Source: an optimization exercise on an open RTL-to-GDS flow (aim: small area and a short achievable clock period). Production flows keep margins and buffers that such runs may drop. Where RTL was checked, it was by simulation tests only, not by an equivalence proof against the original. Not every run is shown, and edits may drop behaviour that the tests do not exercise. Function not checked in runs 2 to 4: the RTL went through the layout flow alone.

### Routing view, run 1

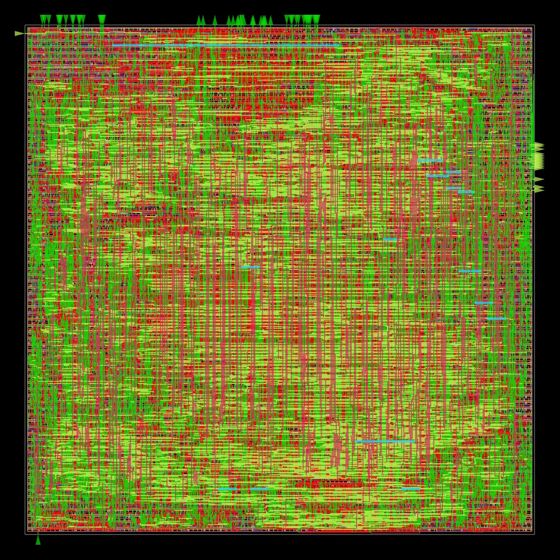
### Placement density heat map, run 1

Bar = 100 microns. The die is cut into 22 by 22 equal tiles; black is low, pale yellow is high, 0 to 100% covered.
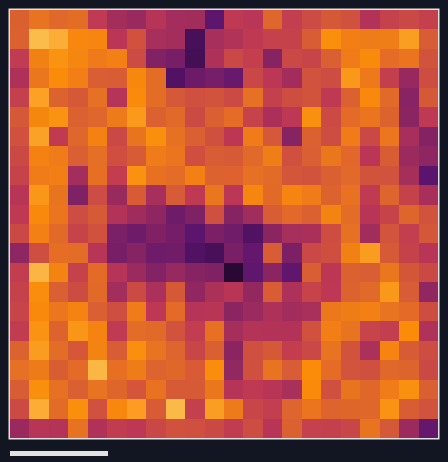
### Ports around the boundary, run 1

Pins as bars across the die edge, other pins in grey.
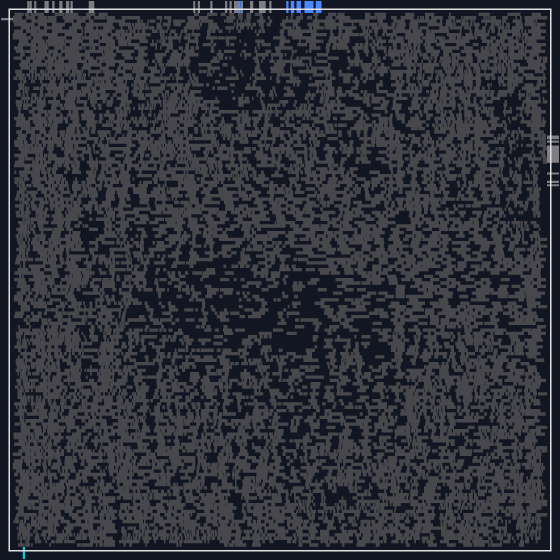
## flow/design.v in outline (module list and top-level ports)
// module fir: 2916 lines
// module full_add: 4 lines
// module half_add: 4 lines
// module error_calcu: 23 lines
// module coef_update: 1856 lines
// module lsm_top: 49 lines
module lsm_top(
    (* io_buffer_type = "none" *)input clk_i,
    (* io_buffer_type = "none" *)input rst_n_i,
    (* io_buffer_type = "none" *)input signed [15:0] data_in,
    (* io_buffer_type = "none" *)input signed [15:0] data_ref,
    (* io_buffer_type = "none" *)output signed [15:0] error_o,
    (* io_buffer_type = "none" *)output signed [15:0] data_o
    );
  // ...
==> flow/flow/run.sh <==
#!/bin/bash
set -euo pipefail
MARGIN=7.4
sed -e "s/SETUP_SLACK_MARGIN=[0-9.]*/SETUP_SLACK_MARGIN=$MARGIN/" standard.sh > standard_margin.sh
grep -q "SETUP_SLACK_MARGIN=$MARGIN" standard_margin.sh
bash standard_margin.sh > standard.log 2>&1
==> flow/standard.sh <==
#!/bin/bash
# synth_recipe.tcl (not shown) runs the flow's synth.tcl, then flattens the netlist and writes it again
# the make line also repeats each setting of config.mk as NAME=value (left out here)
make -C /OpenROAD-flow-scripts/flow DESIGN_CONFIG=/design/flow/config.mk WORK_HOME=/design/flow/orfs CLKGATE_MAP_FILE= SYNTH_SCRIPT=/design/flow/synth_recipe.tcl "${@:-finish}"
==> flow/config.mk <==
export PLATFORM = sky130hd
export DESIGN_NAME = lsm_top
export DESIGN_NICKNAME = lsm_top
export VERILOG_FILES = /design/flow/design.v
export SDC_FILE = /design/flow/constraint.sdc
export NUM_CORES = 4
export LEC_CHECK = 0
export ABC_AREA = 1
export CAP_MARGIN = 20
export CORE_MARGIN = 2
export CORE_UTILIZATION = 55
export PLACE_DENSITY = 0.65
export SETUP_SLACK_MARGIN = 5
export SLEW_MARGIN = 20
export SYNTH_HIERARCHICAL = 1
export SYNTH_MINIMUM_KEEP_SIZE = 0
==> flow/constraint.sdc <==
create_clock -name core_clock -period 14.0 [get_ports {clk_i}]
set_input_delay 2.8000 -clock core_clock [delete_from_list [all_inputs] [get_ports {clk_i}]]
set_output_delay 2.8000 -clock core_clock [all_outputs]
set_load 0.01 [all_outputs]
==> impl_metrics.ini, run 1 <==
[timing]
fmax_ghz = 0.142
finalHoldViolations = 0
grt_setup_unrepaired = yes
tightest_slew_ns = 1.22
slew_headroom = 0.181
setup_viol = 0
skew_ns = 0.0594
min_period_ns = 7.02
period_share = 0.502
slew_viol_final = 0
finalSetupTns_ns = 0

[flow_run]
maxCapViolations = 0

[clocking]
clock_latency_ns = 0.78
clkSinkCount = 587
hold_buffers = 0
cts_tree = yes
clock_path_buffers = 3
clockRootBuffer = clkbuf_16
h-tree-depth = 3
cts_buffers = 78
clk_pin_slew_ns = 0.07

[cells_and_area]
drive_gt1_frac = 0.127
nets = 12800
syn2layout_area_growth_pct = 9.06
layoutNonFillerInstCount = 13000
largest_reg_flops = 144

[hold_path]
hp-class = reg2reg
hold_depth = 0

[floorplanning]
die_area_sq_mm = 0.191
ios = 66
rows = 159
fp.dieH_microns = 437
chipWidth_microns = 437

[worst_setup_path]
cpMostUsedCell = nand2_2
critPathCaptureType = output port
critPathMaxStageDelay_ns = 0.40
crit_chain = buf_8, ha_4, fa_2, inv_2, nand4_1, nand2_2, nand2_2, nand2_1, nand2_1, nand2_2, buf_6
regToRegSetupSlack_ns = 7.40
crit_fanout = 3
crit_type = in2out
critical_path_depth = 11
crit_family = simple AND/OR/NAND/NOR gates
crit_required_ns = 11.20
critPathBufInv = 3
cp-start-kind = input port
arrival_ns = 4.22
reg2regPathDepth = 15
crit_slowest_cell = fa_2

[drt]
drtPass1Iterations = 8
routed_via_density = 6.79
drc = 0
drt-initial-drc-count = 13300
ant_nets = 0

[global_routing]
grt_usage = 0.475
grt_max_degree = 104
overflow = 0
grt_pass1_wl_microns = 650000
antenna_found_initial = 24
grt_pass1_vias = 88000

[placement]
dp.cells = 12600
gp_congestion = 1.14
io_buffers = 65
place_hpwl_microns = 356000

[logic_synthesis]
yosysWarnings = 10
postSynthAreaPerCell_sq_um = 9.71
synth_area_sq_mm = 0.103
netlist_instances = 10600

[run_status]
status = timing/DRC/antenna clean
## Picture notes: 'Routing view'
routed wire length: 462,000 microns
Vias: 88,500
wire per inst: 35.5 microns

## Picture notes: 'Placement density heat map'
The mean over all tiles is 57%. The fullest tile reaches 86%. 7.0% of the tiles are over 75% full.
Core Area: 0.187 sq mm
Core Util, Final: 0.602
Initial Util: 0.552

## Picture notes: 'Ports around the boundary'
data_in: drawn in blue, pins 16, direction input, edge top. rst_n_i: drawn in cyan, pins 1, direction input, edge bottom.
All pins by edge: 48 top, 16 right, 1 left, 1 bottom.

==> run 1: metrics by stage <==
step	setup WS (ns)	hold WS, ns	cell area (sq um)
after floorplan	7.33	0.310	103000
after global placement	5.95	0.309	105000
after detailed placement	6.02	0.312	105000
after CTS	6.92	0.323	110000
after global routing	6.91	0.326	113000
final	6.98	0.320	113000
==> run 1: metal layers <==
metal,share of wire,wire [microns],GRT usage,vias to the layer above
li1,-,-,-,35000
met3,0.15,71100,0.193,1647
met2,0.40,185000,0.655,7224
met4,0.080,37100,0.275,30
met5,0.00091,419,0.00731,-
met1,0.37,169000,0.628,44600
==> run 1: placed cells by master (no fill, tap or decap), types with 49 or more instances in the layout <==
cell type / count
fa_1: 1820
nor2_1: 354
o22ai_2: 181
fa_2: 60
nand3_1: 157
buf_6: 50
buf_4: 337
o21ai_0: 72
dfxtp_1: 272
clkbuf_16: 83
nand2_1: 1052
nor3_1: 49
ha_1: 359
nand2_4: 57
xor2_1: 1982
a21oi_1: 247
o22ai_1: 1582
inv_1: 741
nand2_2: 74
dfrtp_1: 241
==> run 1: repair_timing <==
item | 4_1_cts | 5_1_grt
buffers inserted | 112 | 153
endpoints found under the hold margin | 0 | 0
gates resized for setup | 466 | 369
gates cloned | 2 | 8
pin swaps | 65 | 108
setup endpoints to repair | 68 | 84
==> run 1: layout make-up <==
class                      count  area [sq um]
antenna                       10          25.0
clock buffer                  92          2060
clock inverter                51           686
fill                       16000         74500
inverter                     862          3640
multi-input combinational   8443         84900
sequential                   587         13500
tap                         2495          3120
timing repair buffer         497          4690
timing repair inverter         4          25.0
==> run 1: worst reg2reg max path, cell delays in order (launching register included) <==
cell	delay (ns)
dfrtp_1	0.40
clkbuf_8	0.25
nor2_1	0.36
nor2_1	0.14
inv_2	0.21
buf_4	0.25
o22ai_1	0.11
xor2_1	0.22
fa_1	0.43
fa_1	0.94
fa_1	0.55
fa_1	0.43
fa_1	0.56
fa_1	0.48
fa_1	0.47
fa_1	0.61
### Port wiring, run 1

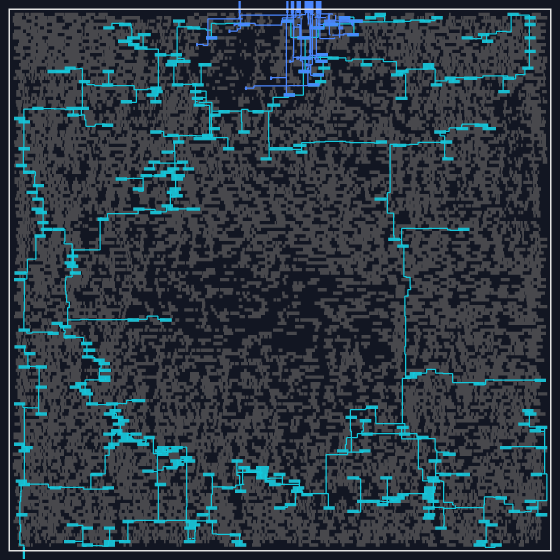

--- run 2 (changed files replaced; the others as in run 1) ---
removed: flow/flow/run.sh
removed: flow/standard.sh
==> flow/design.v <==
module fir(
    input                clk_i,
    input                rst_n_i,
    input  signed [15:0] data_in,                        
    input signed [15:0] coef1,       
    input signed [15:0] coef2,
    input signed [15:0] coef3,
    input signed [15:0] coef4,
    input signed [15:0] coef5,
    input signed [15:0] coef6,
    input signed [15:0] coef7,
    input signed [15:0] coef8,
    input signed [15:0] coef9,
    output signed [15:0] data_o                    
    );
reg signed [15:0] data_shift1;
reg signed [15:0] data_shift2;
reg signed [15:0] data_shift3;
reg signed [15:0] data_shift4;
reg signed [15:0] data_shift5;
reg signed [15:0] data_shift6;
reg signed [15:0] data_shift7;
reg signed [15:0] data_shift8;
reg signed [15:0] data_shift9;
always @(posedge clk_i or negedge rst_n_i) begin
    if(!rst_n_i)begin
        data_shift1 <= 16'd0;
        data_shift2 <= 16'd0;
        data_shift3 <= 16'd0;
        data_shift4 <= 16'd0;
        data_shift5 <= 16'd0;
        data_shift6 <= 16'd0;
        data_shift7 <= 16'd0;
        data_shift8 <= 16'd0;
        data_shift9 <= 16'd0;
    end
    else begin
        data_shift9 <= data_shift8;
        data_shift8 <= data_shift7;
        data_shift7 <= data_shift6;
        data_shift6 <= data_shift5;
        data_shift5 <= data_shift4;
        data_shift4 <= data_shift3;
        data_shift3 <= data_shift2;
        data_shift2 <= data_shift1;
        data_shift1 <= data_in    ;
    end
end
reg signed [31:0] multi_data1;
reg signed [31:0] multi_data2;
reg signed [31:0] multi_data3;
reg signed [31:0] multi_data4;
reg signed [31:0] multi_data5;
reg signed [31:0] multi_data6;
reg signed [31:0] multi_data7;
reg signed [31:0] multi_data8;
reg signed [31:0] multi_data9;
always @(posedge clk_i or negedge rst_n_i) begin
    if(!rst_n_i)begin
        multi_data1 <= 32'd0;
        multi_data2 <= 32'd0;
        multi_data3 <= 32'd0;
        multi_data4 <= 32'd0;
        multi_data5 <= 32'd0;
        multi_data6 <= 32'd0;
        multi_data7 <= 32'd0;
        multi_data8 <= 32'd0;
        multi_data9 <= 32'd0;
    end
    else begin
        multi_data1 <= data_shift1 * coef1 ;
        multi_data2 <= data_shift2 * coef2 ;
        multi_data3 <= data_shift3 * coef3 ;
        multi_data4 <= data_shift4 * coef4 ;
        multi_data5 <= data_shift5 * coef5 ;
        multi_data6 <= data_shift6 * coef6 ;
        multi_data7 <= data_shift7 * coef7 ;
        multi_data8 <= data_shift8 * coef8 ;
        multi_data9 <= data_shift9 * coef9 ;
    end
end
reg signed [40:0] adder_data_one_1;
reg signed [40:0] adder_data_one_2;
reg signed [40:0] adder_data_one_3;
reg signed [40:0] adder_data_one_4;
reg signed [40:0] adder_data_one_5;
reg signed [40:0] adder_data_two_1;
reg signed [40:0] adder_data_two_2;
reg signed [40:0] adder_data_two_3;
reg signed [40:0] adder_data_three_1;
reg signed [40:0] adder_data_three_2;
reg signed [40:0] adder_data_four;
always @(posedge clk_i or negedge rst_n_i) begin
    if(!rst_n_i)begin
        adder_data_one_1   <= 40'd0;
        adder_data_one_2   <= 40'd0;
        adder_data_one_3   <= 40'd0;
        adder_data_one_4   <= 40'd0;
        adder_data_one_5   <= 40'd0;
        adder_data_two_1   <= 40'd0;
        adder_data_two_2   <= 40'd0;
        adder_data_two_3   <= 40'd0;
        adder_data_three_1 <= 40'd0;
        adder_data_three_2 <= 40'd0;
        adder_data_four    <= 40'd0;
    end
    else begin
        adder_data_one_1   <= multi_data1 + multi_data2;
        adder_data_one_2   <= multi_data3 + multi_data4;
        adder_data_one_3   <= multi_data5 + multi_data6;
        adder_data_one_4   <= multi_data7 + multi_data8;
        adder_data_one_5   <= multi_data9;
        adder_data_two_1   <= adder_data_one_1 + adder_data_one_2;
        adder_data_two_2   <= adder_data_one_3 + adder_data_one_4;
        adder_data_two_3   <= adder_data_one_5;
        adder_data_three_1 <= adder_data_two_1 + adder_data_two_2;
        adder_data_three_2 <= adder_data_two_3;
        adder_data_four    <= adder_data_three_1 + adder_data_three_2;
    end
end
assign data_o = adder_data_four>>24;
endmodule
module error_calcu(
    input                clk_i,
    input                rst_n_i,
    input  signed [15:0] data_in,            
    input  signed [15:0] data_ref,           
    output signed [15:0] error_o             
    );
    wire  signed [15:0] error;
    reg signed [15:0] data_shift1;
    reg signed [15:0] data_shift2;
    reg signed [15:0] data_shift3;
    reg signed [15:0] data_shift4;
    reg signed [15:0] data_shift5;
    reg signed [15:0] data_shift6;
    reg signed [15:0] data_shift7;
    reg signed [15:0] data_shift8;
    reg signed [15:0] data_shift9;
    always @(posedge clk_i or negedge rst_n_i) begin
        if(!rst_n_i)begin
            data_shift1 <= 16'd0;
            data_shift2 <= 16'd0;
            data_shift3 <= 16'd0;
            data_shift4 <= 16'd0;
            data_shift5 <= 16'd0;
            data_shift6 <= 16'd0;
            data_shift7 <= 16'd0;
            data_shift8 <= 16'd0;
            data_shift9 <= 16'd0;
        end
        else begin
            data_shift1 <= data_ref   ;
            data_shift2 <= data_shift1;
            data_shift3 <= data_shift2;
            data_shift4 <= data_shift3;
            data_shift5 <= data_shift4;
            data_shift6 <= data_shift5;
            data_shift7 <= data_shift6;
            data_shift8 <= data_shift7;
            data_shift9 <= data_shift8;
        end
    end
assign error = data_shift9 - data_in;
assign error_o = error;
endmodule
module coef_update(                      
    input               clk_i,
    input               rst_n_i,
    input signed [15:0] error_o,           
    input signed [15:0] data_in,         
    output reg signed [15:0] coef1,
    output reg signed [15:0] coef2,
    output reg signed [15:0] coef3,
    output reg signed [15:0] coef4,
    output reg signed [15:0] coef5,
    output reg signed [15:0] coef6,
    output reg signed [15:0] coef7,
    output reg signed [15:0] coef8,
    output reg signed [15:0] coef9
    );
    reg signed [15:0] mu;            
    reg signed [15:0] data_shift1;
    reg signed [15:0] data_shift2;
    reg signed [15:0] data_shift3;
    reg signed [15:0] data_shift4;
    reg signed [15:0] data_shift5;
    reg signed [15:0] data_shift6;
    reg signed [15:0] data_shift7;
    reg signed [15:0] data_shift8;
    reg signed [15:0] data_shift9;
    always @(posedge clk_i or negedge rst_n_i) begin
        if(!rst_n_i)begin            
            data_shift1 <= 16'b0000_0001_0010_1010;            
            data_shift2 <= 16'b0000_0001_0010_1011;            
            data_shift3 <= 16'b0000_0001_0010_1100;            
            data_shift4 <= 16'b0000_0001_0010_1101;            
            data_shift5 <= 16'b0000_0001_0010_1101;            
            data_shift6 <= 16'b0000_0001_0010_1110;            
            data_shift7 <= 16'b0000_0001_0010_1100;            
            data_shift8 <= 16'b0000_0001_0010_1011;            
            data_shift9 <= 16'b0000_0001_0010_1001;            
            mu          <= 16'd383;              
        end
        else begin
            data_shift1 <= data_in   ;
            data_shift2 <= data_shift1;
            data_shift3 <= data_shift2;
            data_shift4 <= data_shift3;
            data_shift5 <= data_shift4;
            data_shift6 <= data_shift5;
            data_shift7 <= data_shift6;
            data_shift8 <= data_shift7;
            data_shift9 <= data_shift8;
        end
    end    
    reg signed [47:0] coef1_reg;
    reg signed [47:0] coef2_reg;
    reg signed [47:0] coef3_reg;
    reg signed [47:0] coef4_reg;
    reg signed [47:0] coef5_reg;
    reg signed [47:0] coef6_reg;
    reg signed [47:0] coef7_reg;
    reg signed [47:0] coef8_reg;
    reg signed [47:0] coef9_reg;
always @(posedge clk_i or negedge rst_n_i) begin
    if(!rst_n_i)begin
        coef1 <= 16'd0;
        coef2 <= 16'd0;
        coef3 <= 16'd0;
        coef4 <= 16'd0;
        coef5 <= 16'd0;
        coef6 <= 16'd0;
        coef7 <= 16'd0;
        coef8 <= 16'd0;
        coef9 <= 16'd0;
        coef1_reg <= 16'd0;
        coef2_reg <= 16'd0;
        coef3_reg <= 16'd0;
        coef4_reg <= 16'd0;
        coef5_reg <= 16'd0;
        coef6_reg <= 16'd0;
        coef7_reg <= 16'd0;
        coef8_reg <= 16'd0;
        coef9_reg <= 16'd0;
    end
    else begin
        coef1_reg <= (mu * error_o * data_shift1)>>2;
        coef2_reg <= (mu * error_o * data_shift2)>>2;
        coef3_reg <= (mu * error_o * data_shift3)>>2;
        coef4_reg <= (mu * error_o * data_shift4)>>2;
        coef5_reg <= (mu * error_o * data_shift5)>>2;
        coef6_reg <= (mu * error_o * data_shift6)>>2;
        coef7_reg <= (mu * error_o * data_shift7)>>2;
        coef8_reg <= (mu * error_o * data_shift8)>>2;
        coef9_reg <= (mu * error_o * data_shift9)>>2;
        coef1 <= coef1 + coef1_reg;
        coef2 <= coef2 + coef2_reg;
        coef3 <= coef3 + coef3_reg;
        coef4 <= coef4 + coef4_reg;
        coef5 <= coef5 + coef5_reg;
        coef6 <= coef6 + coef6_reg;
        coef7 <= coef7 + coef7_reg;
        coef8 <= coef8 + coef8_reg;
        coef9 <= coef9 + coef9_reg;
    end
end
endmodule
module lsm_top(
    (* io_buffer_type = "none" *)input clk_i,
    (* io_buffer_type = "none" *)input rst_n_i,
    (* io_buffer_type = "none" *)input signed [15:0] data_in,         
    (* io_buffer_type = "none" *)input signed [15:0] data_ref,        
    (* io_buffer_type = "none" *)output signed [15:0] error_o,          
    (* io_buffer_type = "none" *)output signed [15:0] data_o          
    );
    wire signed [15:0] coef1;
    wire signed [15:0] coef2;
    wire signed [15:0] coef3;
    wire signed [15:0] coef4;
    wire signed [15:0] coef5;
    wire signed [15:0] coef6;
    wire signed [15:0] coef7;
    wire signed [15:0] coef8;
    wire signed [15:0] coef9;
    fir 
    fir_dut (
      .clk_i (clk_i ),
      .rst_n_i (rst_n_i ),
      .data_in (data_in ),
      .coef1 (coef1 ),
      .coef2 (coef2 ),
      .coef3 (coef3 ),
      .coef4 (coef4 ),
      .coef5 (coef5 ),
      .coef6 (coef6 ),
      .coef7 (coef7 ),
      .coef8 (coef8 ),
      .coef9 (coef9 ),
      .data_o(data_o)
    );
    error_calcu 
    error_calcu_dut (
      .clk_i (clk_i ),
      .rst_n_i (rst_n_i ),
      .data_in (data_in ),
      .data_ref (data_ref ),
      .error_o  ( error_o)
    );
    coef_update 
    coef_update_dut (
      .clk_i (clk_i ),
      .rst_n_i (rst_n_i ),
      .error_o (error_o ),
      .data_in (data_in ),
      .coef1 (coef1 ),
      .coef2 (coef2 ),
      .coef3 (coef3 ),
      .coef4 (coef4 ),
      .coef5 (coef5 ),
      .coef6 (coef6 ),
      .coef7 (coef7 ),
      .coef8 (coef8 ),
      .coef9 (coef9 )
    );
endmodule
==> flow/run.sh <==
#!/bin/bash
# synth_recipe.tcl (not shown) runs the flow's synth.tcl, then flattens the netlist and writes it again
# the make line also repeats each setting of config.mk as NAME=value (left out here)
make -C /OpenROAD-flow-scripts/flow DESIGN_CONFIG=/design/flow/config.mk WORK_HOME=/design/flow/orfs CLKGATE_MAP_FILE= SYNTH_SCRIPT=/design/flow/synth_recipe.tcl finish
==> flow/config.mk <==
export PLATFORM = sky130hd
export DESIGN_NAME = lsm_top
export DESIGN_NICKNAME = lsm_top
export VERILOG_FILES = /design/flow/design.v
export SDC_FILE = /design/flow/constraint.sdc
export NUM_CORES = 4
export LEC_CHECK = 0
export CAP_MARGIN = 20
export CORE_MARGIN = 2
export CORE_UTILIZATION = 40
export PLACE_DENSITY = 0.6
export SLEW_MARGIN = 20
### Port wiring, run 2

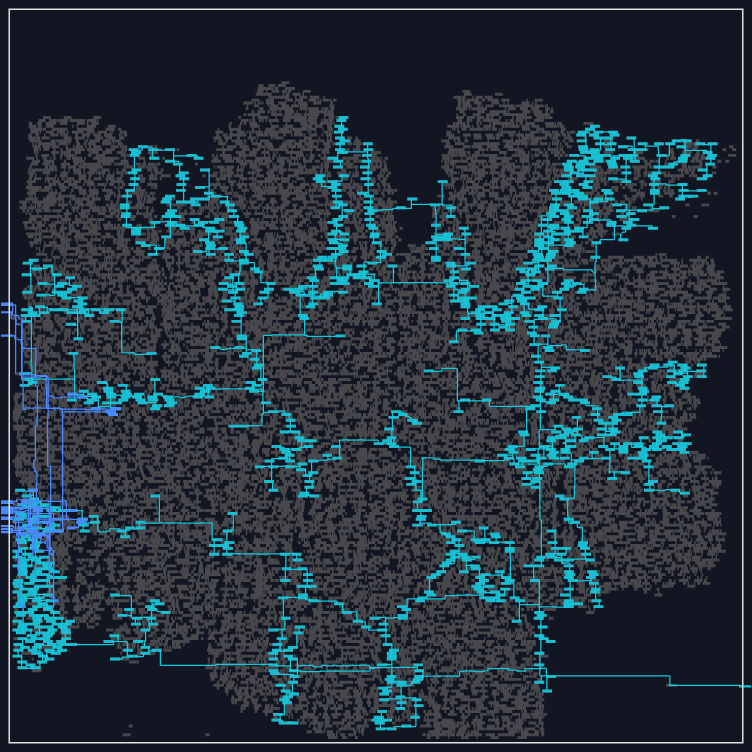
data_in: drawn in blue, bits 16, direction input, edge left, end cells 37, buffers 23, wire 1,940 microns. rst_n_i: drawn in cyan, bits 1, direction input, edge right, end cells 1,267, buffers 17, wire 10,600 microns.
input/output buffers: 65
I/O Pins: 66

### Placement density heat map, run 2

Bar = 200 microns. The die is cut into 34 by 34 equal tiles; black is low, pale yellow is high, 0 to 100% covered.
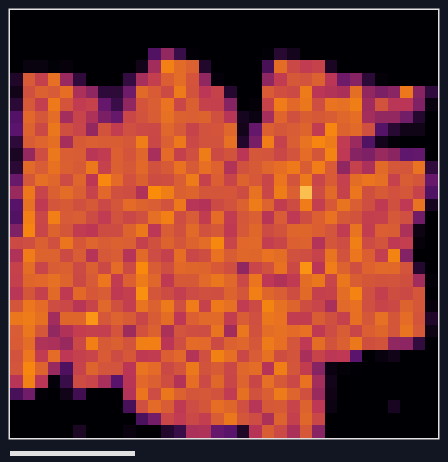
0.40% of the tiles are over 75% full. 24% of the tiles are nearly empty. The fullest tile reaches 86%. The emptiest ninth of the die: top right. The mean over all tiles is 41%.

### Routing view, run 2

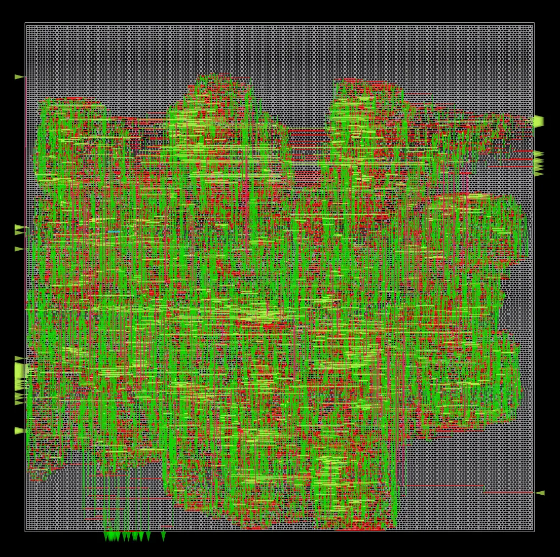
WL met2: 231,000 microns
M1 wire length: 211,000 microns
metal3 WL: 26,900 microns
GRT Util Overall: 0.213
top layer in use: met5

==> impl_metrics.ini, run 2 <==
[drt]
drc = 0
drt-initial-drc-count = 7260
drtPass1Iterations = 6
wl_per_cell_microns = 19.1
routed_via_density = 4.93
ant_nets = 0
routed_wl_microns = 486000
vias = 125000

[logic_synthesis]
ys_ff_latch = 1267
yosysWarnings = 3
synth_cell_types = 91
synth_top_area_frac = 0.368
netlist_instances = 19000
synth_seq_area_share = 0.172
synth_edf_count = 0
yosysTopAreaCell = fa_1
synth.most_common_cell = inv_1
postSynthAreaPerCell_sq_um = 9.73
synth_area_sq_mm = 0.185
async_flop_share = 1.00

[timing]
fmax_ghz = 0.0735
whs_ns = 0.318
finalHoldViolations = 0
tightest_slew_ns = 1.17
slew_viol_final = 0
slew_headroom = 0.223
grt_setup_unrepaired = yes
period_share = 0.972
skew_ns = 0.0663
setup_viol = 0
min_period_ns = 13.61

[global_routing]
grt_max_degree = 158
antenna_found_initial = 28
grt_pass1_vias = 137000
overflow = 0
grt_pass1_wl_microns = 782000

[clocking]
clockRootBuffer = clkbuf_16
clock_path_buffers = 4
h-tree-depth = 4
cts_tree = yes
clk_pin_slew_ns = 0.06
clkSinkCount = 1267
cts_buffers = 157
hold_buffers = 0
clock_latency_ns = 0.89

[placement]
place_hpwl_microns = 380000
gp_congestion = 0.873

[floorplanning]
chipWidth_microns = 684
fp.dieH_microns = 684
start_util = 0.402
design.core.area_sq_mm = 0.460
rows = 249
die_area_sq_mm = 0.468

[worst_setup_path]
reg2regPathDepth = 49
critPathMaxStageDelay_ns = 0.57
cp-start-kind = input port
crit_required_ns = 14.73
crit_fanout = 4
crit_type = in2reg
regToRegSetupSlack_ns = 2.38
critPathCaptureType = flip-flop
arrival_ns = 14.34
crit_slowest_cell = fa_1
cpMostUsedCell = fa_1

[cells_and_area]
largest_reg_flops = 40
layout_common_cells = 4,254 x inv_1, 3,385 x fa_1, 2,139 x nand2_1
final_util = 0.438
final_common_cell = inv_1
drive_gt1_frac = 0.0521
fillers = 44300
nets = 24400
syn2layout_area_growth_pct = 9.02

[hold_path]
hold_depth = 0
hp-class = reg2reg

[flow_run]
maxCapViolations = 0

[run_status]
status = timing/DRC/antenna clean
## run 2: cell count changes in the layout (fill, tap and decap cells not counted), moves of 289 or more
cell,delta
ha_1,+1398
fa_1,+1565
a21oi_1,+289
o22ai_1,-1571
nand2_1,+1087
xor2_1,-1793
xnor2_1,+742
inv_1,+3513
dfrtp_1,+984
and2_1,+1504
## run 2: repair_timing
item	4_1_cts	5_1_grt
setup buffers	0	9
endpoints found under the setup margin	7	9
endpoints found under the hold margin	0	0
gates resized for setup	4	53
pin swaps	0	66
cloned	0	2
## run 2: kinds of logic (layout without fill, tap and decap cells)
logic type / count (synthesis) / count (layout) / synth area share
DFF: 1267 / 1267 / 0.172
muxes: 9 / 9 / 0.000494
AOI/OAI and AO/OA: 1683 / 1683 / 0.0583
other: 0 / 11 / 0
adders and majority gates: 5162 / 5162 / 0.487
buffers and inverters: 4882 / 5178 / 0.0992
xor gates and xnor gates: 989 / 989 / 0.0487
and+or+nand+nor: 5008 / 5008 / 0.134
## run 2: final cells by class
| type | instances | area [sq um] | area share |
|---|---|---|---|
| well taps | 6149 | 7690 | 0.0382 |
| flip-flops and latches | 1267 | 31800 | 0.158 |
| diodes | 11 | 27.5 | 0.000137 |
| multi-input cells | 12900 | 135000 | 0.671 |
| repair buffers | 641 | 5560 | 0.0276 |
| inverters | 4256 | 16000 | 0.0792 |
| clock inverters | 86 | 1030 | 0.00511 |
| clock buffers | 195 | 4270 | 0.0212 |
## run 2: worst max-delay path: cells and delay by family
kind | cells | cell delay (ns)
fa+ha+maj | 13 | 6.00
simple gates | 4 | 0.57
compound gates | 4 | 0.85
buf+inv | 13 | 1.78
xor+xnor | 13 | 2.29
## run 2: per-stage QoR
step                      worst slack, ns  cells  setup TNS, ns  area [sq um]
after floorplan                    0.0180  19000              0        185000
after global placement              -1.06  25200         -11.76        196000
after detailed placement            -1.11  25200         -11.87        196000
after CTS                          0.0270  25400              0        201000
after global routing              -0.0566  25400         -0.134        202000
final                               0.386  25500              0        202000
## run 2: metal layers
layer  vias up  track usage  share of wire
met2      3080        0.359           0.48
li1      57400            -              -
met4         2       0.0674          0.036
met5         -            0       0.000027
met1     64300        0.284           0.43
met3       685       0.0289          0.055
### Ports around the boundary, run 2

Pins as bars across the die edge, other pins in grey.
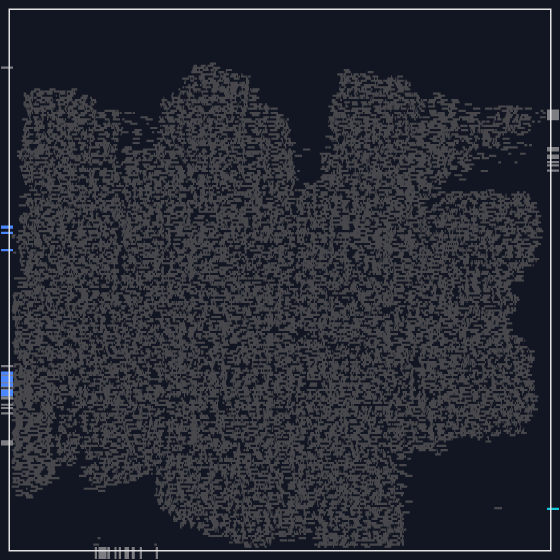

--- run 3: outline of the changes from run 2 ---
flow/design.v: 326 -> 4916 lines; modules unchanged: 0
  full_add: new, 4 lines
  half_add: new, 4 lines
  error_calcu: edited, 44 -> 23 lines
  err_sub: new, 257 lines
  g_nand2: new, 3 lines
  g_nor2: new, 3 lines
  g_inv: new, 3 lines
  g_aoi21: new, 3 lines
  g_oai21: new, 3 lines
  g_mux2i: new, 3 lines
  coef_regs: new, 10 lines
  lsm_top: edited, 58 -> 4600 lines
  removed: fir, coef_update
==> module err_sub as of run 3 <==
module err_sub(input [15:0] a, input [15:0] x, output [15:0] d);
  wire [15:0] an = ~a;
  wire [15:0] h = a ^ x;
  wire [15:0] hn = ~h;
  wire s1;
  g_nand2 u_s1 (.a(an[0]), .b(x[0]), .y(s1));
  wire s2;
  g_nor2 u_s2 (.a(an[1]), .b(x[1]), .y(s2));
  wire s3;
  g_nand2 u_s3 (.a(an[1]), .b(x[1]), .y(s3));
  wire s4;
  g_nor2 u_s4 (.a(an[2]), .b(x[2]), .y(s4));
  wire s5;
  g_nand2 u_s5 (.a(an[2]), .b(x[2]), .y(s5));
  wire s6;
  g_nor2 u_s6 (.a(an[3]), .b(x[3]), .y(s6));
  wire s7;
  g_nand2 u_s7 (.a(an[3]), .b(x[3]), .y(s7));
  wire s8;
  g_nor2 u_s8 (.a(an[4]), .b(x[4]), .y(s8));
  wire s9;
  g_nand2 u_s9 (.a(an[4]), .b(x[4]), .y(s9));
  wire s10;
  g_nor2 u_s10 (.a(an[5]), .b(x[5]), .y(s10));
  wire s11;
  g_nand2 u_s11 (.a(an[5]), .b(x[5]), .y(s11));
  wire s12;
  g_nor2 u_s12 (.a(an[6]), .b(x[6]), .y(s12));
  wire s13;
  g_nand2 u_s13 (.a(an[6]), .b(x[6]), .y(s13));
  wire s14;
  g_nor2 u_s14 (.a(an[7]), .b(x[7]), .y(s14));
  wire s15;
  g_nand2 u_s15 (.a(an[7]), .b(x[7]), .y(s15));
  wire s16;
  g_nor2 u_s16 (.a(an[8]), .b(x[8]), .y(s16));
  wire s17;
  g_nand2 u_s17 (.a(an[8]), .b(x[8]), .y(s17));
  wire s18;
  g_nor2 u_s18 (.a(an[9]), .b(x[9]), .y(s18));
  wire s19;
  g_nand2 u_s19 (.a(an[9]), .b(x[9]), .y(s19));
  wire s20;
  g_nor2 u_s20 (.a(an[10]), .b(x[10]), .y(s20));
  wire s21;
  g_nand2 u_s21 (.a(an[10]), .b(x[10]), .y(s21));
  wire s22;
  g_nor2 u_s22 (.a(an[11]), .b(x[11]), .y(s22));
  wire s23;
  g_nand2 u_s23 (.a(an[11]), .b(x[11]), .y(s23));
  wire s24;
  g_nor2 u_s24 (.a(an[12]), .b(x[12]), .y(s24));
  wire s25;
  g_nand2 u_s25 (.a(an[12]), .b(x[12]), .y(s25));
  wire s26;
  g_nor2 u_s26 (.a(an[13]), .b(x[13]), .y(s26));
  wire s27;
  g_nand2 u_s27 (.a(an[13]), .b(x[13]), .y(s27));
  wire s28;
  g_nor2 u_s28 (.a(an[14]), .b(x[14]), .y(s28));
  wire s29;
  g_nand2 u_s29 (.a(an[14]), .b(x[14]), .y(s29));
  wire s30;
  g_nor2 u_s30 (.a(an[15]), .b(x[15]), .y(s30));
  wire s31;
  g_nand2 u_s31 (.a(an[15]), .b(x[15]), .y(s31));
  wire s32;
  g_aoi21 u_s32 (.a(s3), .b(s1), .c(s2), .y(s32));
  wire s33;
  g_aoi21 u_s33 (.a(s5), .b(s2), .c(s4), .y(s33));
  wire s34;
  g_nand2 u_s34 (.a(s5), .b(s3), .y(s34));
  wire s35;
  g_aoi21 u_s35 (.a(s7), .b(s4), .c(s6), .y(s35));
  wire s36;
  g_nand2 u_s36 (.a(s7), .b(s5), .y(s36));
  wire s37;
  g_aoi21 u_s37 (.a(s9), .b(s6), .c(s8), .y(s37));
  wire s38;
  g_nand2 u_s38 (.a(s9), .b(s7), .y(s38));
  wire s39;
  g_aoi21 u_s39 (.a(s11), .b(s8), .c(s10), .y(s39));
  wire s40;
  g_nand2 u_s40 (.a(s11), .b(s9), .y(s40));
  wire s41;
  g_aoi21 u_s41 (.a(s13), .b(s10), .c(s12), .y(s41));
  wire s42;
  g_nand2 u_s42 (.a(s13), .b(s11), .y(s42));
  wire s43;
  g_aoi21 u_s43 (.a(s15), .b(s12), .c(s14), .y(s43));
  wire s44;
  g_nand2 u_s44 (.a(s15), .b(s13), .y(s44));
  wire s45;
  g_aoi21 u_s45 (.a(s17), .b(s14), .c(s16), .y(s45));
  wire s46;
  g_nand2 u_s46 (.a(s17), .b(s15), .y(s46));
  wire s47;
  g_aoi21 u_s47 (.a(s19), .b(s16), .c(s18), .y(s47));
  wire s48;
  g_nand2 u_s48 (.a(s19), .b(s17), .y(s48));
  wire s49;
  g_aoi21 u_s49 (.a(s21), .b(s18), .c(s20), .y(s49));
  wire s50;
  g_nand2 u_s50 (.a(s21), .b(s19), .y(s50));
  wire s51;
  g_aoi21 u_s51 (.a(s23), .b(s20), .c(s22), .y(s51));
  wire s52;
  g_nand2 u_s52 (.a(s23), .b(s21), .y(s52));
  wire s53;
  g_aoi21 u_s53 (.a(s25), .b(s22), .c(s24), .y(s53));
  wire s54;
  g_nand2 u_s54 (.a(s25), .b(s23), .y(s54));
  wire s55;
  g_aoi21 u_s55 (.a(s27), .b(s24), .c(s26), .y(s55));
  wire s56;
  g_nand2 u_s56 (.a(s27), .b(s25), .y(s56));
  wire s57;
  g_aoi21 u_s57 (.a(s29), .b(s26), .c(s28), .y(s57));
  wire s58;
  g_nand2 u_s58 (.a(s29), .b(s27), .y(s58));
  wire s59;
  g_aoi21 u_s59 (.a(s31), .b(s28), .c(s30), .y(s59));
  wire s60;
  g_nand2 u_s60 (.a(s31), .b(s29), .y(s60));
  wire s61;
  g_inv u_s61 (.a(s1), .y(s61));
  wire s62;
  g_oai21 u_s62 (.a(s34), .b(s61), .c(s33), .y(s62));
  wire s63;
  g_oai21 u_s63 (.a(s36), .b(s32), .c(s35), .y(s63));
  wire s64;
  g_oai21 u_s64 (.a(s38), .b(s33), .c(s37), .y(s64));
  wire s65;
  g_nor2 u_s65 (.a(s38), .b(s34), .y(s65));
  wire s66;
  g_oai21 u_s66 (.a(s40), .b(s35), .c(s39), .y(s66));
  wire s67;
  g_nor2 u_s67 (.a(s40), .b(s36), .y(s67));
  wire s68;
  g_oai21 u_s68 (.a(s42), .b(s37), .c(s41), .y(s68));
  wire s69;
  g_nor2 u_s69 (.a(s42), .b(s38), .y(s69));
  wire s70;
  g_oai21 u_s70 (.a(s44), .b(s39), .c(s43), .y(s70));
  wire s71;
  g_nor2 u_s71 (.a(s44), .b(s40), .y(s71));
  wire s72;
  g_oai21 u_s72 (.a(s46), .b(s41), .c(s45), .y(s72));
  wire s73;
  g_nor2 u_s73 (.a(s46), .b(s42), .y(s73));
  wire s74;
  g_oai21 u_s74 (.a(s48), .b(s43), .c(s47), .y(s74));
  wire s75;
  g_nor2 u_s75 (.a(s48), .b(s44), .y(s75));
  wire s76;
  g_oai21 u_s76 (.a(s50), .b(s45), .c(s49), .y(s76));
  wire s77;
  g_nor2 u_s77 (.a(s50), .b(s46), .y(s77));
  wire s78;
  g_oai21 u_s78 (.a(s52), .b(s47), .c(s51), .y(s78));
  wire s79;
  g_nor2 u_s79 (.a(s52), .b(s48), .y(s79));
  wire s80;
  g_oai21 u_s80 (.a(s54), .b(s49), .c(s53), .y(s80));
  wire s81;
  g_nor2 u_s81 (.a(s54), .b(s50), .y(s81));
  wire s82;
  g_oai21 u_s82 (.a(s56), .b(s51), .c(s55), .y(s82));
  wire s83;
  g_nor2 u_s83 (.a(s56), .b(s52), .y(s83));
  wire s84;
  g_oai21 u_s84 (.a(s58), .b(s53), .c(s57), .y(s84));
  wire s85;
  g_nor2 u_s85 (.a(s58), .b(s54), .y(s85));
  wire s86;
  g_oai21 u_s86 (.a(s60), .b(s55), .c(s59), .y(s86));
  wire s87;
  g_nor2 u_s87 (.a(s60), .b(s56), .y(s87));
  wire s88;
  g_aoi21 u_s88 (.a(s65), .b(s1), .c(s64), .y(s88));
  wire s89;
  g_inv u_s89 (.a(s32), .y(s89));
  wire s90;
  g_aoi21 u_s90 (.a(s67), .b(s89), .c(s66), .y(s90));
  wire s91;
  g_aoi21 u_s91 (.a(s69), .b(s62), .c(s68), .y(s91));
  wire s92;
  g_aoi21 u_s92 (.a(s71), .b(s63), .c(s70), .y(s92));
  wire s93;
  g_aoi21 u_s93 (.a(s73), .b(s64), .c(s72), .y(s93));
  wire s94;
  g_nand2 u_s94 (.a(s73), .b(s65), .y(s94));
  wire s95;
  g_aoi21 u_s95 (.a(s75), .b(s66), .c(s74), .y(s95));
  wire s96;
  g_nand2 u_s96 (.a(s75), .b(s67), .y(s96));
  wire s97;
  g_aoi21 u_s97 (.a(s77), .b(s68), .c(s76), .y(s97));
  wire s98;
  g_nand2 u_s98 (.a(s77), .b(s69), .y(s98));
  wire s99;
  g_aoi21 u_s99 (.a(s79), .b(s70), .c(s78), .y(s99));
  wire s100;
  g_nand2 u_s100 (.a(s79), .b(s71), .y(s100));
  wire s101;
  g_aoi21 u_s101 (.a(s81), .b(s72), .c(s80), .y(s101));
  wire s102;
  g_nand2 u_s102 (.a(s81), .b(s73), .y(s102));
  wire s103;
  g_aoi21 u_s103 (.a(s83), .b(s74), .c(s82), .y(s103));
  wire s104;
  g_nand2 u_s104 (.a(s83), .b(s75), .y(s104));
  wire s105;
  g_aoi21 u_s105 (.a(s85), .b(s76), .c(s84), .y(s105));
  wire s106;
  g_nand2 u_s106 (.a(s85), .b(s77), .y(s106));
  wire s107;
  g_aoi21 u_s107 (.a(s87), .b(s78), .c(s86), .y(s107));
  wire s108;
  g_nand2 u_s108 (.a(s87), .b(s79), .y(s108));
  wire s109;
  g_oai21 u_s109 (.a(s94), .b(s61), .c(s93), .y(s109));
  wire s110;
  g_oai21 u_s110 (.a(s96), .b(s32), .c(s95), .y(s110));
  wire s111;
  g_inv u_s111 (.a(s62), .y(s111));
  wire s112;
  g_oai21 u_s112 (.a(s98), .b(s111), .c(s97), .y(s112));
  wire s113;
  g_inv u_s113 (.a(s63), .y(s113));
  wire s114;
  g_oai21 u_s114 (.a(s100), .b(s113), .c(s99), .y(s114));
  wire s115;
  g_oai21 u_s115 (.a(s102), .b(s88), .c(s101), .y(s115));
  wire s116;
  g_oai21 u_s116 (.a(s104), .b(s90), .c(s103), .y(s116));
  wire s117;
  g_oai21 u_s117 (.a(s106), .b(s91), .c(s105), .y(s117));
  wire s118;
  g_oai21 u_s118 (.a(s108), .b(s92), .c(s107), .y(s118));
  assign d[0] = h[0];
  g_mux2i u_d1 (.a(h[1]), .b(hn[1]), .s(s1), .y(d[1]));
  g_mux2i u_d2 (.a(hn[2]), .b(h[2]), .s(s32), .y(d[2]));
  g_mux2i u_d3 (.a(h[3]), .b(hn[3]), .s(s62), .y(d[3]));
  g_mux2i u_d4 (.a(h[4]), .b(hn[4]), .s(s63), .y(d[4]));
  g_mux2i u_d5 (.a(hn[5]), .b(h[5]), .s(s88), .y(d[5]));
  g_mux2i u_d6 (.a(hn[6]), .b(h[6]), .s(s90), .y(d[6]));
  g_mux2i u_d7 (.a(hn[7]), .b(h[7]), .s(s91), .y(d[7]));
  g_mux2i u_d8 (.a(hn[8]), .b(h[8]), .s(s92), .y(d[8]));
  g_mux2i u_d9 (.a(h[9]), .b(hn[9]), .s(s109), .y(d[9]));
  g_mux2i u_d10 (.a(h[10]), .b(hn[10]), .s(s110), .y(d[10]));
  g_mux2i u_d11 (.a(h[11]), .b(hn[11]), .s(s112), .y(d[11]));
  g_mux2i u_d12 (.a(h[12]), .b(hn[12]), .s(s114), .y(d[12]));
  g_mux2i u_d13 (.a(h[13]), .b(hn[13]), .s(s115), .y(d[13]));
  g_mux2i u_d14 (.a(h[14]), .b(hn[14]), .s(s116), .y(d[14]));
  g_mux2i u_d15 (.a(h[15]), .b(hn[15]), .s(s117), .y(d[15]));
endmodule
==> module error_calcu as of run 3 <==
module error_calcu(
    input                clk_i,
    input                rst_n_i,
    input  signed [15:0] data_in,
    input  signed [15:0] data_ref,
    input                valid9,     
    output signed [15:0] error_o
    );
  reg [15:0] ref1, ref2, ref3, ref4, ref5, ref6, ref7, ref8, ref9;
  always @(posedge clk_i) begin
    ref1 <= data_ref;
    ref2 <= ref1;
    ref3 <= ref2;
    ref4 <= ref3;
    ref5 <= ref4;
    ref6 <= ref5;
    ref7 <= ref6;
    ref8 <= ref7;
    ref9 <= ref8;
  end
  wire [15:0] ref9m = ref9 & {16{valid9}};
  err_sub sub (.a(ref9m), .x(data_in), .d(error_o));
endmodule
==> module g_nor2 as of run 3 <==
module g_nor2(input a, input b, output y);
  assign y = ~(a | b);
endmodule
==> module full_add as of run 3 <==
module full_add(input a, input b, input ci, output s, output co);
  assign s  = a ^ b ^ ci;
  assign co = (a & b) | (ci & (a ^ b));
endmodule
==> module coef_regs as of run 3 <==
module coef_regs(
    input              clk_i,
    input              rst_n_i,
    input      [143:0] next,
    output reg [143:0] coefs
    );
  always @(posedge clk_i or negedge rst_n_i)
    if (!rst_n_i) coefs <= 144'd0;
    else coefs <= next;
endmodule
==> module g_mux2i as of run 3 <==
module g_mux2i(input a, input b, input s, output y);
  assign y = ~(s ? b : a);
endmodule
==> module g_aoi21 as of run 3 <==
module g_aoi21(input a, input b, input c, output y);
  assign y = ~((a & b) | c);
endmodule
==> module g_oai21 as of run 3 <==
module g_oai21(input a, input b, input c, output y);
  assign y = ~((a | b) & c);
endmodule
==> module g_inv as of run 3 <==
module g_inv(input a, output y);
  assign y = ~a;
endmodule
==> module g_nand2 as of run 3 <==
module g_nand2(input a, input b, output y);
  assign y = ~(a & b);
endmodule
==> module half_add as of run 3 <==
module half_add(input a, input b, output s, output co);
  assign s  = a ^ b;
  assign co = a & b;
endmodule
==> flow/flow/run.sh (new file) <==
#!/bin/bash
set -euo pipefail
MARGIN=7.5
sed -e "s/SETUP_SLACK_MARGIN=[0-9.]*/SETUP_SLACK_MARGIN=$MARGIN/" standard.sh > standard_margin.sh
grep -q "SETUP_SLACK_MARGIN=$MARGIN" standard_margin.sh
bash standard_margin.sh > standard.log 2>&1
==> flow/standard.sh (new file) <==
#!/bin/bash
# synth_recipe.tcl (not shown) runs the flow's synth.tcl, then flattens the netlist and writes it again
# the make line also repeats each setting of config.mk as NAME=value (left out here)
make -C /OpenROAD-flow-scripts/flow DESIGN_CONFIG=/design/flow/config.mk WORK_HOME=/design/flow/orfs CLKGATE_MAP_FILE= SYNTH_SCRIPT=/design/flow/synth_recipe.tcl "${@:-finish}"
--- a/flow/config.mk
+++ b/flow/config.mk
@@ -6,7 +6,11 @@
 export NUM_CORES = 4
 export LEC_CHECK = 0
+export ABC_AREA = 1
 export CAP_MARGIN = 20
 export CORE_MARGIN = 2
-export CORE_UTILIZATION = 40
-export PLACE_DENSITY = 0.6
+export CORE_UTILIZATION = 55
+export PLACE_DENSITY = 0.65
+export SETUP_SLACK_MARGIN = 5
 export SLEW_MARGIN = 20
+export SYNTH_HIERARCHICAL = 1
+export SYNTH_MINIMUM_KEEP_SIZE = 0
removed: flow/run.sh
### Ports around the boundary, run 3

Pins as bars across the die edge, other pins in grey.
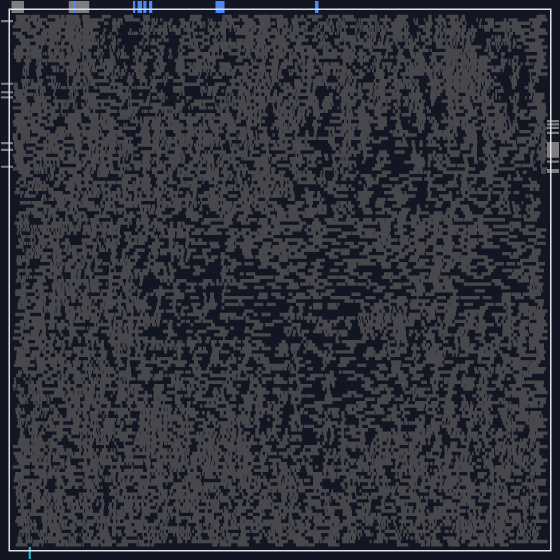
data_in: drawn in blue, pins 16, direction input, edge top. rst_n_i: drawn in cyan, pins 1, direction input, edge bottom.
Die H: 434 microns
die extent in x: 434 microns

### Port wiring, run 3

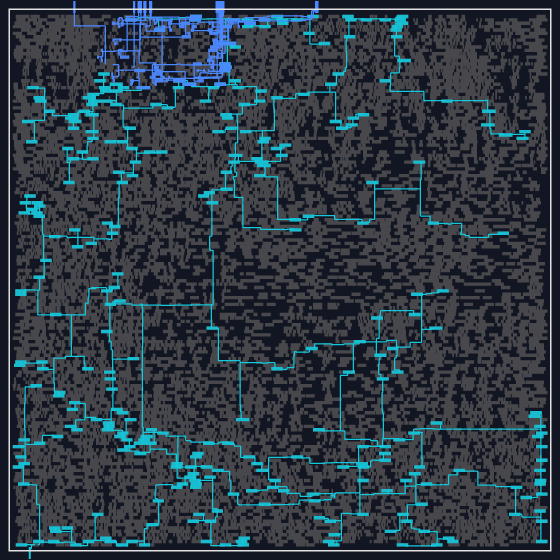
rst_n_i: drawn in cyan, bits 1, direction input, edge bottom, end cells 324, buffers 4, wire 5,590 microns. data_in: drawn in blue, bits 16, direction input, edge top, end cells 92, buffers 25, wire 1,660 microns.

### Signal wires on met4, run 3

Supply wires on this layer in grey. Cells faint in the background.
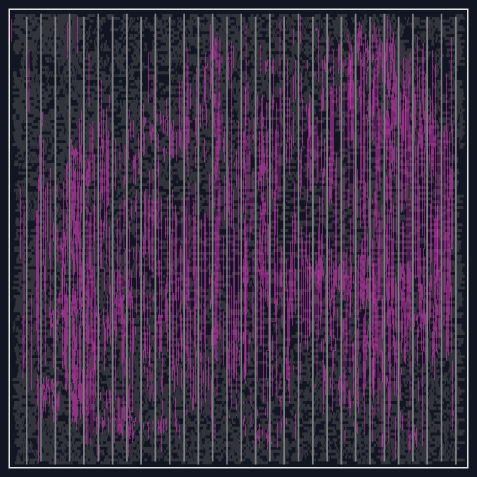
The layer carries 43.7 mm of wire. The longest straight run is 235 microns. The layer holds 9.1% of the routed length. 724 nets have wire on it.
Vias: 91,200
routed wire length: 478,000 microns

==> impl_metrics.ini, run 3 <==
[run_status]
status = timing/DRC/antenna clean

[clocking]
clock_latency_ns = 0.80
cts_tree = yes
clkSinkCount = 573
clock_path_buffers = 3
cts_buffers = 78
clk_pin_slew_ns = 0.07
h-tree-depth = 3
clockRootBuffer = clkbuf_16

[placement]
io_buffers = 65
placed_area_sq_mm = 0.103
place_ws_ns = 6.07
place_hpwl_microns = 361000
gp_congestion = 1.13
dp.cells = 12700

[cells_and_area]
final_common_cell = xor2_1
final_util = 0.616
final_area_sq_mm = 0.113
multi_input_area_sq_mm = 0.0842
syn2layout_area_growth_pct = 11.2
regArea_sq_mm = 0.0133
nets = 12900
drive_gt1_frac = 0.146
layout_common_cells = 1,965 x xor2_1, 1,716 x o22ai_1, 1,687 x fa_1
layoutNonFillerInstCount = 13200
fillers = 15500

[timing]
whs_ns = 0.319
finalHoldViolations = 0
setup_viol = 0
slew_viol_final = 0
timing.final.ws_setup_ns = 7.22
min_period_ns = 6.78
grt_setup_unrepaired = yes
period_share = 0.484
skew_ns = 0.0726
finalSetupTns_ns = 0
fmax_ghz = 0.148
slew_headroom = 0.225
tightest_slew_ns = 1.16

[global_routing]
grt_pass1_wl_microns = 673000
grt_usage = 0.508
overflow = 0
grt_pass1_vias = 90100
antenna_found_initial = 28
grt_max_degree = 112

[worst_setup_path]
regToRegSetupSlack_ns = 7.24
crit_type = in2out
cp-start-kind = input port
reg2regPathDepth = 22
critical_path_depth = 11
critPathMaxStageDelay_ns = 0.18
crit_fanout = 4
crit_required_ns = 11.20
crit_family = buffers and inverters
crit_slowest_cell = o21ai_4
cpMostUsedCell = a21oi_4
critPathCaptureType = output port
crit_chain = buf_12, nor2_4, buf_4, a21oi_4, o21ai_4, a21oi_4, o21ai_2, inv_1, nand2_1, nand2_2, buf_6
arrival_ns = 3.98
critPathBufInv = 4

[logic_synthesis]
synth.most_common_cell = xor2_1
ys_ff_latch = 573
ys_top_cells_by_count = 1,986 x xor2_1, 1,889 x fa_1, 1,760 x o22ai_1
synth_top_area_frac = 0.373
postSynthAreaPerCell_sq_um = 9.49
async_flop_share = 0.565
synth_area_sq_mm = 0.101
synth_edf_count = 0
ys.flop_type = dfrtp_1
synth_seq_area_share = 0.130
netlist_instances = 10700
yosysWarnings = 9
synth.area.top_cells = fa_1 37%, xor2_1 17%, o22ai_1 11%
yosysTopAreaCell = fa_1
synth_cell_types = 53

[drt]
drc = 0
wl_per_cell_microns = 36.2
routed_via_density = 6.91
ant_nets = 0
drtPass1Iterations = 9
drt-initial-drc-count = 14500

[hold_path]
hp-class = reg2reg
hold_depth = 0

[floorplanning]
ios = 66
rows = 157
start_util = 0.554
die_area_sq_mm = 0.188
design.core.area_sq_mm = 0.183

[flow_run]
maxCapViolations = 0
## run 3: changes by cell type after synthesis, moves of 780 or more
cell     change
inv_1     -3555
xor2_1    +1791
o22ai_1   +1749
and2_1    -1520
fa_1      -1508
ha_1      -1479
dfrtp_1    -943
nand2_1    -780
## run 3: layer usage
| metal | track usage | share of wire |
|---|---|---|
| met5 | 0.0211 | 0.0019 |
| met4 | 0.335 | 0.091 |
| met1 | 0.630 | 0.35 |
| met2 | 0.689 | 0.39 |
| met3 | 0.256 | 0.17 |
## run 3: layout make-up
cell class | count | share of cell area
antenna | 26 | 0.000577
tap | 2464 | 0.0273
inverter | 819 | 0.0320
clock buffer | 94 | 0.0190
timing repair inverter | 15 | 0.000854
sequential | 573 | 0.117
timing repair buffer | 592 | 0.0498
clock inverter | 52 | 0.00651
multi-input combinational | 8564 | 0.746
## run 3: what timing repair did
item                                    4_1_cts  5_1_grt
hold buffers                                  0        0
endpoints found under the setup margin       56       56
buffers inserted                            229       89
pin swaps                                   166      177
gates resized for setup                     815      311
gates cloned                                 20        4
## run 3: cell families after synthesis
kind of cell	share of synthesized area
fa+ha+maj	0.408
flops	0.130
simple gates	0.0865
compound gates	0.138
buf+inv	0.0652
xor+xnor	0.173
other cells	0.0000369
### Placement density heat map, run 3

Bar = 100 microns. The die is cut into 22 by 22 equal tiles; black is low, pale yellow is high, 0 to 100% covered.
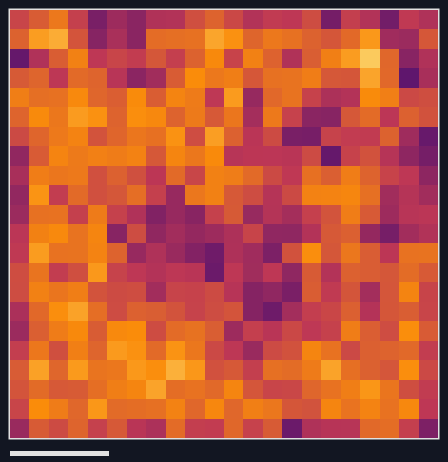

## Run 4: what changed since run 3
==> flow/flow/run.sh (replaced) <==
#!/bin/bash
set -euo pipefail
MARGIN=7.2
sed -e "s/SETUP_SLACK_MARGIN=[0-9.]*/SETUP_SLACK_MARGIN=$MARGIN/" standard.sh > standard_margin.sh
grep -q "SETUP_SLACK_MARGIN=$MARGIN" standard_margin.sh
bash standard_margin.sh > standard.log 2>&1
### Placement density heat map, run 4

Bar = 100 microns. The die is cut into 22 by 22 equal tiles; black is low, pale yellow is high, 0 to 100% covered.
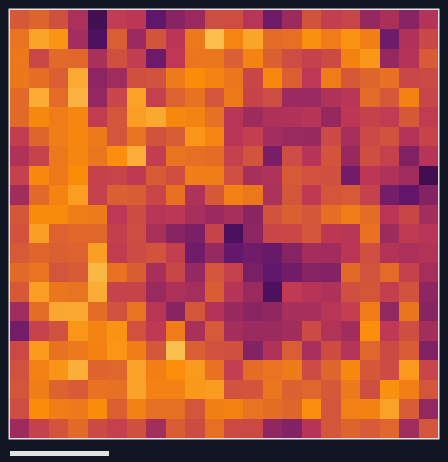
The fullest tile reaches 86%. The mean over all tiles is 57%. 8.9% of the tiles are over 75% full.
Core Area: 0.183 sq mm
Initial Util: 0.554
Core Util, Final: 0.604

### Ports around the boundary, run 4

Pins as bars across the die edge, other pins in grey.
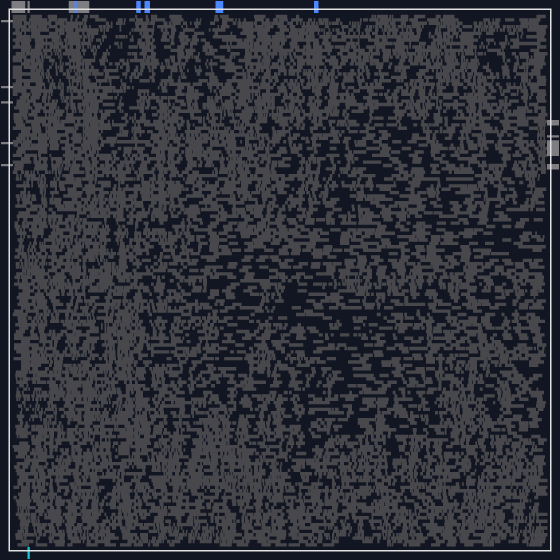
data_in: drawn in blue, pins 16, direction input, edge top. rst_n_i: drawn in cyan, pins 1, direction input, edge bottom.

==> impl_metrics.ini, run 4 <==
[global_routing]
antenna_found_initial = 27
grt_pass1_vias = 88400
grt_usage = 0.504
grt_pass1_wl_microns = 666000
grt_max_degree = 123
overflow = 0

[logic_synthesis]
async_flop_share = 0.565
synth.area.top_cells = fa_1 37%, xor2_1 17%, o22ai_1 11%
ys_ff_latch = 573
ys.flop_type = dfrtp_1
synth.most_common_cell = xor2_1
ys_top_cells_by_count = 1,986 x xor2_1, 1,889 x fa_1, 1,760 x o22ai_1
synth_seq_area_share = 0.130
synth_area_sq_mm = 0.101
yosysWarnings = 9
synth_edf_count = 0
synth_top_area_frac = 0.373
netlist_instances = 10700
synth_cell_types = 53
postSynthAreaPerCell_sq_um = 9.49
yosysTopAreaCell = fa_1

[worst_setup_path]
crit_fanout = 22
reg2regPathDepth = 14
critPathCaptureType = flip-flop
arrival_ns = 7.49
cp-start-kind = flip-flop
regToRegSetupSlack_ns = 7.11
crit_required_ns = 14.60
crit_type = reg2reg

[floorplanning]
rows = 157
fp.dieH_microns = 434
chipWidth_microns = 434
ios = 66
die_area_sq_mm = 0.188

[drt]
ant_nets = 0
vias = 91000
drt-initial-drc-count = 15000
wl_per_cell_microns = 36.5
routed_wl_microns = 478000
routed_via_density = 6.95
drtPass1Iterations = 9
drc = 0

[clocking]
clkSinkCount = 573
clock_path_buffers = 3
clock_latency_ns = 0.79
clockRootBuffer = clkbuf_16
cts_tree = yes
h-tree-depth = 3
clk_pin_slew_ns = 0.07
cts_buffers = 79

[placement]
io_buffers = 65
gp_congestion = 1.14
place_hpwl_microns = 364000

[timing]
slew_viol_final = 0
finalHoldViolations = 0
skew_ns = 0.0618
min_period_ns = 6.89
grt_setup_unrepaired = yes
fmax_ghz = 0.145
slew_headroom = 0.239
finalSetupTns_ns = 0
period_share = 0.492
tightest_slew_ns = 1.14
setup_viol = 0

[cells_and_area]
nets = 12800
layout_common_cells = 1,967 x xor2_1, 1,847 x fa_1, 1,743 x o22ai_1
final_common_cell = xor2_1
drive_gt1_frac = 0.115
fillers = 15600
syn2layout_area_growth_pct = 9.05

[run_status]
status = timing/DRC/antenna clean

[hold_path]
hp-class = reg2reg
hold_depth = 0

[flow_run]
maxCapViolations = 0
### Port wiring, run 4

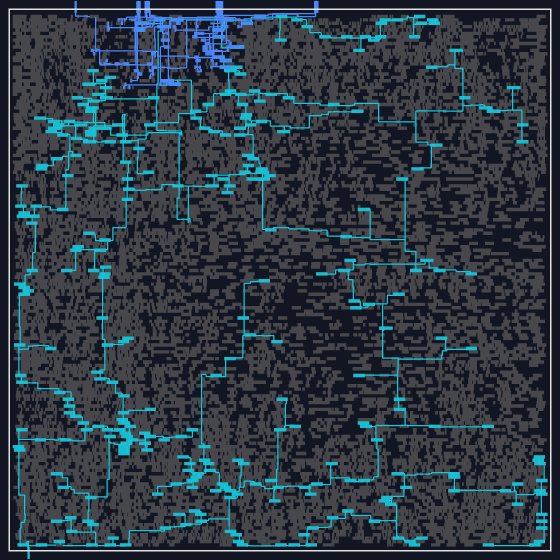
data_in: drawn in blue, bits 16, direction input, edge top, end cells 92, buffers 18, wire 1,530 microns. rst_n_i: drawn in cyan, bits 1, direction input, edge bottom, end cells 324, buffers 5, wire 5,490 microns.

-- run 4: cell counts after synthesis --
No cell type changed its count.
-- run 4: kinds of logic after synthesis --
kind of cell	synth area share
xor+xnor	0.173
other cells	0.0000369
buf+inv	0.0652
simple gates	0.0865
flops	0.130
fa+ha+maj	0.408
compound gates	0.138
-- run 4: per-layer routing --
metal	part of all wire	vias to the layer above	global-route usage
met5	0.0017	-	0.00520
met3	0.17	2072	0.252
met1	0.35	45400	0.639
met2	0.39	8338	0.676
li1	-	35200	-
met4	0.087	31	0.320
-- run 4: cell type report --
| type | instances | area (sq um) | area share |
|---|---|---|---|
| clock buffer | 97 | 2130 | 0.0193 |
| clock inverter | 51 | 716 | 0.00647 |
| timing repair buffer | 501 | 4560 | 0.0412 |
| multi-input combinational | 8560 | 83300 | 0.752 |
| sequential | 573 | 13200 | 0.120 |
| antenna | 28 | 70.1 | 0.000633 |
| inverter | 819 | 3540 | 0.0320 |
| timing repair inverter | 11 | 65.1 | 0.000588 |
| tap | 2464 | 3080 | 0.0279 |
-- run 4: worst max-delay path, cell delays in order (launching register included) --
cell and delay, ns:
dfrtp_1 0.32, buf_4 0.42, nor2_1 0.18, nor2_1 0.20, nand2_1 0.09, xor2_1 0.78, fa_1 0.66, fa_1 0.52
fa_1 0.67, fa_1 0.49, fa_1 0.51, fa_1 0.45, fa_1 0.40, fa_1 0.55, fa_1 0.48
-- run 4: per-stage QoR --
step	std cells	hold WS [ns]	utilization	setup slack (ns)	instance area, sq um
floorplan	10700	0.310	-	7.45	102000
CTS	13000	0.321	0.591	7.15	108000
detailed placement	12700	0.312	0.565	5.95	103000
global route	13100	0.330	0.604	7.08	111000
finish	13100	0.325	0.604	7.11	111000
global placement	12700	0.310	0.565	5.97	103000
-- run 4: repair_timing --
action                                  in CTS  in global routing
pin swaps                                   53                 81
resized for setup                          445                327
setup buffers                              100                110
hold buffers                                 0                  0
endpoints found under the setup margin      55                 46
cloned                                       6                  9
### Routing view, run 4

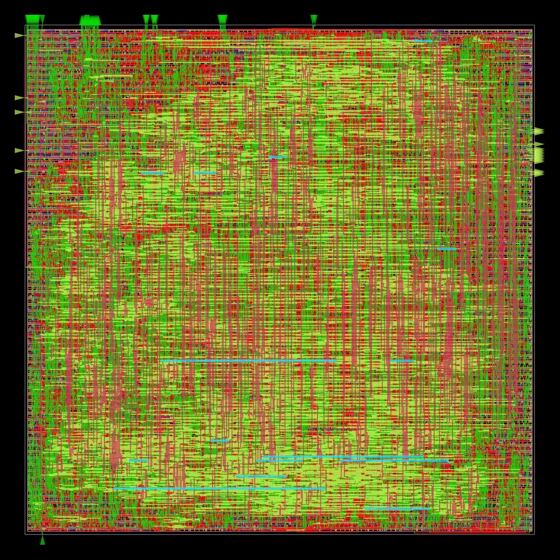

--- run 5: outline of the changes from run 4 ---
flow/design.v: 4916 -> 5553 lines; modules unchanged: 11
  lsm_top: edited, 4600 -> 5237 lines
==> flow/flow/run.sh (replaced) <==
#!/bin/bash
set -euo pipefail
MARGIN=7.2
CTS="-sink_clustering_enable -repair_clock_nets -dont_use_dummy_load -sink_clustering_size 24 -sink_clustering_max_diameter 80"
sed -e "s/SETUP_SLACK_MARGIN=[0-9.]*/SETUP_SLACK_MARGIN=$MARGIN/" \
    -e "s/\"\${@:-finish}\"/REMOVE_ABC_BUFFERS=1 CTS_ARGS='$CTS' \"\${@:-finish}\"/" standard.sh > standard_custom.sh
grep -q "SETUP_SLACK_MARGIN=$MARGIN" standard_custom.sh
grep -q "REMOVE_ABC_BUFFERS=1" standard_custom.sh
bash standard_custom.sh > standard.log 2>&1
### Routing view, run 5

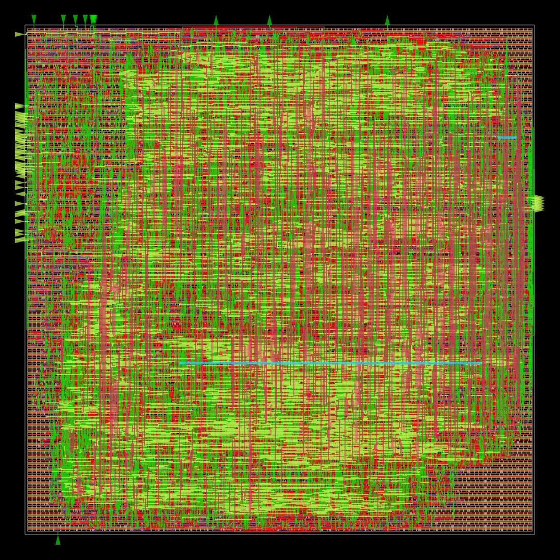
metal3 WL: 62,400 microns
Vias: 82,100
routed wire length: 424,000 microns
WL met2: 173,000 microns

### Placement density heat map, run 5

Bar = 100 microns. The die is cut into 21 by 21 equal tiles; black is low, pale yellow is high, 0 to 100% covered.
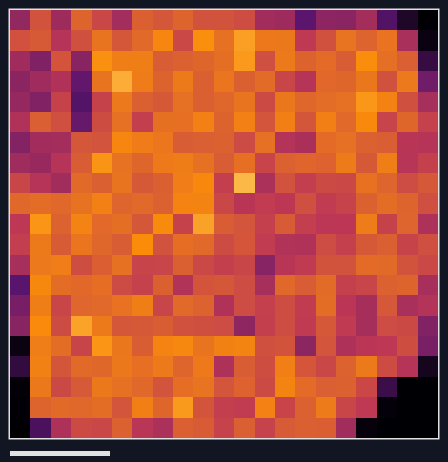
The mean over all tiles is 56%. 2.9% of the tiles are nearly empty. The emptiest ninth of the die: bottom right. The fullest tile reaches 85%. 3.2% of the tiles are over 75% full.

==> impl_metrics.ini, run 5 <==
[drt]
drt-initial-drc-count = 12500
wl_met1_microns = 147000
wl_per_cell_microns = 35.8
drc = 0
top_layer = met5
ant_nets = 0
routed_via_density = 6.94
drtPass1Iterations = 8

[logic_synthesis]
synth_seq_area_share = 0.132
synth-simple-area-share = 0.0526
muxShareOfSynthArea = 0
ys_ff_latch = 573
netlist_instances = 9607
synth-compound-area-share = 0.143
async_flop_share = 0.565
ys.flop_type = dfrtp_1
synth_top_family_by_area = adder cells
synth_cell_types = 46
yosysWarnings = 9
synth-adder-area-share = 0.429
synth_edf_count = 0
synth_top_area_frac = 0.395
synth.area.top_cells = fa_1 39%, xor2_1 18%, o22ai_1 10%
ys_top_cells_by_count = 1,996 x xor2_1, 1,966 x fa_1, 1,596 x o22ai_1
yosysTopAreaCell = fa_1
synth_area_sq_mm = 0.0997
synth.most_common_cell = xor2_1
postSynthAreaPerCell_sq_um = 10.4
synth_xor_area_frac = 0.178

[timing]
tightest_slew_ns = 1.15
skew_ns = 0.0962
timing.final.ws_setup_ns = 7.06
fmax_ghz = 0.144
period_share = 0.496
finalSetupTns_ns = 0
finalHoldViolations = 0
grt_setup_unrepaired = yes
setup_viol = 0
min_period_ns = 6.94
slew_viol_final = 0
slew_headroom = 0.233

[cells_and_area]
syn2layout_area_growth_pct = 7.36
drive_gt1_frac = 0.139
final_common_cell = xor2_1
final_util = 0.593
nets = 11700
layout_common_cells = 1,983 x xor2_1, 1,942 x fa_1, 1,590 x o22ai_1

[worst_setup_path]
crit_fanout = 15
critPathBufInv = 2
regToRegSetupSlack_ns = 7.06
critPathMaxStageDelay_ns = 0.72
arrival_ns = 7.53
crit_slowest_cell = dfrtp_1
cp-start-kind = flip-flop
crit_type = reg2reg
crit_required_ns = 14.59
critical_path_depth = 15
crit_chain = nand2_1, inv_1, nor2_1, inv_1, o22ai_1, xor2_1, fa_1, fa_1, fa_1, fa_1, fa_1, fa_1, fa_1, fa_1, fa_1
critPathCaptureType = flip-flop
crit_family = adder cells
cpMostUsedCell = fa_1
reg2regPathDepth = 15

[floorplanning]
die_area_sq_mm = 0.185
rows = 156
ios = 66
design.core.area_sq_mm = 0.181
start_util = 0.552

[global_routing]
grt_pass1_wl_microns = 603000
grt_pass1_vias = 82800
grt_max_degree = 136
antenna_found_initial = 14
overflow = 0
grt_usage = 0.456

[clocking]
clock_path_buffers = 3
hold_buffers = 0
clk_pin_slew_ns = 0.08
clkSinkCount = 573
cts_tree = yes
h-tree-depth = 3
cts_buffers = 71
clockRootBuffer = clkbuf_16
clock_latency_ns = 0.77

[placement]
gp_congestion = 1.11
place_ws_ns = 6.07
io_buffers = 65
place_hpwl_microns = 320000

[run_status]
status = timing/DRC/antenna clean

[hold_path]
hold_depth = 0
hp-class = reg2reg

[flow_run]
maxCapViolations = 0
### Ports around the boundary, run 5

Pins as bars across the die edge, other pins in grey.
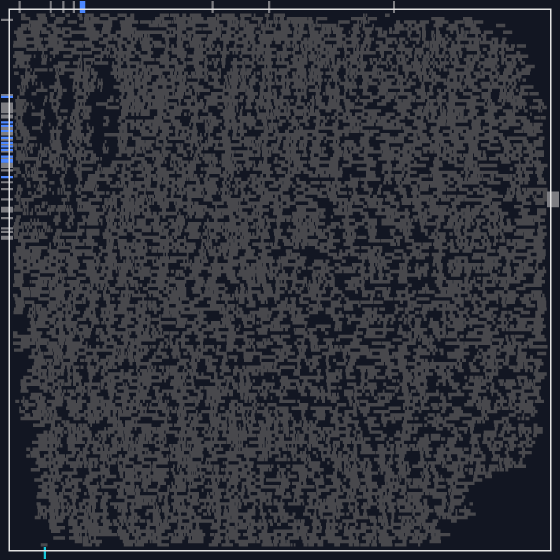
rst_n_i: drawn in cyan, pins 1, direction input, edge bottom. data_in: drawn in blue, pins 16, direction input, edge 12 left, 4 top.
die extent in x: 430 microns
Die H: 430 microns

==> run 5: cell count changes in the layout (fill, tap and decap cells not counted), moves of 95 or more <==
cell and change:
inv_1 -138, nor2_1 -187, nand3_1 -136, nand2_1 -505, fa_1 +95, o22ai_2 +168
o22ai_1 -153
==> run 5: area by class of cell <==
class	count	area, sq um
Sequential cell	573	13200
Tap cell	2370	2970
Timing Repair Buffer	515	4650
Fill cell	15200	73500
Clock buffer	71	1780
Timing Repair inverter	5	37.5
Inverter	679	2940
Antenna cell	13	32.5
Multi-Input combinational cell	7612	81400
==> run 5: metrics by stage <==
stage	cells	hold WS, ns	area [sq um]
after global placement	11500	0.310	101000
after CTS	11700	0.269	105000
final	11800	0.276	107000
after global routing	11800	0.278	107000
after detailed placement	11500	0.312	101000
after floorplan	8863	0.310	95900
==> run 5: logic make-up (layout without fill, tap and decap cells) <==
family | Yosys count | after routing
adder cells (fa/ha/maj) | 2242 | 2242
flip-flops | 573 | 573
AO/OA/AOI/OAI | 2105 | 2105
XOR/XNOR | 2030 | 2030
buffers and inverters | 1426 | 1270
AND/OR/NAND/NOR | 1230 | 1231
other | 1 | 17
==> run 5: repair_timing <==
item | 4_1_cts | 5_1_grt
gates resized for setup | 416 | 238
buffers inserted | 105 | 116
cloned | 2 | 9
endpoints found under the setup margin | 48 | 50
pin swaps | 45 | 85
==> run 5: per-layer routing <==
layer  vias to the layer above  track usage
met5                         -      0.00911
met2                      7199        0.638
met4                         4        0.343
met3                      1792        0.168
met1                     41500        0.575
li1                      31600            -
### Signal wires on met4, run 5

Supply wires on this layer in grey. Cells faint in the background.
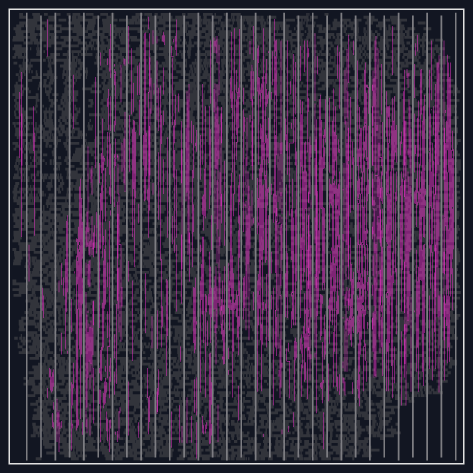

## Run 6: what changed since run 5
==> flow/flow/run.sh (replaced) <==
#!/bin/bash
set -euo pipefail
MARGIN=7.2
CTS="-sink_clustering_enable -repair_clock_nets -dont_use_dummy_load"
sed -e "s/SETUP_SLACK_MARGIN=[0-9.]*/SETUP_SLACK_MARGIN=$MARGIN/" \
    -e "s/\"\${@:-finish}\"/REMOVE_ABC_BUFFERS=1 CTS_ARGS='$CTS' \"\${@:-finish}\"/" standard.sh > standard_custom.sh
grep -q "SETUP_SLACK_MARGIN=$MARGIN" standard_custom.sh
grep -q "REMOVE_ABC_BUFFERS=1" standard_custom.sh
bash standard_custom.sh > standard.log 2>&1
### Signal wires on met4, run 6

Supply wires on this layer in grey. Cells faint in the background.
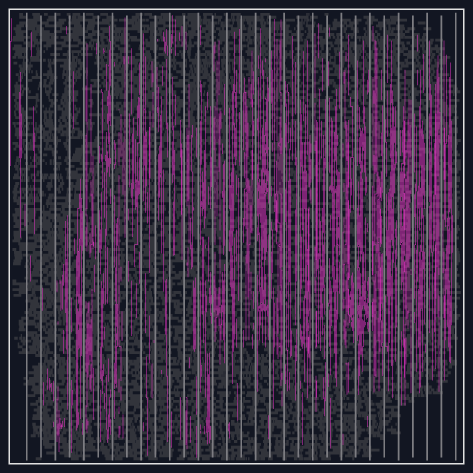
The wires run mostly vertical. The longest straight run is 209 microns.
Vias: 81,700
routed wire length: 422,000 microns

### Routing view, run 6

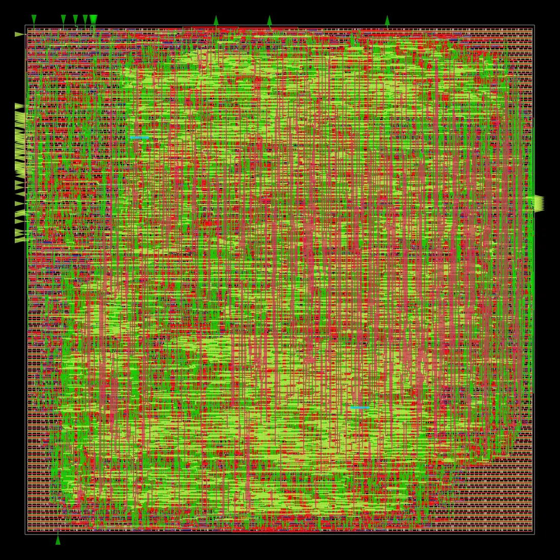
wire per inst: 35.7 microns
metal3 WL: 61,600 microns
M1 wire length: 146,000 microns
GRT Util Overall: 0.456
WL met2: 173,000 microns

### Placement density heat map, run 6

Bar = 100 microns. The die is cut into 21 by 21 equal tiles; black is low, pale yellow is high, 0 to 100% covered.
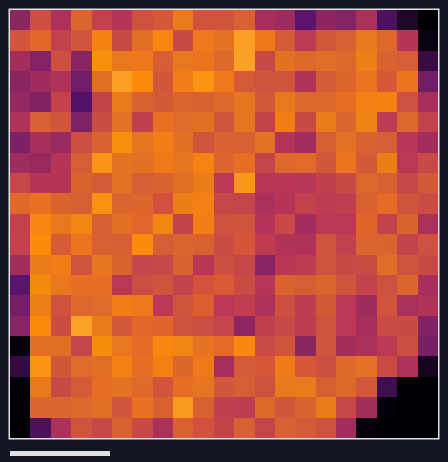
3.2% of the tiles are nearly empty. The fullest tile reaches 80%. The mean over all tiles is 56%. 3.2% of the tiles are over 75% full. The emptiest ninth of the die: bottom right.

==> impl_metrics.ini, run 6 <==
[worst_setup_path]
critPathCaptureType = flip-flop
crit_fanout = 16
crit_family = adder cells
crit_slowest_cell = fa_1
crit_type = reg2reg
crit_required_ns = 14.63
critPathMaxStageDelay_ns = 0.64
critPathBufInv = 2
cp-start-kind = flip-flop
arrival_ns = 7.46
regToRegSetupSlack_ns = 7.17
cpMostUsedCell = fa_1
crit_chain = inv_2, nand2_2, nand2_2, o22ai_1, xor2_1, fa_1, fa_1, fa_1, fa_1, fa_1, fa_1, fa_1, fa_1, ha_1, nand2_1, inv_1, nand3_1, nor3_2, nand2_1, o2111ai_1
critical_path_depth = 20
reg2regPathDepth = 20

[clocking]
clockRootBuffer = clkbuf_16
clk_pin_slew_ns = 0.07
cts_tree = yes
h-tree-depth = 3
clock_latency_ns = 0.76
clock_path_buffers = 3
hold_buffers = 0
clkSinkCount = 573
cts_buffers = 77

[logic_synthesis]
synth_edf_count = 0
synth-adder-area-share = 0.429
postSynthAreaPerCell_sq_um = 10.4
synth_cell_types = 46
synth.area.top_cells = fa_1 39%, xor2_1 18%, o22ai_1 10%
yosysWarnings = 9
synth_top_area_frac = 0.395
netlist_instances = 9607
muxShareOfSynthArea = 0
synth_xor_area_frac = 0.178
async_flop_share = 0.565
yosysTopAreaCell = fa_1
ys_ff_latch = 573
ys.flop_type = dfrtp_1
synth-compound-area-share = 0.143
synth_top_family_by_area = adder cells
synth.most_common_cell = xor2_1
ys_top_cells_by_count = 1,996 x xor2_1, 1,966 x fa_1, 1,596 x o22ai_1
synth_seq_area_share = 0.132
synth-simple-area-share = 0.0526
synth_area_sq_mm = 0.0997

[timing]
tightest_slew_ns = 1.14
grt_setup_unrepaired = yes
finalSetupTns_ns = 0
setup_viol = 0
slew_viol_final = 0
finalHoldViolations = 0
slew_headroom = 0.241
timing.final.ws_setup_ns = 7.17
min_period_ns = 6.83
period_share = 0.488
skew_ns = 0.0983
fmax_ghz = 0.146

[drt]
drc = 0
routed_via_density = 6.93
drtPass1Iterations = 8
top_layer = met5
ant_nets = 0
drt-initial-drc-count = 11900

[hold_path]
hold_depth = 0
hp-class = reg2reg

[global_routing]
grt_pass1_vias = 82700
overflow = 0
grt_max_degree = 136
grt_pass1_wl_microns = 602000
antenna_found_initial = 11

[floorplanning]
rows = 156
start_util = 0.552
chipWidth_microns = 430
die_area_sq_mm = 0.185
fp.dieH_microns = 430
design.core.area_sq_mm = 0.181
ios = 66

[placement]
dp.cells = 11500
place_hpwl_microns = 320000
place_ws_ns = 6.07
gp_congestion = 1.11
io_buffers = 65

[cells_and_area]
regArea_sq_mm = 0.0132
fillers = 15300
multi_input_area_sq_mm = 0.0812
layoutNonFillerInstCount = 11800
final_common_cell = xor2_1
layout_common_cells = 1,986 x xor2_1, 1,950 x fa_1, 1,591 x o22ai_1
drive_gt1_frac = 0.132
nets = 11700
syn2layout_area_growth_pct = 6.69

[flow_run]
maxCapViolations = 0

[run_status]
status = timing/DRC/antenna clean
==> run 6: cell count changes in the layout (fill, tap and decap cells not counted), moves of 5 or more <==
cell,previous run,this run
nand2_4,67,60
nand2_1,756,763
buf_4,386,356
inv_2,77,87
fa_2,24,16
fa_1,1942,1950
inv_4,15,8
nand2_8,11,6
buf_12,33,27
buf_8,8,3
==> run 6: through the flow <==
stage                     instance area, sq um  hold slack [ns]   util
after global routing                    106000            0.269  0.589
after CTS                               105000            0.260  0.581
after global placement                  101000            0.310  0.561
after detailed placement                101000            0.312  0.561
after floorplan                          95900            0.310      -
final                                   106000            0.260  0.589
==> run 6: cell type report <==
| type | count | area share |
|---|---|---|
| antenna | 9 | 0.000212 |
| timing repair inverter | 2 | 0.000141 |
| timing repair buffer | 472 | 0.0390 |
| multi-input combinational | 7611 | 0.763 |
| inverter | 679 | 0.0270 |
| clock buffer | 77 | 0.0181 |
| tap | 2370 | 0.0279 |
| sequential | 573 | 0.124 |
==> run 6: logic make-up (layout without fill, tap and decap cells) <==
group           count (synthesis)  in the layout
simple gates                 1230           1230
compound gates               2105           2105
buf+inv                      1426           1230
other cells                     1             13
xor+xnor                     2030           2030
fa+ha+maj                    2242           2242
flops                         573            573
==> run 6: metal layers <==
metal / track usage / vias to the layer above
met1: 0.574 / 41400
li1: - / 31500
met4: 0.338 / 4
met2: 0.641 / 7088
met3: 0.168 / 1674
met5: 0 / -
==> run 6: what timing repair did <==
| action | CTS | global route |
|---|---|---|
| gates cloned | 2 | 1 |
| setup buffers | 94 | 89 |
| pin swaps | 45 | 54 |
| gates resized for setup | 388 | 157 |
| setup endpoints to repair | 47 | 48 |
==> run 6: worst reg2reg max path: cells and delay by family (launching register included) <==
kind / cells / cell delay [ns]
flip-flops: 1 / 0.59
XOR/XNOR: 1 / 0.22
adder cells (fa/ha/maj): 9 / 4.36
buffers and inverters: 2 / 0.36
AND/OR/NAND/NOR: 6 / 0.84
AO/OA/AOI/OAI: 2 / 0.42
### Ports around the boundary, run 6

Pins as bars across the die edge, other pins in grey.
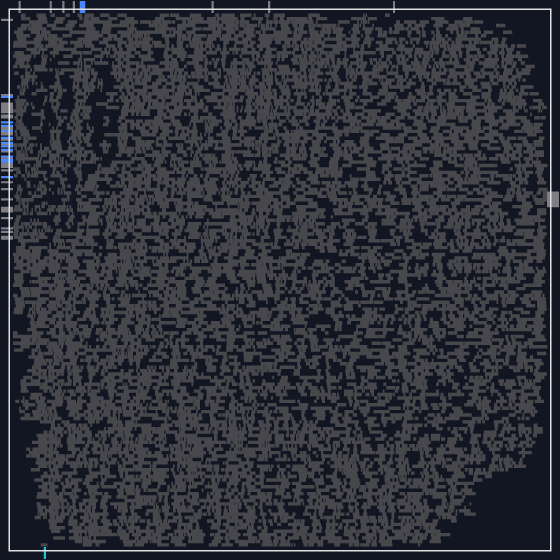

## Run 7: what changed since run 6
--- a/flow/config.mk
+++ b/flow/config.mk
@@ -15,2 +15,3 @@
 export SYNTH_HIERARCHICAL = 1
 export SYNTH_MINIMUM_KEEP_SIZE = 0
+export TNS_END_PERCENT = 20
### Ports around the boundary, run 7

Pins as bars across the die edge, other pins in grey.
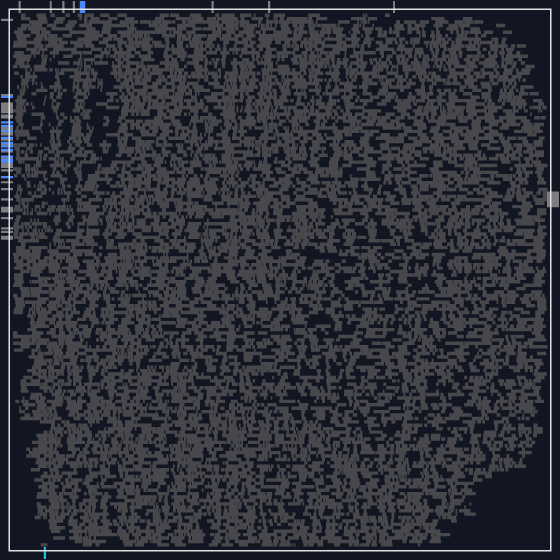
data_in: drawn in blue, pins 16, direction input, edge 12 left, 4 top. rst_n_i: drawn in cyan, pins 1, direction input, edge bottom.

### Port wiring, run 7

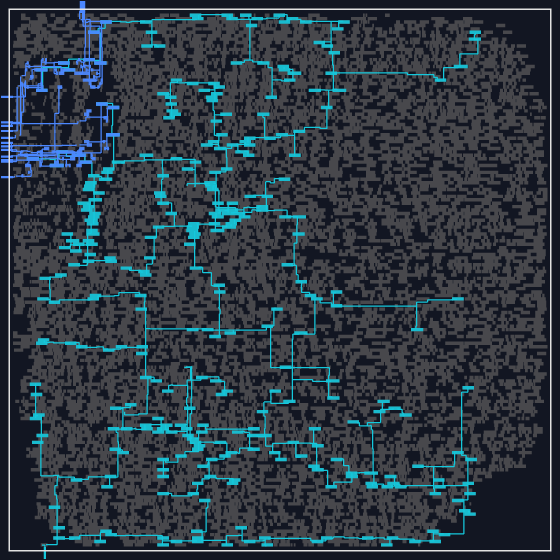
rst_n_i: drawn in cyan, bits 1, direction input, edge bottom, end cells 324, buffers 4, wire 4,750 microns. data_in: drawn in blue, bits 16, direction input, edge 12 left, 4 top, end cells 92, buffers 16, wire 1,340 microns.

==> impl_metrics.ini, run 7 <==
[run_status]
status = timing/DRC/antenna clean

[logic_synthesis]
synth_seq_area_share = 0.132
synth-adder-area-share = 0.429
synth-compound-area-share = 0.143
yosysTopAreaCell = fa_1
synth_top_area_frac = 0.395
ys_top_cells_by_count = 1,996 x xor2_1, 1,966 x fa_1, 1,596 x o22ai_1
ys.flop_type = dfrtp_1
synth.most_common_cell = xor2_1
postSynthAreaPerCell_sq_um = 10.4
synth_edf_count = 0
muxShareOfSynthArea = 0
synth-simple-area-share = 0.0526
synth_xor_area_frac = 0.178
synth.area.top_cells = fa_1 39%, xor2_1 18%, o22ai_1 10%
yosysWarnings = 9
netlist_instances = 9607

[clocking]
clock_latency_ns = 0.76
cts_buffers = 77
cts_tree = yes
clock_path_buffers = 3
hold_buffers = 0
clkSinkCount = 573

[worst_setup_path]
crit_type = reg2reg
critPathCaptureType = flip-flop
reg2regPathDepth = 15
cp-start-kind = flip-flop
crit_required_ns = 14.59

[timing]
slew_headroom = 0.238
fmax_ghz = 0.143
tightest_slew_ns = 1.14
period_share = 0.499
skew_ns = 0.107

[floorplanning]
ios = 66
rows = 156
fp.dieH_microns = 430
chipWidth_microns = 430
die_area_sq_mm = 0.185

[cells_and_area]
multi_input_area_sq_mm = 0.0811
drive_gt1_frac = 0.132
syn2layout_area_growth_pct = 6.69
final_common_cell = xor2_1
regArea_sq_mm = 0.0132
final_area_sq_mm = 0.106

[global_routing]
grt_max_degree = 136
overflow = 0
antenna_found_initial = 8

[drt]
wl_per_cell_microns = 35.6
drt-initial-drc-count = 12400
ant_nets = 0
drtPass1Iterations = 7
routed_via_density = 6.89
drc = 0
routed_wl_microns = 420000
vias = 81200

[placement]
placed_area_sq_mm = 0.101
gp_congestion = 1.11
io_buffers = 65

[hold_path]
hp-class = reg2reg
hold_depth = 0

[flow_run]
maxCapViolations = 0
### Placement density heat map, run 7

Bar = 100 microns. The die is cut into 21 by 21 equal tiles; black is low, pale yellow is high, 0 to 100% covered.
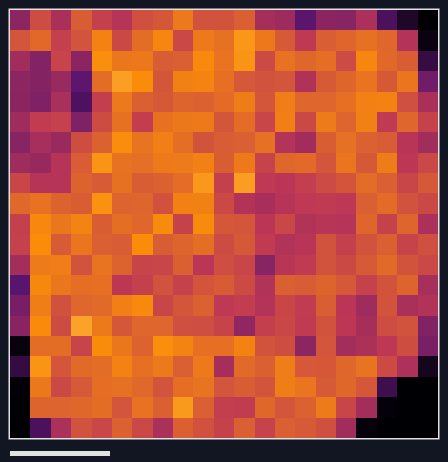
The emptiest ninth of the die: bottom right. The fullest tile reaches 80%. 3.2% of the tiles are nearly empty. The mean over all tiles is 56%. 3.4% of the tiles are over 75% full.
Initial Util: 0.552
Core Area: 0.181 sq mm
Core Util, Final: 0.589

run 7: routing by layer:
| layer | vias up | share of wire | wire (microns) | GRT usage |
|---|---|---|---|---|
| li1 | 31500 | - | - | - |
| met2 | 6967 | 0.41 | 173000 | 0.637 |
| met3 | 1631 | 0.14 | 59900 | 0.152 |
| met4 | 4 | 0.097 | 40600 | 0.338 |
| met1 | 41100 | 0.35 | 146000 | 0.576 |
| met5 | - | 0.00060 | 252 | 0.00911 |
run 7: cell type report:
type                    count  share of cell area
diodes                     10            0.000235
repair buffers            475              0.0394
well taps                2370              0.0279
flip-flops and latches    573               0.124
repair inverters            1           0.0000823
multi-input cells        7611               0.763
clock buffers              77              0.0181
inverters                 679              0.0273
run 7: stage by stage:
| step | setup WS (ns) | hold slack [ns] | cells | util |
|---|---|---|---|---|
| 3_3_place_gp | 6.05 | 0.310 | 11500 | 0.561 |
| 3_5_place_dp | 6.07 | 0.312 | 11500 | 0.561 |
| 5_1_grt | 6.99 | 0.269 | 11800 | 0.589 |
| 4_1_cts | 7.07 | 0.260 | 11700 | 0.578 |
| 2_1_floorplan | 5.65 | 0.310 | 8863 | - |
| 6_report | 7.02 | 0.256 | 11800 | 0.589 |
run 7: what timing repair did:
item                       CTS  global route
hold endpoints to repair     0             0
gates resized for setup    323           187
pin swaps                   40            29
setup endpoints to repair   47            49
gates cloned                 0             2
setup buffers               60           126
run 7: kinds of logic after synthesis:
logic type                 Yosys count
and+or+nand+nor                   1230
adders and majority gates         2242
AOI/OAI and AO/OA                 2105
xor gates and xnor gates          2030
DFF                                573
other                                1
buffers and inverters             1426
run 7: critical path: stages, from the launching register on:
cell	delay, ns
dfrtp_1	0.32
buf_4	0.39
inv_2	0.23
nand2_1	0.13
o21ai_2	0.05
buf_4	0.21
o22ai_1	0.21
xor2_1	0.58
fa_1	0.71
fa_1	0.78
fa_1	0.50
fa_1	0.49
fa_1	0.74
fa_1	0.51
fa_1	0.55
fa_1	0.46
### Routing view, run 7

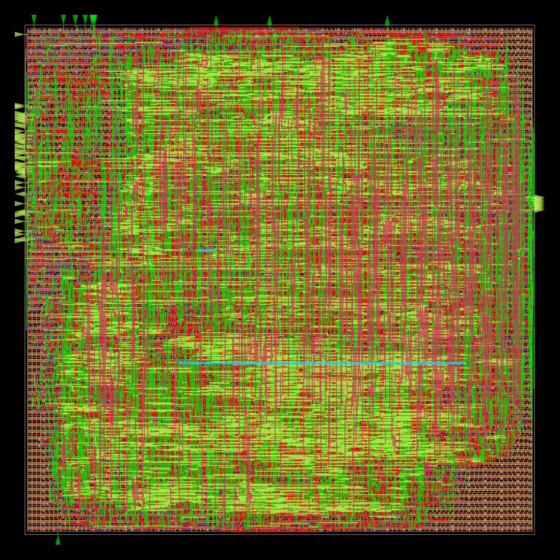

## Run 8: what changed since run 7
--- a/flow/flow/run.sh
+++ b/flow/flow/run.sh
@@ -1,5 +1,5 @@
 #!/bin/bash
 set -euo pipefail
-MARGIN=7.2
+MARGIN=7.4
 CTS="-sink_clustering_enable -repair_clock_nets -dont_use_dummy_load"
 sed -e "s/SETUP_SLACK_MARGIN=[0-9.]*/SETUP_SLACK_MARGIN=$MARGIN/" \
--- a/flow/config.mk
+++ b/flow/config.mk
@@ -15,3 +15,2 @@
 export SYNTH_HIERARCHICAL = 1
 export SYNTH_MINIMUM_KEEP_SIZE = 0
-export TNS_END_PERCENT = 20
### Routing view, run 8

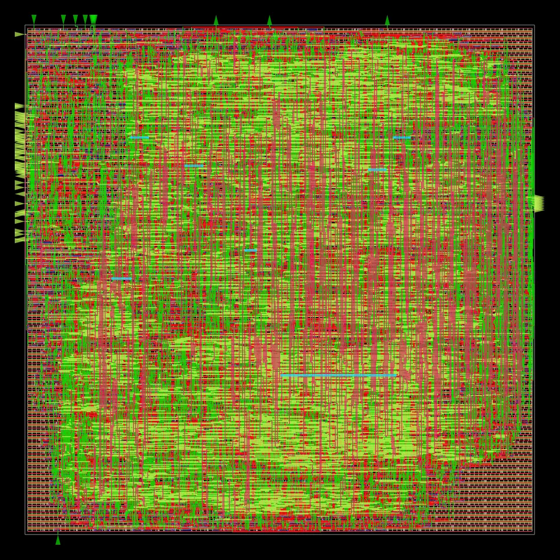
M1 wire length: 147,000 microns
metal3 WL: 65,300 microns
GRT Util Overall: 0.462

### Port wiring, run 8

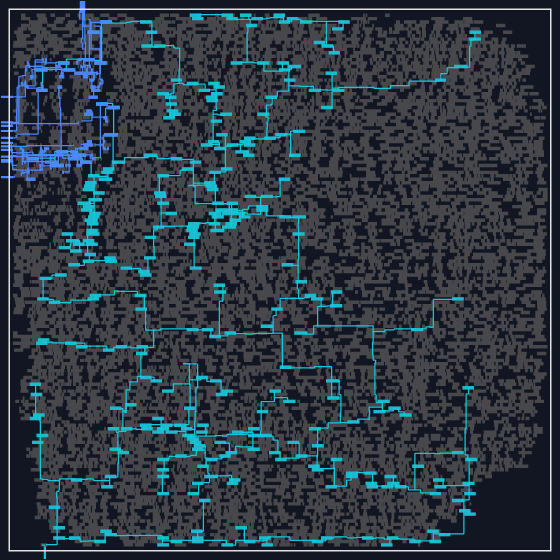
data_in: drawn in blue, bits 16, direction input, edge 12 left, 4 top, end cells 92, buffers 23, wire 1,420 microns. rst_n_i: drawn in cyan, bits 1, direction input, edge bottom, end cells 324, buffers 4, wire 4,790 microns.

==> impl_metrics.ini, run 8 <==
[drt]
wl_per_cell_microns = 36.1
drc = 0
ant_nets = 0
drtPass1Iterations = 8
routed_via_density = 6.95
drt-initial-drc-count = 12500
routed_wl_microns = 430000
vias = 82800

[logic_synthesis]
ys_ff_latch = 573
postSynthAreaPerCell_sq_um = 10.4
ys_top_cells_by_count = 1,996 x xor2_1, 1,966 x fa_1, 1,596 x o22ai_1
synth.area.top_cells = fa_1 39%, xor2_1 18%, o22ai_1 10%
async_flop_share = 0.565
ys.flop_type = dfrtp_1
synth_edf_count = 0
netlist_instances = 9607
synth_area_sq_mm = 0.0997
yosysWarnings = 9
yosysTopAreaCell = fa_1
synth.most_common_cell = xor2_1
synth_top_area_frac = 0.395
synth_cell_types = 46
synth_seq_area_share = 0.132

[clocking]
clk_pin_slew_ns = 0.07
h-tree-depth = 3
clock_latency_ns = 0.76
clockRootBuffer = clkbuf_16
clkSinkCount = 573
cts_tree = yes
cts_buffers = 77
clock_path_buffers = 3

[timing]
period_share = 0.484
grt_setup_unrepaired = yes
tightest_slew_ns = 1.15
finalSetupTns_ns = 0
fmax_ghz = 0.148
slew_headroom = 0.231
slew_viol_final = 0
skew_ns = 0.101
timing.final.ws_setup_ns = 7.23
finalHoldViolations = 0
min_period_ns = 6.77
setup_viol = 0

[run_status]
status = timing/DRC/antenna clean

[worst_setup_path]
crit_family = adder cells
critPathMaxStageDelay_ns = 0.79
crit_slowest_cell = fa_2
critPathCaptureType = flip-flop
crit_fanout = 15
arrival_ns = 7.39
reg2regPathDepth = 22
crit_type = reg2reg
cp-start-kind = flip-flop
crit_chain = clkinvlp_4, nand2_2, nor2_2, nor2_4, buf_8, o22ai_1, xor2_1, fa_1, fa_2, fa_2, fa_1, fa_1, fa_2, fa_2, fa_1, ha_1, nand2_2, inv_1, nand3_1, nor3_2, nand2_1, o2111ai_2
crit_required_ns = 14.62
regToRegSetupSlack_ns = 7.23
critical_path_depth = 22
critPathBufInv = 3

[placement]
gp_congestion = 1.11
place_hpwl_microns = 320000
placed_area_sq_mm = 0.101
place_ws_ns = 6.07
io_buffers = 65

[floorplanning]
die_area_sq_mm = 0.185
chipWidth_microns = 430
design.core.area_sq_mm = 0.181
start_util = 0.552
rows = 156
fp.dieH_microns = 430
ios = 66

[global_routing]
antenna_found_initial = 15
grt_max_degree = 136
grt_pass1_wl_microns = 609000
overflow = 0
grt_pass1_vias = 83400

[hold_path]
hp-class = reg2reg
hold_depth = 0

[cells_and_area]
final_common_cell = xor2_1
syn2layout_area_growth_pct = 9.26
final_area_sq_mm = 0.109
nets = 11800
layout_common_cells = 1,969 x xor2_1, 1,881 x fa_1, 1,572 x o22ai_1
fillers = 15100
drive_gt1_frac = 0.160
regArea_sq_mm = 0.0133
multi_input_area_sq_mm = 0.0821

[flow_run]
maxCapViolations = 0
### Signal wires on met4, run 8

Supply wires on this layer in grey. Cells faint in the background.
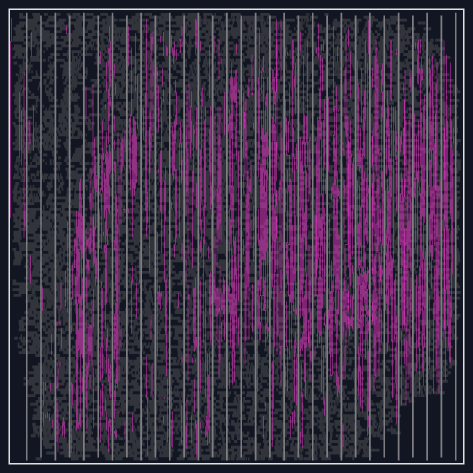
658 nets have wire on it. The layer carries 42.2 mm of wire. The longest straight run is 222 microns.

-- run 8: cell types whose count changed in the layout (fill, tap and decap cells not counted), moves of 17 or more --
| cell | change |
|---|---|
| o22ai_1 | -18 |
| buf_4 | +53 |
| fa_2 | +69 |
| xor2_1 | -17 |
| nand2_1 | -18 |
| nand2_8 | +22 |
| buf_12 | +19 |
| fa_1 | -69 |
| buf_6 | +40 |
-- run 8: cell type report --
cell class	count	area share
sequential	573	0.122
antenna	15	0.000344
timing repair inverter	10	0.000620
clock buffer	77	0.0177
tap	2370	0.0272
timing repair buffer	585	0.0513
inverter	679	0.0275
multi-input combinational	7611	0.754
-- run 8: repair_timing --
item,CTS,global route
hold buffers,0,0
pin swaps,106,118
cloned,12,6
buffers inserted,177,112
gates resized for setup,616,285
endpoints found under the setup margin,55,55
-- run 8: layer usage --
layer | wire length (microns) | part of all wire | vias to the layer above | track usage
met5 | 172 | 0.00040 | - | 0
met4 | 42200 | 0.098 | 14 | 0.344
met3 | 65300 | 0.15 | 1771 | 0.174
met2 | 175000 | 0.41 | 7431 | 0.646
met1 | 147000 | 0.34 | 41800 | 0.582
li1 | - | - | 31800 | -
-- run 8: cells by family after synthesis --
group	Yosys count	share of synthesized area
other	1	0.0000376
XOR/XNOR	2030	0.178
AND/OR/NAND/NOR	1230	0.0526
buffers and inverters	1426	0.0648
AO/OA/AOI/OAI	2105	0.143
adder cells (fa/ha/maj)	2242	0.429
flip-flops	573	0.132
-- run 8: worst reg2reg max path, cell delays in order, from the launching register on --
cell        delay [ns]
dfrtp_1           0.59
clkinvlp_4        0.19
nand2_2           0.18
nor2_2            0.07
nor2_4            0.11
buf_8             0.23
o22ai_1           0.17
xor2_1            0.19
fa_1              0.53
fa_2              0.79
fa_2              0.51
fa_1              0.40
fa_1              0.44
fa_2              0.57
fa_2              0.45
fa_1              0.45
ha_1              0.31
nand2_2           0.08
inv_1             0.07
nand3_1           0.07
nor3_2            0.12
nand2_1           0.09
o2111ai_2         0.11
-- run 8: metrics by stage --
step / cells / hold WS, ns / util
floorplan: 8863 / 0.310 / -
global placement: 11500 / 0.310 / 0.561
detailed placement: 11500 / 0.312 / 0.561
CTS: 11800 / 0.260 / 0.591
global route: 11900 / 0.269 / 0.603
finish: 11900 / 0.256 / 0.604
### Placement density heat map, run 8

Bar = 100 microns. The die is cut into 21 by 21 equal tiles; black is low, pale yellow is high, 0 to 100% covered.
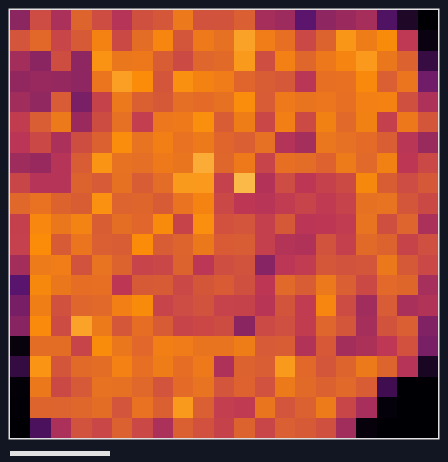

## Run 9: what changed since run 8
--- a/flow/design.v
+++ b/flow/design.v
@@ -348,5 +348,90 @@
   wire [143:0] coefs;
   wire [17:0] es = {{2{error_o[15]}}, error_o};
-  wire [17:0] e383 = (es << 8) + (es << 7) - es;
+  wire [17:0] esn = ~es;
+  wire m_1, m_2;
+  full_add um_1 (.a(es[0]), .b(es[1]), .ci(esn[8]), .s(m_1), .co(m_2));
+  wire m_3, m_4;
+  full_add um_3 (.a(es[1]), .b(es[2]), .ci(esn[9]), .s(m_3), .co(m_4));
+  wire m_5, m_6;
+  full_add um_5 (.a(es[2]), .b(es[3]), .ci(esn[10]), .s(m_5), .co(m_6));
+  wire m_7, m_8;
+  full_add um_7 (.a(es[3]), .b(es[4]), .ci(esn[11]), .s(m_7), .co(m_8));
+  wire m_9, m_10;
+  full_add um_9 (.a(es[4]), .b(es[5]), .ci(esn[12]), .s(m_9), .co(m_10));
+  wire m_11, m_12;
+  full_add um_11 (.a(es[5]), .b(es[6]), .ci(esn[13]), .s(m_11), .co(m_12));
+  wire m_13, m_14;
+  full_add um_13 (.a(es[6]), .b(es[7]), .ci(esn[14]), .s(m_13), .co(m_14));
+  wire m_15, m_16;
+  full_add um_15 (.a(es[7]), .b(es[8]), .ci(esn[15]), .s(m_15), .co(m_16));
+  wire m_17, m_18;
+  full_add um_17 (.a(es[8]), .b(es[9]), .ci(esn[16]), .s(m_17), .co(m_18));
+  wire m_19, m_20;
+  full_add um_19 (.a(es[9]), .b(es[10]), .ci(esn[17]), .s(m_19), .co(m_20));
+  wire [17:0] m_ra = {m_18, m_16, m_14, m_12, m_10, m_8, m_6, m_4, m_2, m_1, es[0], esn[6], esn[5], esn[4], esn[3], esn[2], esn[1], esn[0]};
+  wire [17:0] m_rb = {m_19, m_17, m_15, m_13, m_11, m_9, m_7, m_5, m_3, 1'b0, esn[7], 1'b0, 1'b0, 1'b0, 1'b0, 1'b0, 1'b0, 1'b1};
+  wire [17:0] m_g = m_ra & m_rb;
+  wire [17:0] m_p = m_ra ^ m_rb;
+  wire m_G1 = m_g[1] | (m_p[1] & m_g[0]);
+  wire m_G2 = m_g[3] | (m_p[3] & m_g[2]);
+  wire m_P2 = m_p[3] & m_p[2];
+  wire m_G3 = m_g[5] | (m_p[5] & m_g[4]);
+  wire m_P3 = m_p[5] & m_p[4];
+  wire m_G4 = m_g[7] | (m_p[7] & m_g[6]);
+  wire m_P4 = m_p[7] & m_p[6];
+  wire m_G5 = m_g[9] | (m_p[9] & m_g[8]);
+  wire m_P5 = m_p[9] & m_p[8];
+  wire m_G6 = m_g[11] | (m_p[11] & m_g[10]);
+  wire m_P6 = m_p[11] & m_p[10];
+  wire m_G7 = m_g[13] | (m_p[13] & m_g[12]);
+  wire m_P7 = m_p[13] & m_p[12];
+  wire m_G8 = m_g[15] | (m_p[15] & m_g[14]);
+  wire m_P8 = m_p[15] & m_p[14];
+  wire m_G9 = m_g[17] | (m_p[17] & m_g[16]);
+  wire m_P9 = m_p[17] & m_p[16];
+  wire m_G10 = m_G2 | (m_P2 & m_G1);
+  wire m_G11 = m_G4 | (m_P4 & m_G3);
+  wire m_P11 = m_P4 & m_P3;
+  wire m_G12 = m_G6 | (m_P6 & m_G5);
+  wire m_P12 = m_P6 & m_P5;
+  wire m_G13 = m_G8 | (m_P8 & m_G7);
+  wire m_P13 = m_P8 & m_P7;
+  wire m_G14 = m_G11 | (m_P11 & m_G10);
+  wire m_G15 = m_G13 | (m_P13 & m_G12);
+  wire m_P15 = m_P13 & m_P12;
+  wire m_G16 = m_G15 | (m_P15 & m_G14);
+  wire m_G17 = m_G12 | (m_P12 & m_G14);
+  wire m_G18 = m_G3 | (m_P3 & m_G10);
+  wire m_G19 = m_G5 | (m_P5 & m_G14);
+  wire m_G20 = m_G7 | (m_P7 & m_G17);
+  wire m_G21 = m_G9 | (m_P9 & m_G16);
+  wire m_G22 = m_g[2] | (m_p[2] & m_G1);
+  wire m_G23 = m_g[4] | (m_p[4] & m_G10);
+  wire m_G24 = m_g[6] | (m_p[6] & m_G18);
+  wire m_G25 = m_g[8] | (m_p[8] & m_G14);
+  wire m_G26 = m_g[10] | (m_p[10] & m_G19);
+  wire m_G27 = m_g[12] | (m_p[12] & m_G17);
+  wire m_G28 = m_g[14] | (m_p[14] & m_G20);
+  wire m_G29 = m_g[16] | (m_p[16] & m_G16);
+  wire [17:0] m_s;
+  assign m_s[0] = m_p[0];
+  assign m_s[1] = m_p[1] ^ m_g[0];
+  assign m_s[2] = m_p[2] ^ m_G1;
+  assign m_s[3] = m_p[3] ^ m_G22;
+  assign m_s[4] = m_p[4] ^ m_G10;
+  assign m_s[5] = m_p[5] ^ m_G23;
+  assign m_s[6] = m_p[6] ^ m_G18;
+  assign m_s[7] = m_p[7] ^ m_G24;
+  assign m_s[8] = m_p[8] ^ m_G14;
+  assign m_s[9] = m_p[9] ^ m_G25;
+  assign m_s[10] = m_p[10] ^ m_G19;
+  assign m_s[11] = m_p[11] ^ m_G26;
+  assign m_s[12] = m_p[12] ^ m_G17;
+  assign m_s[13] = m_p[13] ^ m_G27;
+  assign m_s[14] = m_p[14] ^ m_G20;
+  assign m_s[15] = m_p[15] ^ m_G28;
+  assign m_s[16] = m_p[16] ^ m_G16;
+  assign m_s[17] = m_p[17] ^ m_G29;
+  wire [17:0] e383 = m_s;
   wire en_one0 = e383[0] ^ 1'b0;
   wire en_two0 = (e383[1] & ~e383[0] & ~1'b0) | (~e383[1] & e383[0] & 1'b0);
--- a/flow/flow/run.sh
+++ b/flow/flow/run.sh
@@ -1,5 +1,5 @@
 #!/bin/bash
 set -euo pipefail
-MARGIN=7.4
+MARGIN=7.2
 CTS="-sink_clustering_enable -repair_clock_nets -dont_use_dummy_load"
 sed -e "s/SETUP_SLACK_MARGIN=[0-9.]*/SETUP_SLACK_MARGIN=$MARGIN/" \
### Placement density heat map, run 9

Bar = 100 microns. The die is cut into 21 by 21 equal tiles; black is low, pale yellow is high, 0 to 100% covered.
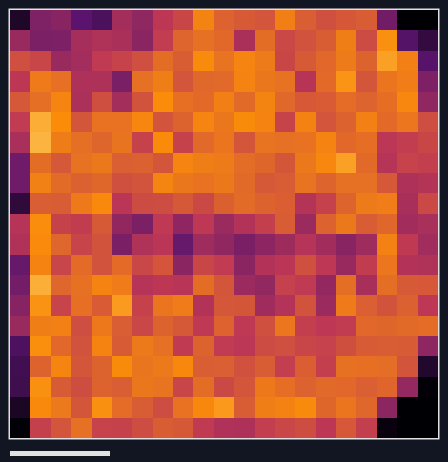
3.2% of the tiles are over 75% full. The mean over all tiles is 56%. The fullest tile reaches 84%. The densest ninth of the die: top middle. 1.8% of the tiles are nearly empty.

### Port wiring, run 9

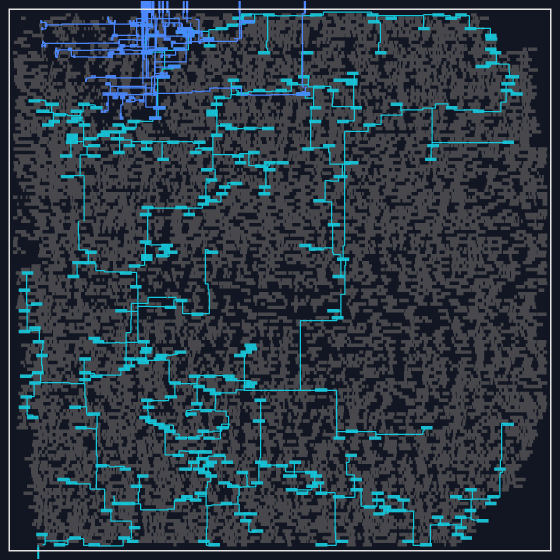
rst_n_i: drawn in cyan, bits 1, direction input, edge bottom, end cells 324, buffers 5, wire 4,970 microns. data_in: drawn in blue, bits 16, direction input, edge top, end cells 92, buffers 17, wire 1,810 microns.

==> impl_metrics.ini, run 9 <==
[timing]
slew_viol_final = 0
whs_ns = 0.320
tightest_slew_ns = 1.31
min_period_ns = 6.86
grt_setup_unrepaired = yes
finalSetupTns_ns = 0
finalHoldViolations = 0
setup_viol = 0
fmax_ghz = 0.146
slew_headroom = 0.118
period_share = 0.490
skew_ns = 0.0617
timing.final.ws_setup_ns = 7.14

[logic_synthesis]
netlist_instances = 9407
synth_cell_types = 49
synth_edf_count = 0
synth.most_common_cell = xor2_1
ys_top_cells_by_count = 2,001 x xor2_1, 1,971 x fa_1, 1,677 x o22ai_1
postSynthAreaPerCell_sq_um = 10.5
synth_top_area_frac = 0.401
synth_seq_area_share = 0.134
synth.area.top_cells = fa_1 40%, xor2_1 18%, o22ai_1 11%
ys.flop_type = dfrtp_1
yosysTopAreaCell = fa_1
ys_ff_latch = 573
async_flop_share = 0.565
yosysWarnings = 9
synth_area_sq_mm = 0.0983

[drt]
drc = 0
vias = 82000
drtPass1Iterations = 10
routed_via_density = 7.06
routed_wl_microns = 432000
ant_nets = 0
wl_per_cell_microns = 37.2
drt-initial-drc-count = 12800

[clocking]
clockRootBuffer = clkbuf_16
hold_buffers = 0
h-tree-depth = 3
clkSinkCount = 573
cts_buffers = 76
clock_latency_ns = 0.74
cts_tree = yes
clock_path_buffers = 3
clk_pin_slew_ns = 0.07

[worst_setup_path]
reg2regPathDepth = 16
critPathCaptureType = flip-flop
crit_type = reg2reg
cp-start-kind = flip-flop
regToRegSetupSlack_ns = 7.14
crit_fanout = 16
crit_required_ns = 14.55
arrival_ns = 7.41

[floorplanning]
rows = 155
design.core.area_sq_mm = 0.178
die_area_sq_mm = 0.182
start_util = 0.552
ios = 66

[global_routing]
antenna_found_initial = 13
grt_usage = 0.474
grt_pass1_vias = 83000
grt_max_degree = 138
grt_pass1_wl_microns = 611000
overflow = 0

[hold_path]
hp-class = reg2reg
hold_depth = 0

[placement]
io_buffers = 65
place_hpwl_microns = 316000
dp.cells = 11300
gp_congestion = 1.07
place_ws_ns = 5.91

[cells_and_area]
final_util = 0.595
drive_gt1_frac = 0.125
final_common_cell = xor2_1
multi_input_area_sq_mm = 0.0807
regArea_sq_mm = 0.0132
nets = 11500
fillers = 15000
layout_common_cells = 1,992 x xor2_1, 1,951 x fa_1, 1,664 x o22ai_1
layoutNonFillerInstCount = 11600
syn2layout_area_growth_pct = 7.73

[flow_run]
maxCapViolations = 0

[run_status]
status = timing/DRC/antenna clean
### Ports around the boundary, run 9

Pins as bars across the die edge, other pins in grey.
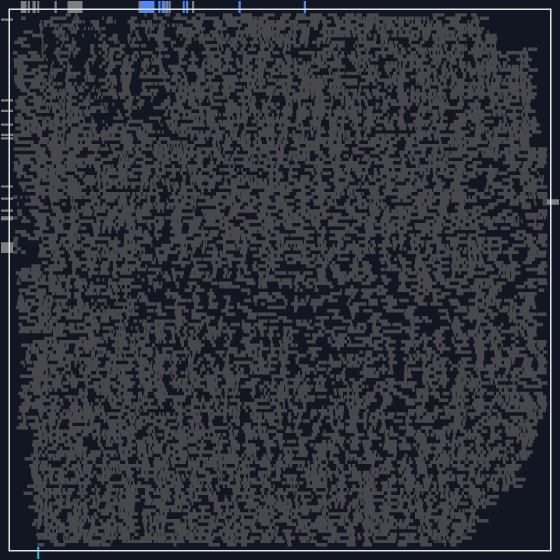
data_in: drawn in blue, pins 16, direction input, edge top. rst_n_i: drawn in cyan, pins 1, direction input, edge bottom.
All pins by edge: 45 top, 17 left, 3 right, 1 bottom.
die extent in x: 427 microns
Die H: 427 microns

-- run 9: changes by cell type after synthesis, sizes merged, moves of 10 or more --
cell and change:
nand3 -17, o21ai -14, inv -83, a21oi +10, buf -44, nand4 -14, nand2 -101, clkbuf +42
-- run 9: critical path: stages (launching register included) --
cell,delay [ns]
dfstp_2,0.60
nand2_4,0.12
bufinv_16,0.27
nand2_1,0.11
nand2_1,0.12
nand2_4,0.15
a21oi_1,0.20
xor2_1,0.53
fa_1,0.56
fa_1,0.55
fa_1,0.47
fa_1,0.55
fa_1,0.52
fa_1,0.56
fa_1,0.43
fa_1,0.51
fa_1,0.42
-- run 9: layout make-up --
| cell class | count | share of cell area |
|---|---|---|
| flip-flops and latches | 573 | 0.125 |
| clock buffers | 76 | 0.0180 |
| repair inverters | 7 | 0.000484 |
| diodes | 16 | 0.000378 |
| well taps | 2355 | 0.0278 |
| multi-input cells | 7498 | 0.762 |
| inverters | 595 | 0.0247 |
| repair buffers | 489 | 0.0421 |
-- run 9: per-stage QoR --
stage	instance area, sq um
finish	106000
global route	106000
CTS	104000
detailed placement	99900
global placement	99900
floorplan	94600
-- run 9: logic make-up after synthesis --
logic type | synth area share
xor gates and xnor gates | 0.181
adders and majority gates | 0.437
and+or+nand+nor | 0.0467
AOI/OAI and AO/OA | 0.141
muxes | 0.000204
buffers and inverters | 0.0608
other | 0.0000381
DFF | 0.134
-- run 9: routing by layer --
layer	global-route usage	vias up	share of wire
met2	0.654	7445	0.41
li1	-	31100	-
met1	0.596	41700	0.35
met5	0.00926	-	0.00056
met4	0.345	14	0.093
met3	0.195	1774	0.15
-- run 9: timing repair --
action / CTS / global route
cloned: 4 / 6
buffers inserted: 104 / 100
pin swaps: 47 / 74
setup endpoints to repair: 49 / 42
hold endpoints to repair: 0 / 0
gates resized for setup: 426 / 263
### Routing view, run 9

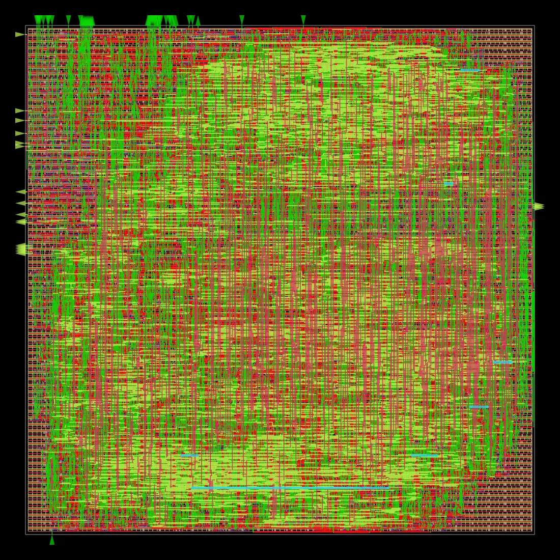

## Run 10: what changed since run 9
--- a/flow/flow/run.sh
+++ b/flow/flow/run.sh
@@ -1,5 +1,5 @@
 #!/bin/bash
 set -euo pipefail
-MARGIN=7.2
+MARGIN=7.1
 CTS="-sink_clustering_enable -repair_clock_nets -dont_use_dummy_load"
 sed -e "s/SETUP_SLACK_MARGIN=[0-9.]*/SETUP_SLACK_MARGIN=$MARGIN/" \
### Routing view, run 10

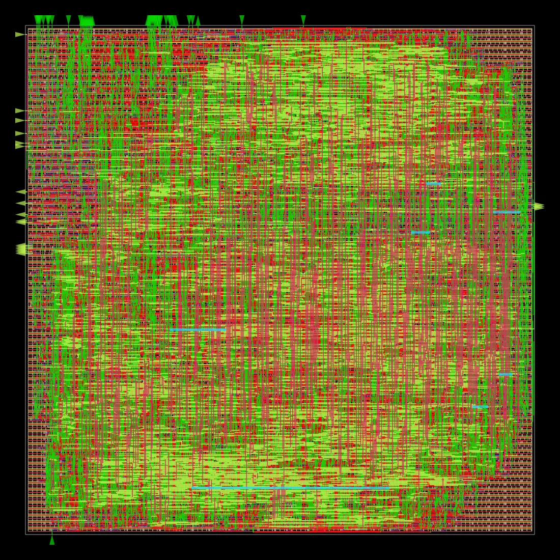
M1 wire length: 148,000 microns
metal3 WL: 64,500 microns
routed wire length: 430,000 microns
wire per inst: 37.2 microns

### Placement density heat map, run 10

Bar = 100 microns. The die is cut into 21 by 21 equal tiles; black is low, pale yellow is high, 0 to 100% covered.
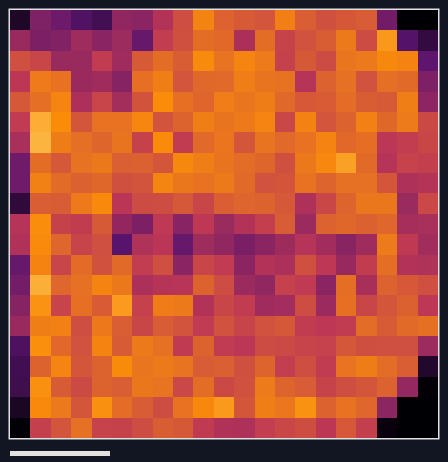
2.9% of the tiles are over 75% full. The densest ninth of the die: top middle. The mean over all tiles is 56%. The fullest tile reaches 84%. 1.8% of the tiles are nearly empty.

==> impl_metrics.ini, run 10 <==
[worst_setup_path]
cpMostUsedCell = fa_1
arrival_ns = 7.49
critPathMaxStageDelay_ns = 0.73
cp-start-kind = flip-flop
crit_fanout = 18
crit_required_ns = 14.54
crit_slowest_cell = dfrtp_1
crit_chain = clkinvlp_4, o22ai_2, xor2_1, fa_1, fa_1, fa_1, fa_1, fa_1, fa_1, fa_1, fa_1, fa_1
reg2regPathDepth = 12

[logic_synthesis]
ys_top_cells_by_count = 2,001 x xor2_1, 1,971 x fa_1, 1,677 x o22ai_1
yosysTopAreaCell = fa_1
synth_seq_area_share = 0.134
synth.area.top_cells = fa_1 40%, xor2_1 18%, o22ai_1 11%
ys.flop_type = dfrtp_1
synth_area_sq_mm = 0.0983
netlist_instances = 9407
async_flop_share = 0.565
synth_edf_count = 0
yosysWarnings = 9
synth_cell_types = 49

[clocking]
clock_path_buffers = 3
clockRootBuffer = clkbuf_16
cts_buffers = 76
clock_latency_ns = 0.73
clk_pin_slew_ns = 0.06
cts_tree = yes
h-tree-depth = 3
hold_buffers = 0

[timing]
slew_headroom = 0.113
finalSetupTns_ns = 0
finalHoldViolations = 0
tightest_slew_ns = 1.32
slew_viol_final = 0
skew_ns = 0.0560
period_share = 0.496
setup_viol = 0

[global_routing]
overflow = 0
grt_max_degree = 138
grt_pass1_wl_microns = 609000
antenna_found_initial = 14
grt_usage = 0.473

[floorplanning]
ios = 66
fp.dieH_microns = 427
rows = 155
start_util = 0.552
die_area_sq_mm = 0.182
design.core.area_sq_mm = 0.178

[flow_run]
maxCapViolations = 0

[cells_and_area]
layoutNonFillerInstCount = 11600
fillers = 15200
multi_input_area_sq_mm = 0.0802
layout_common_cells = 1,997 x xor2_1, 1,960 x fa_1, 1,671 x o22ai_1
drive_gt1_frac = 0.114
nets = 11500
final_common_cell = xor2_1

[placement]
placed_area_sq_mm = 0.0999
io_buffers = 65
gp_congestion = 1.07
dp.cells = 11300

[hold_path]
hp-class = reg2reg

[drt]
vias = 81600
ant_nets = 0
drtPass1Iterations = 8
drt-initial-drc-count = 12700
routed_via_density = 7.06
drc = 0

[run_status]
status = timing/DRC/antenna clean
### Ports around the boundary, run 10

Pins as bars across the die edge, other pins in grey.
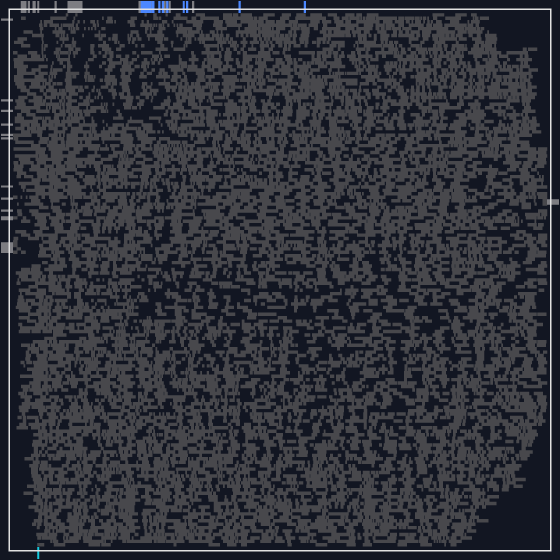
data_in: drawn in blue, pins 16, direction input, edge top. rst_n_i: drawn in cyan, pins 1, direction input, edge bottom.
All pins by edge: 45 top, 17 left, 3 right, 1 bottom.

==> run 10: cell counts after synthesis <==
No cell type changed its count.
==> run 10: worst max-delay path: cells and delay by family, from the launching register on <==
| family | cells | cell delay [ns] |
|---|---|---|
| buffers and inverters | 1 | 0.62 |
| adders and majority gates | 9 | 4.74 |
| DFF | 1 | 0.73 |
| xor gates and xnor gates | 1 | 0.34 |
| AOI/OAI and AO/OA | 1 | 0.32 |
==> run 10: kinds of logic (layout without fill, tap and decap cells) <==
logic type                 after synthesis  after routing  share of synthesized area
DFF                                    573            573                      0.134
adders and majority gates             2248           2248                      0.437
other                                    1             21                  0.0000381
AOI/OAI and AO/OA                     2115           2115                      0.141
xor gates and xnor gates              2034           2034                      0.181
buffers and inverters                 1340           1120                     0.0608
and+or+nand+nor                       1094           1094                     0.0467
muxes                                    2              2                   0.000204
==> run 10: metal layers <==
| layer | routed length, microns | vias up | GRT usage |
|---|---|---|---|
| li1 | - | 30900 | - |
| met1 | 148000 | 41400 | 0.594 |
| met2 | 176000 | 7488 | 0.652 |
| met3 | 64500 | 1771 | 0.194 |
| met4 | 40800 | 14 | 0.347 |
| met5 | 273 | - | 0.00952 |
==> run 10: cell type report <==
class,instances,share of cell area
Tap cell,2355,0.0281
Sequential cell,573,0.126
Antenna cell,17,0.000406
Inverter,595,0.0242
Timing Repair Buffer,444,0.0369
Multi-Input combinational cell,7497,0.766
Clock buffer,76,0.0182
Timing Repair inverter,5,0.000311
==> run 10: stage by stage <==
step / hold WS [ns] / utilization / worst slack [ns]
finish: 0.321 / 0.588 / 7.05
floorplan: 0.310 / - / 5.65
CTS: 0.323 / 0.580 / 7.08
global placement: 0.310 / 0.561 / 5.92
detailed placement: 0.312 / 0.561 / 5.91
global route: 0.324 / 0.588 / 6.99
==> run 10: what timing repair did <==
item | in CTS | in global routing
pin swaps | 36 | 28
buffers inserted | 82 | 79
endpoints found under the setup margin | 46 | 34
gates resized for setup | 331 | 183
hold endpoints to repair | 0 | 0
gates cloned | 3 | 2

==> layout pictures side by side <==
Signal wires on met4.
Supply wires on this layer in grey. Cells faint in the background.
image #1
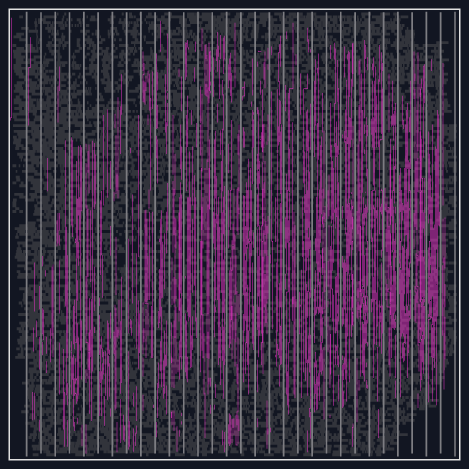
image #2
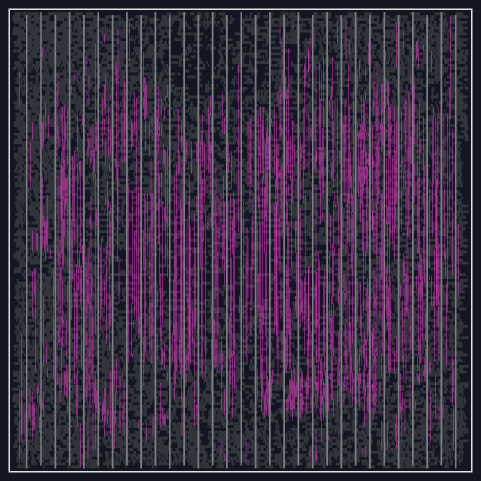
image #3
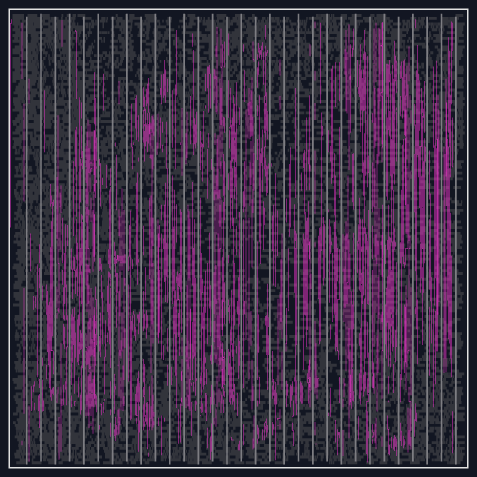
image #4
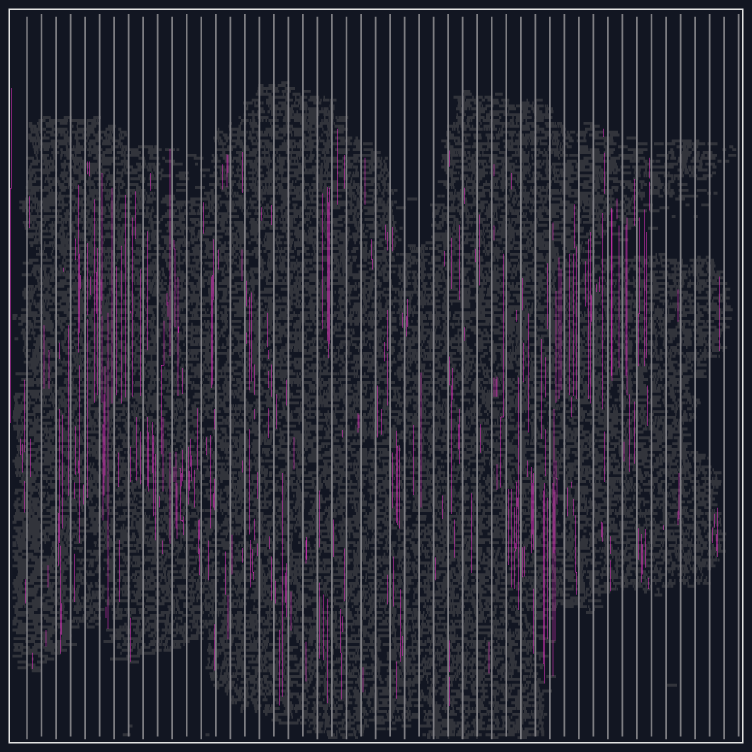
image #5
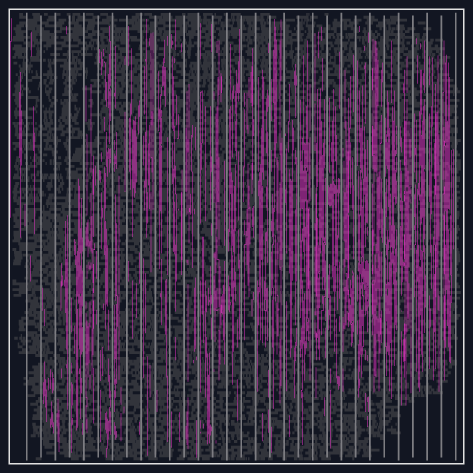
Image #3 is run 4.
Image #1 is run 10.
Image #5 is run 7.
Image #4 is run 2.
Image #2 is run 1.

## port drivers added, routing unchanged
How much do the figures lean on ideal ports? The routed layouts below were timed once more, with nothing changed but the port constraints.
Step 1, drivers: a clkbuf_16 drives clk_i and a buf_2 each remaining input, both assumed.
Step 2, shift: input delay + t, output delay - t, t = (earliest + latest rising clock arrival at the registers) / 2. This alone moves slack from input paths to output paths.
Slacks: ideal / step 1 / step 2; pairs: ideal / step 1.
| run | t (ns) | slack for setup (ns) | worst slew at a driven data input, ns |
|---|---|---|---|
| run 1 | 0.841 | 6.978 / 6.936 / 6.936 | 0.09 |
| run 2 | 0.963 | 0.386 / 0.438 / -0.525 | 0.11 |
| run 3 | 0.857 | 7.222 / 7.127 / 7.127 | 0.10 |
| run 4 | 0.846 | 7.114 / 7.114 / 7.114 | 0.07 |
| run 5 | 0.807 | 7.057 / 7.057 / 7.057 | 0.08 |
| run 6 | 0.798 | 7.171 / 7.158 / 7.158 | 0.10 |
| run 7 | 0.802 | 7.019 / 7.019 / 7.019 | 0.08 |
| run 8 | 0.802 | 7.231 / 7.222 / 7.222 | 0.09 |
| run 9 | 0.795 | 7.136 / 7.061 / 7.061 | 0.11 |
| run 10 | 0.792 | 7.055 / 7.054 / 7.054 | 0.11 |
Met with ideal ports but missed after step 2: setup timing in run 2. For run 2, which loses most, drivers alone change the setup slack by +0.052 ns; drivers and shift together by -0.911 ns.
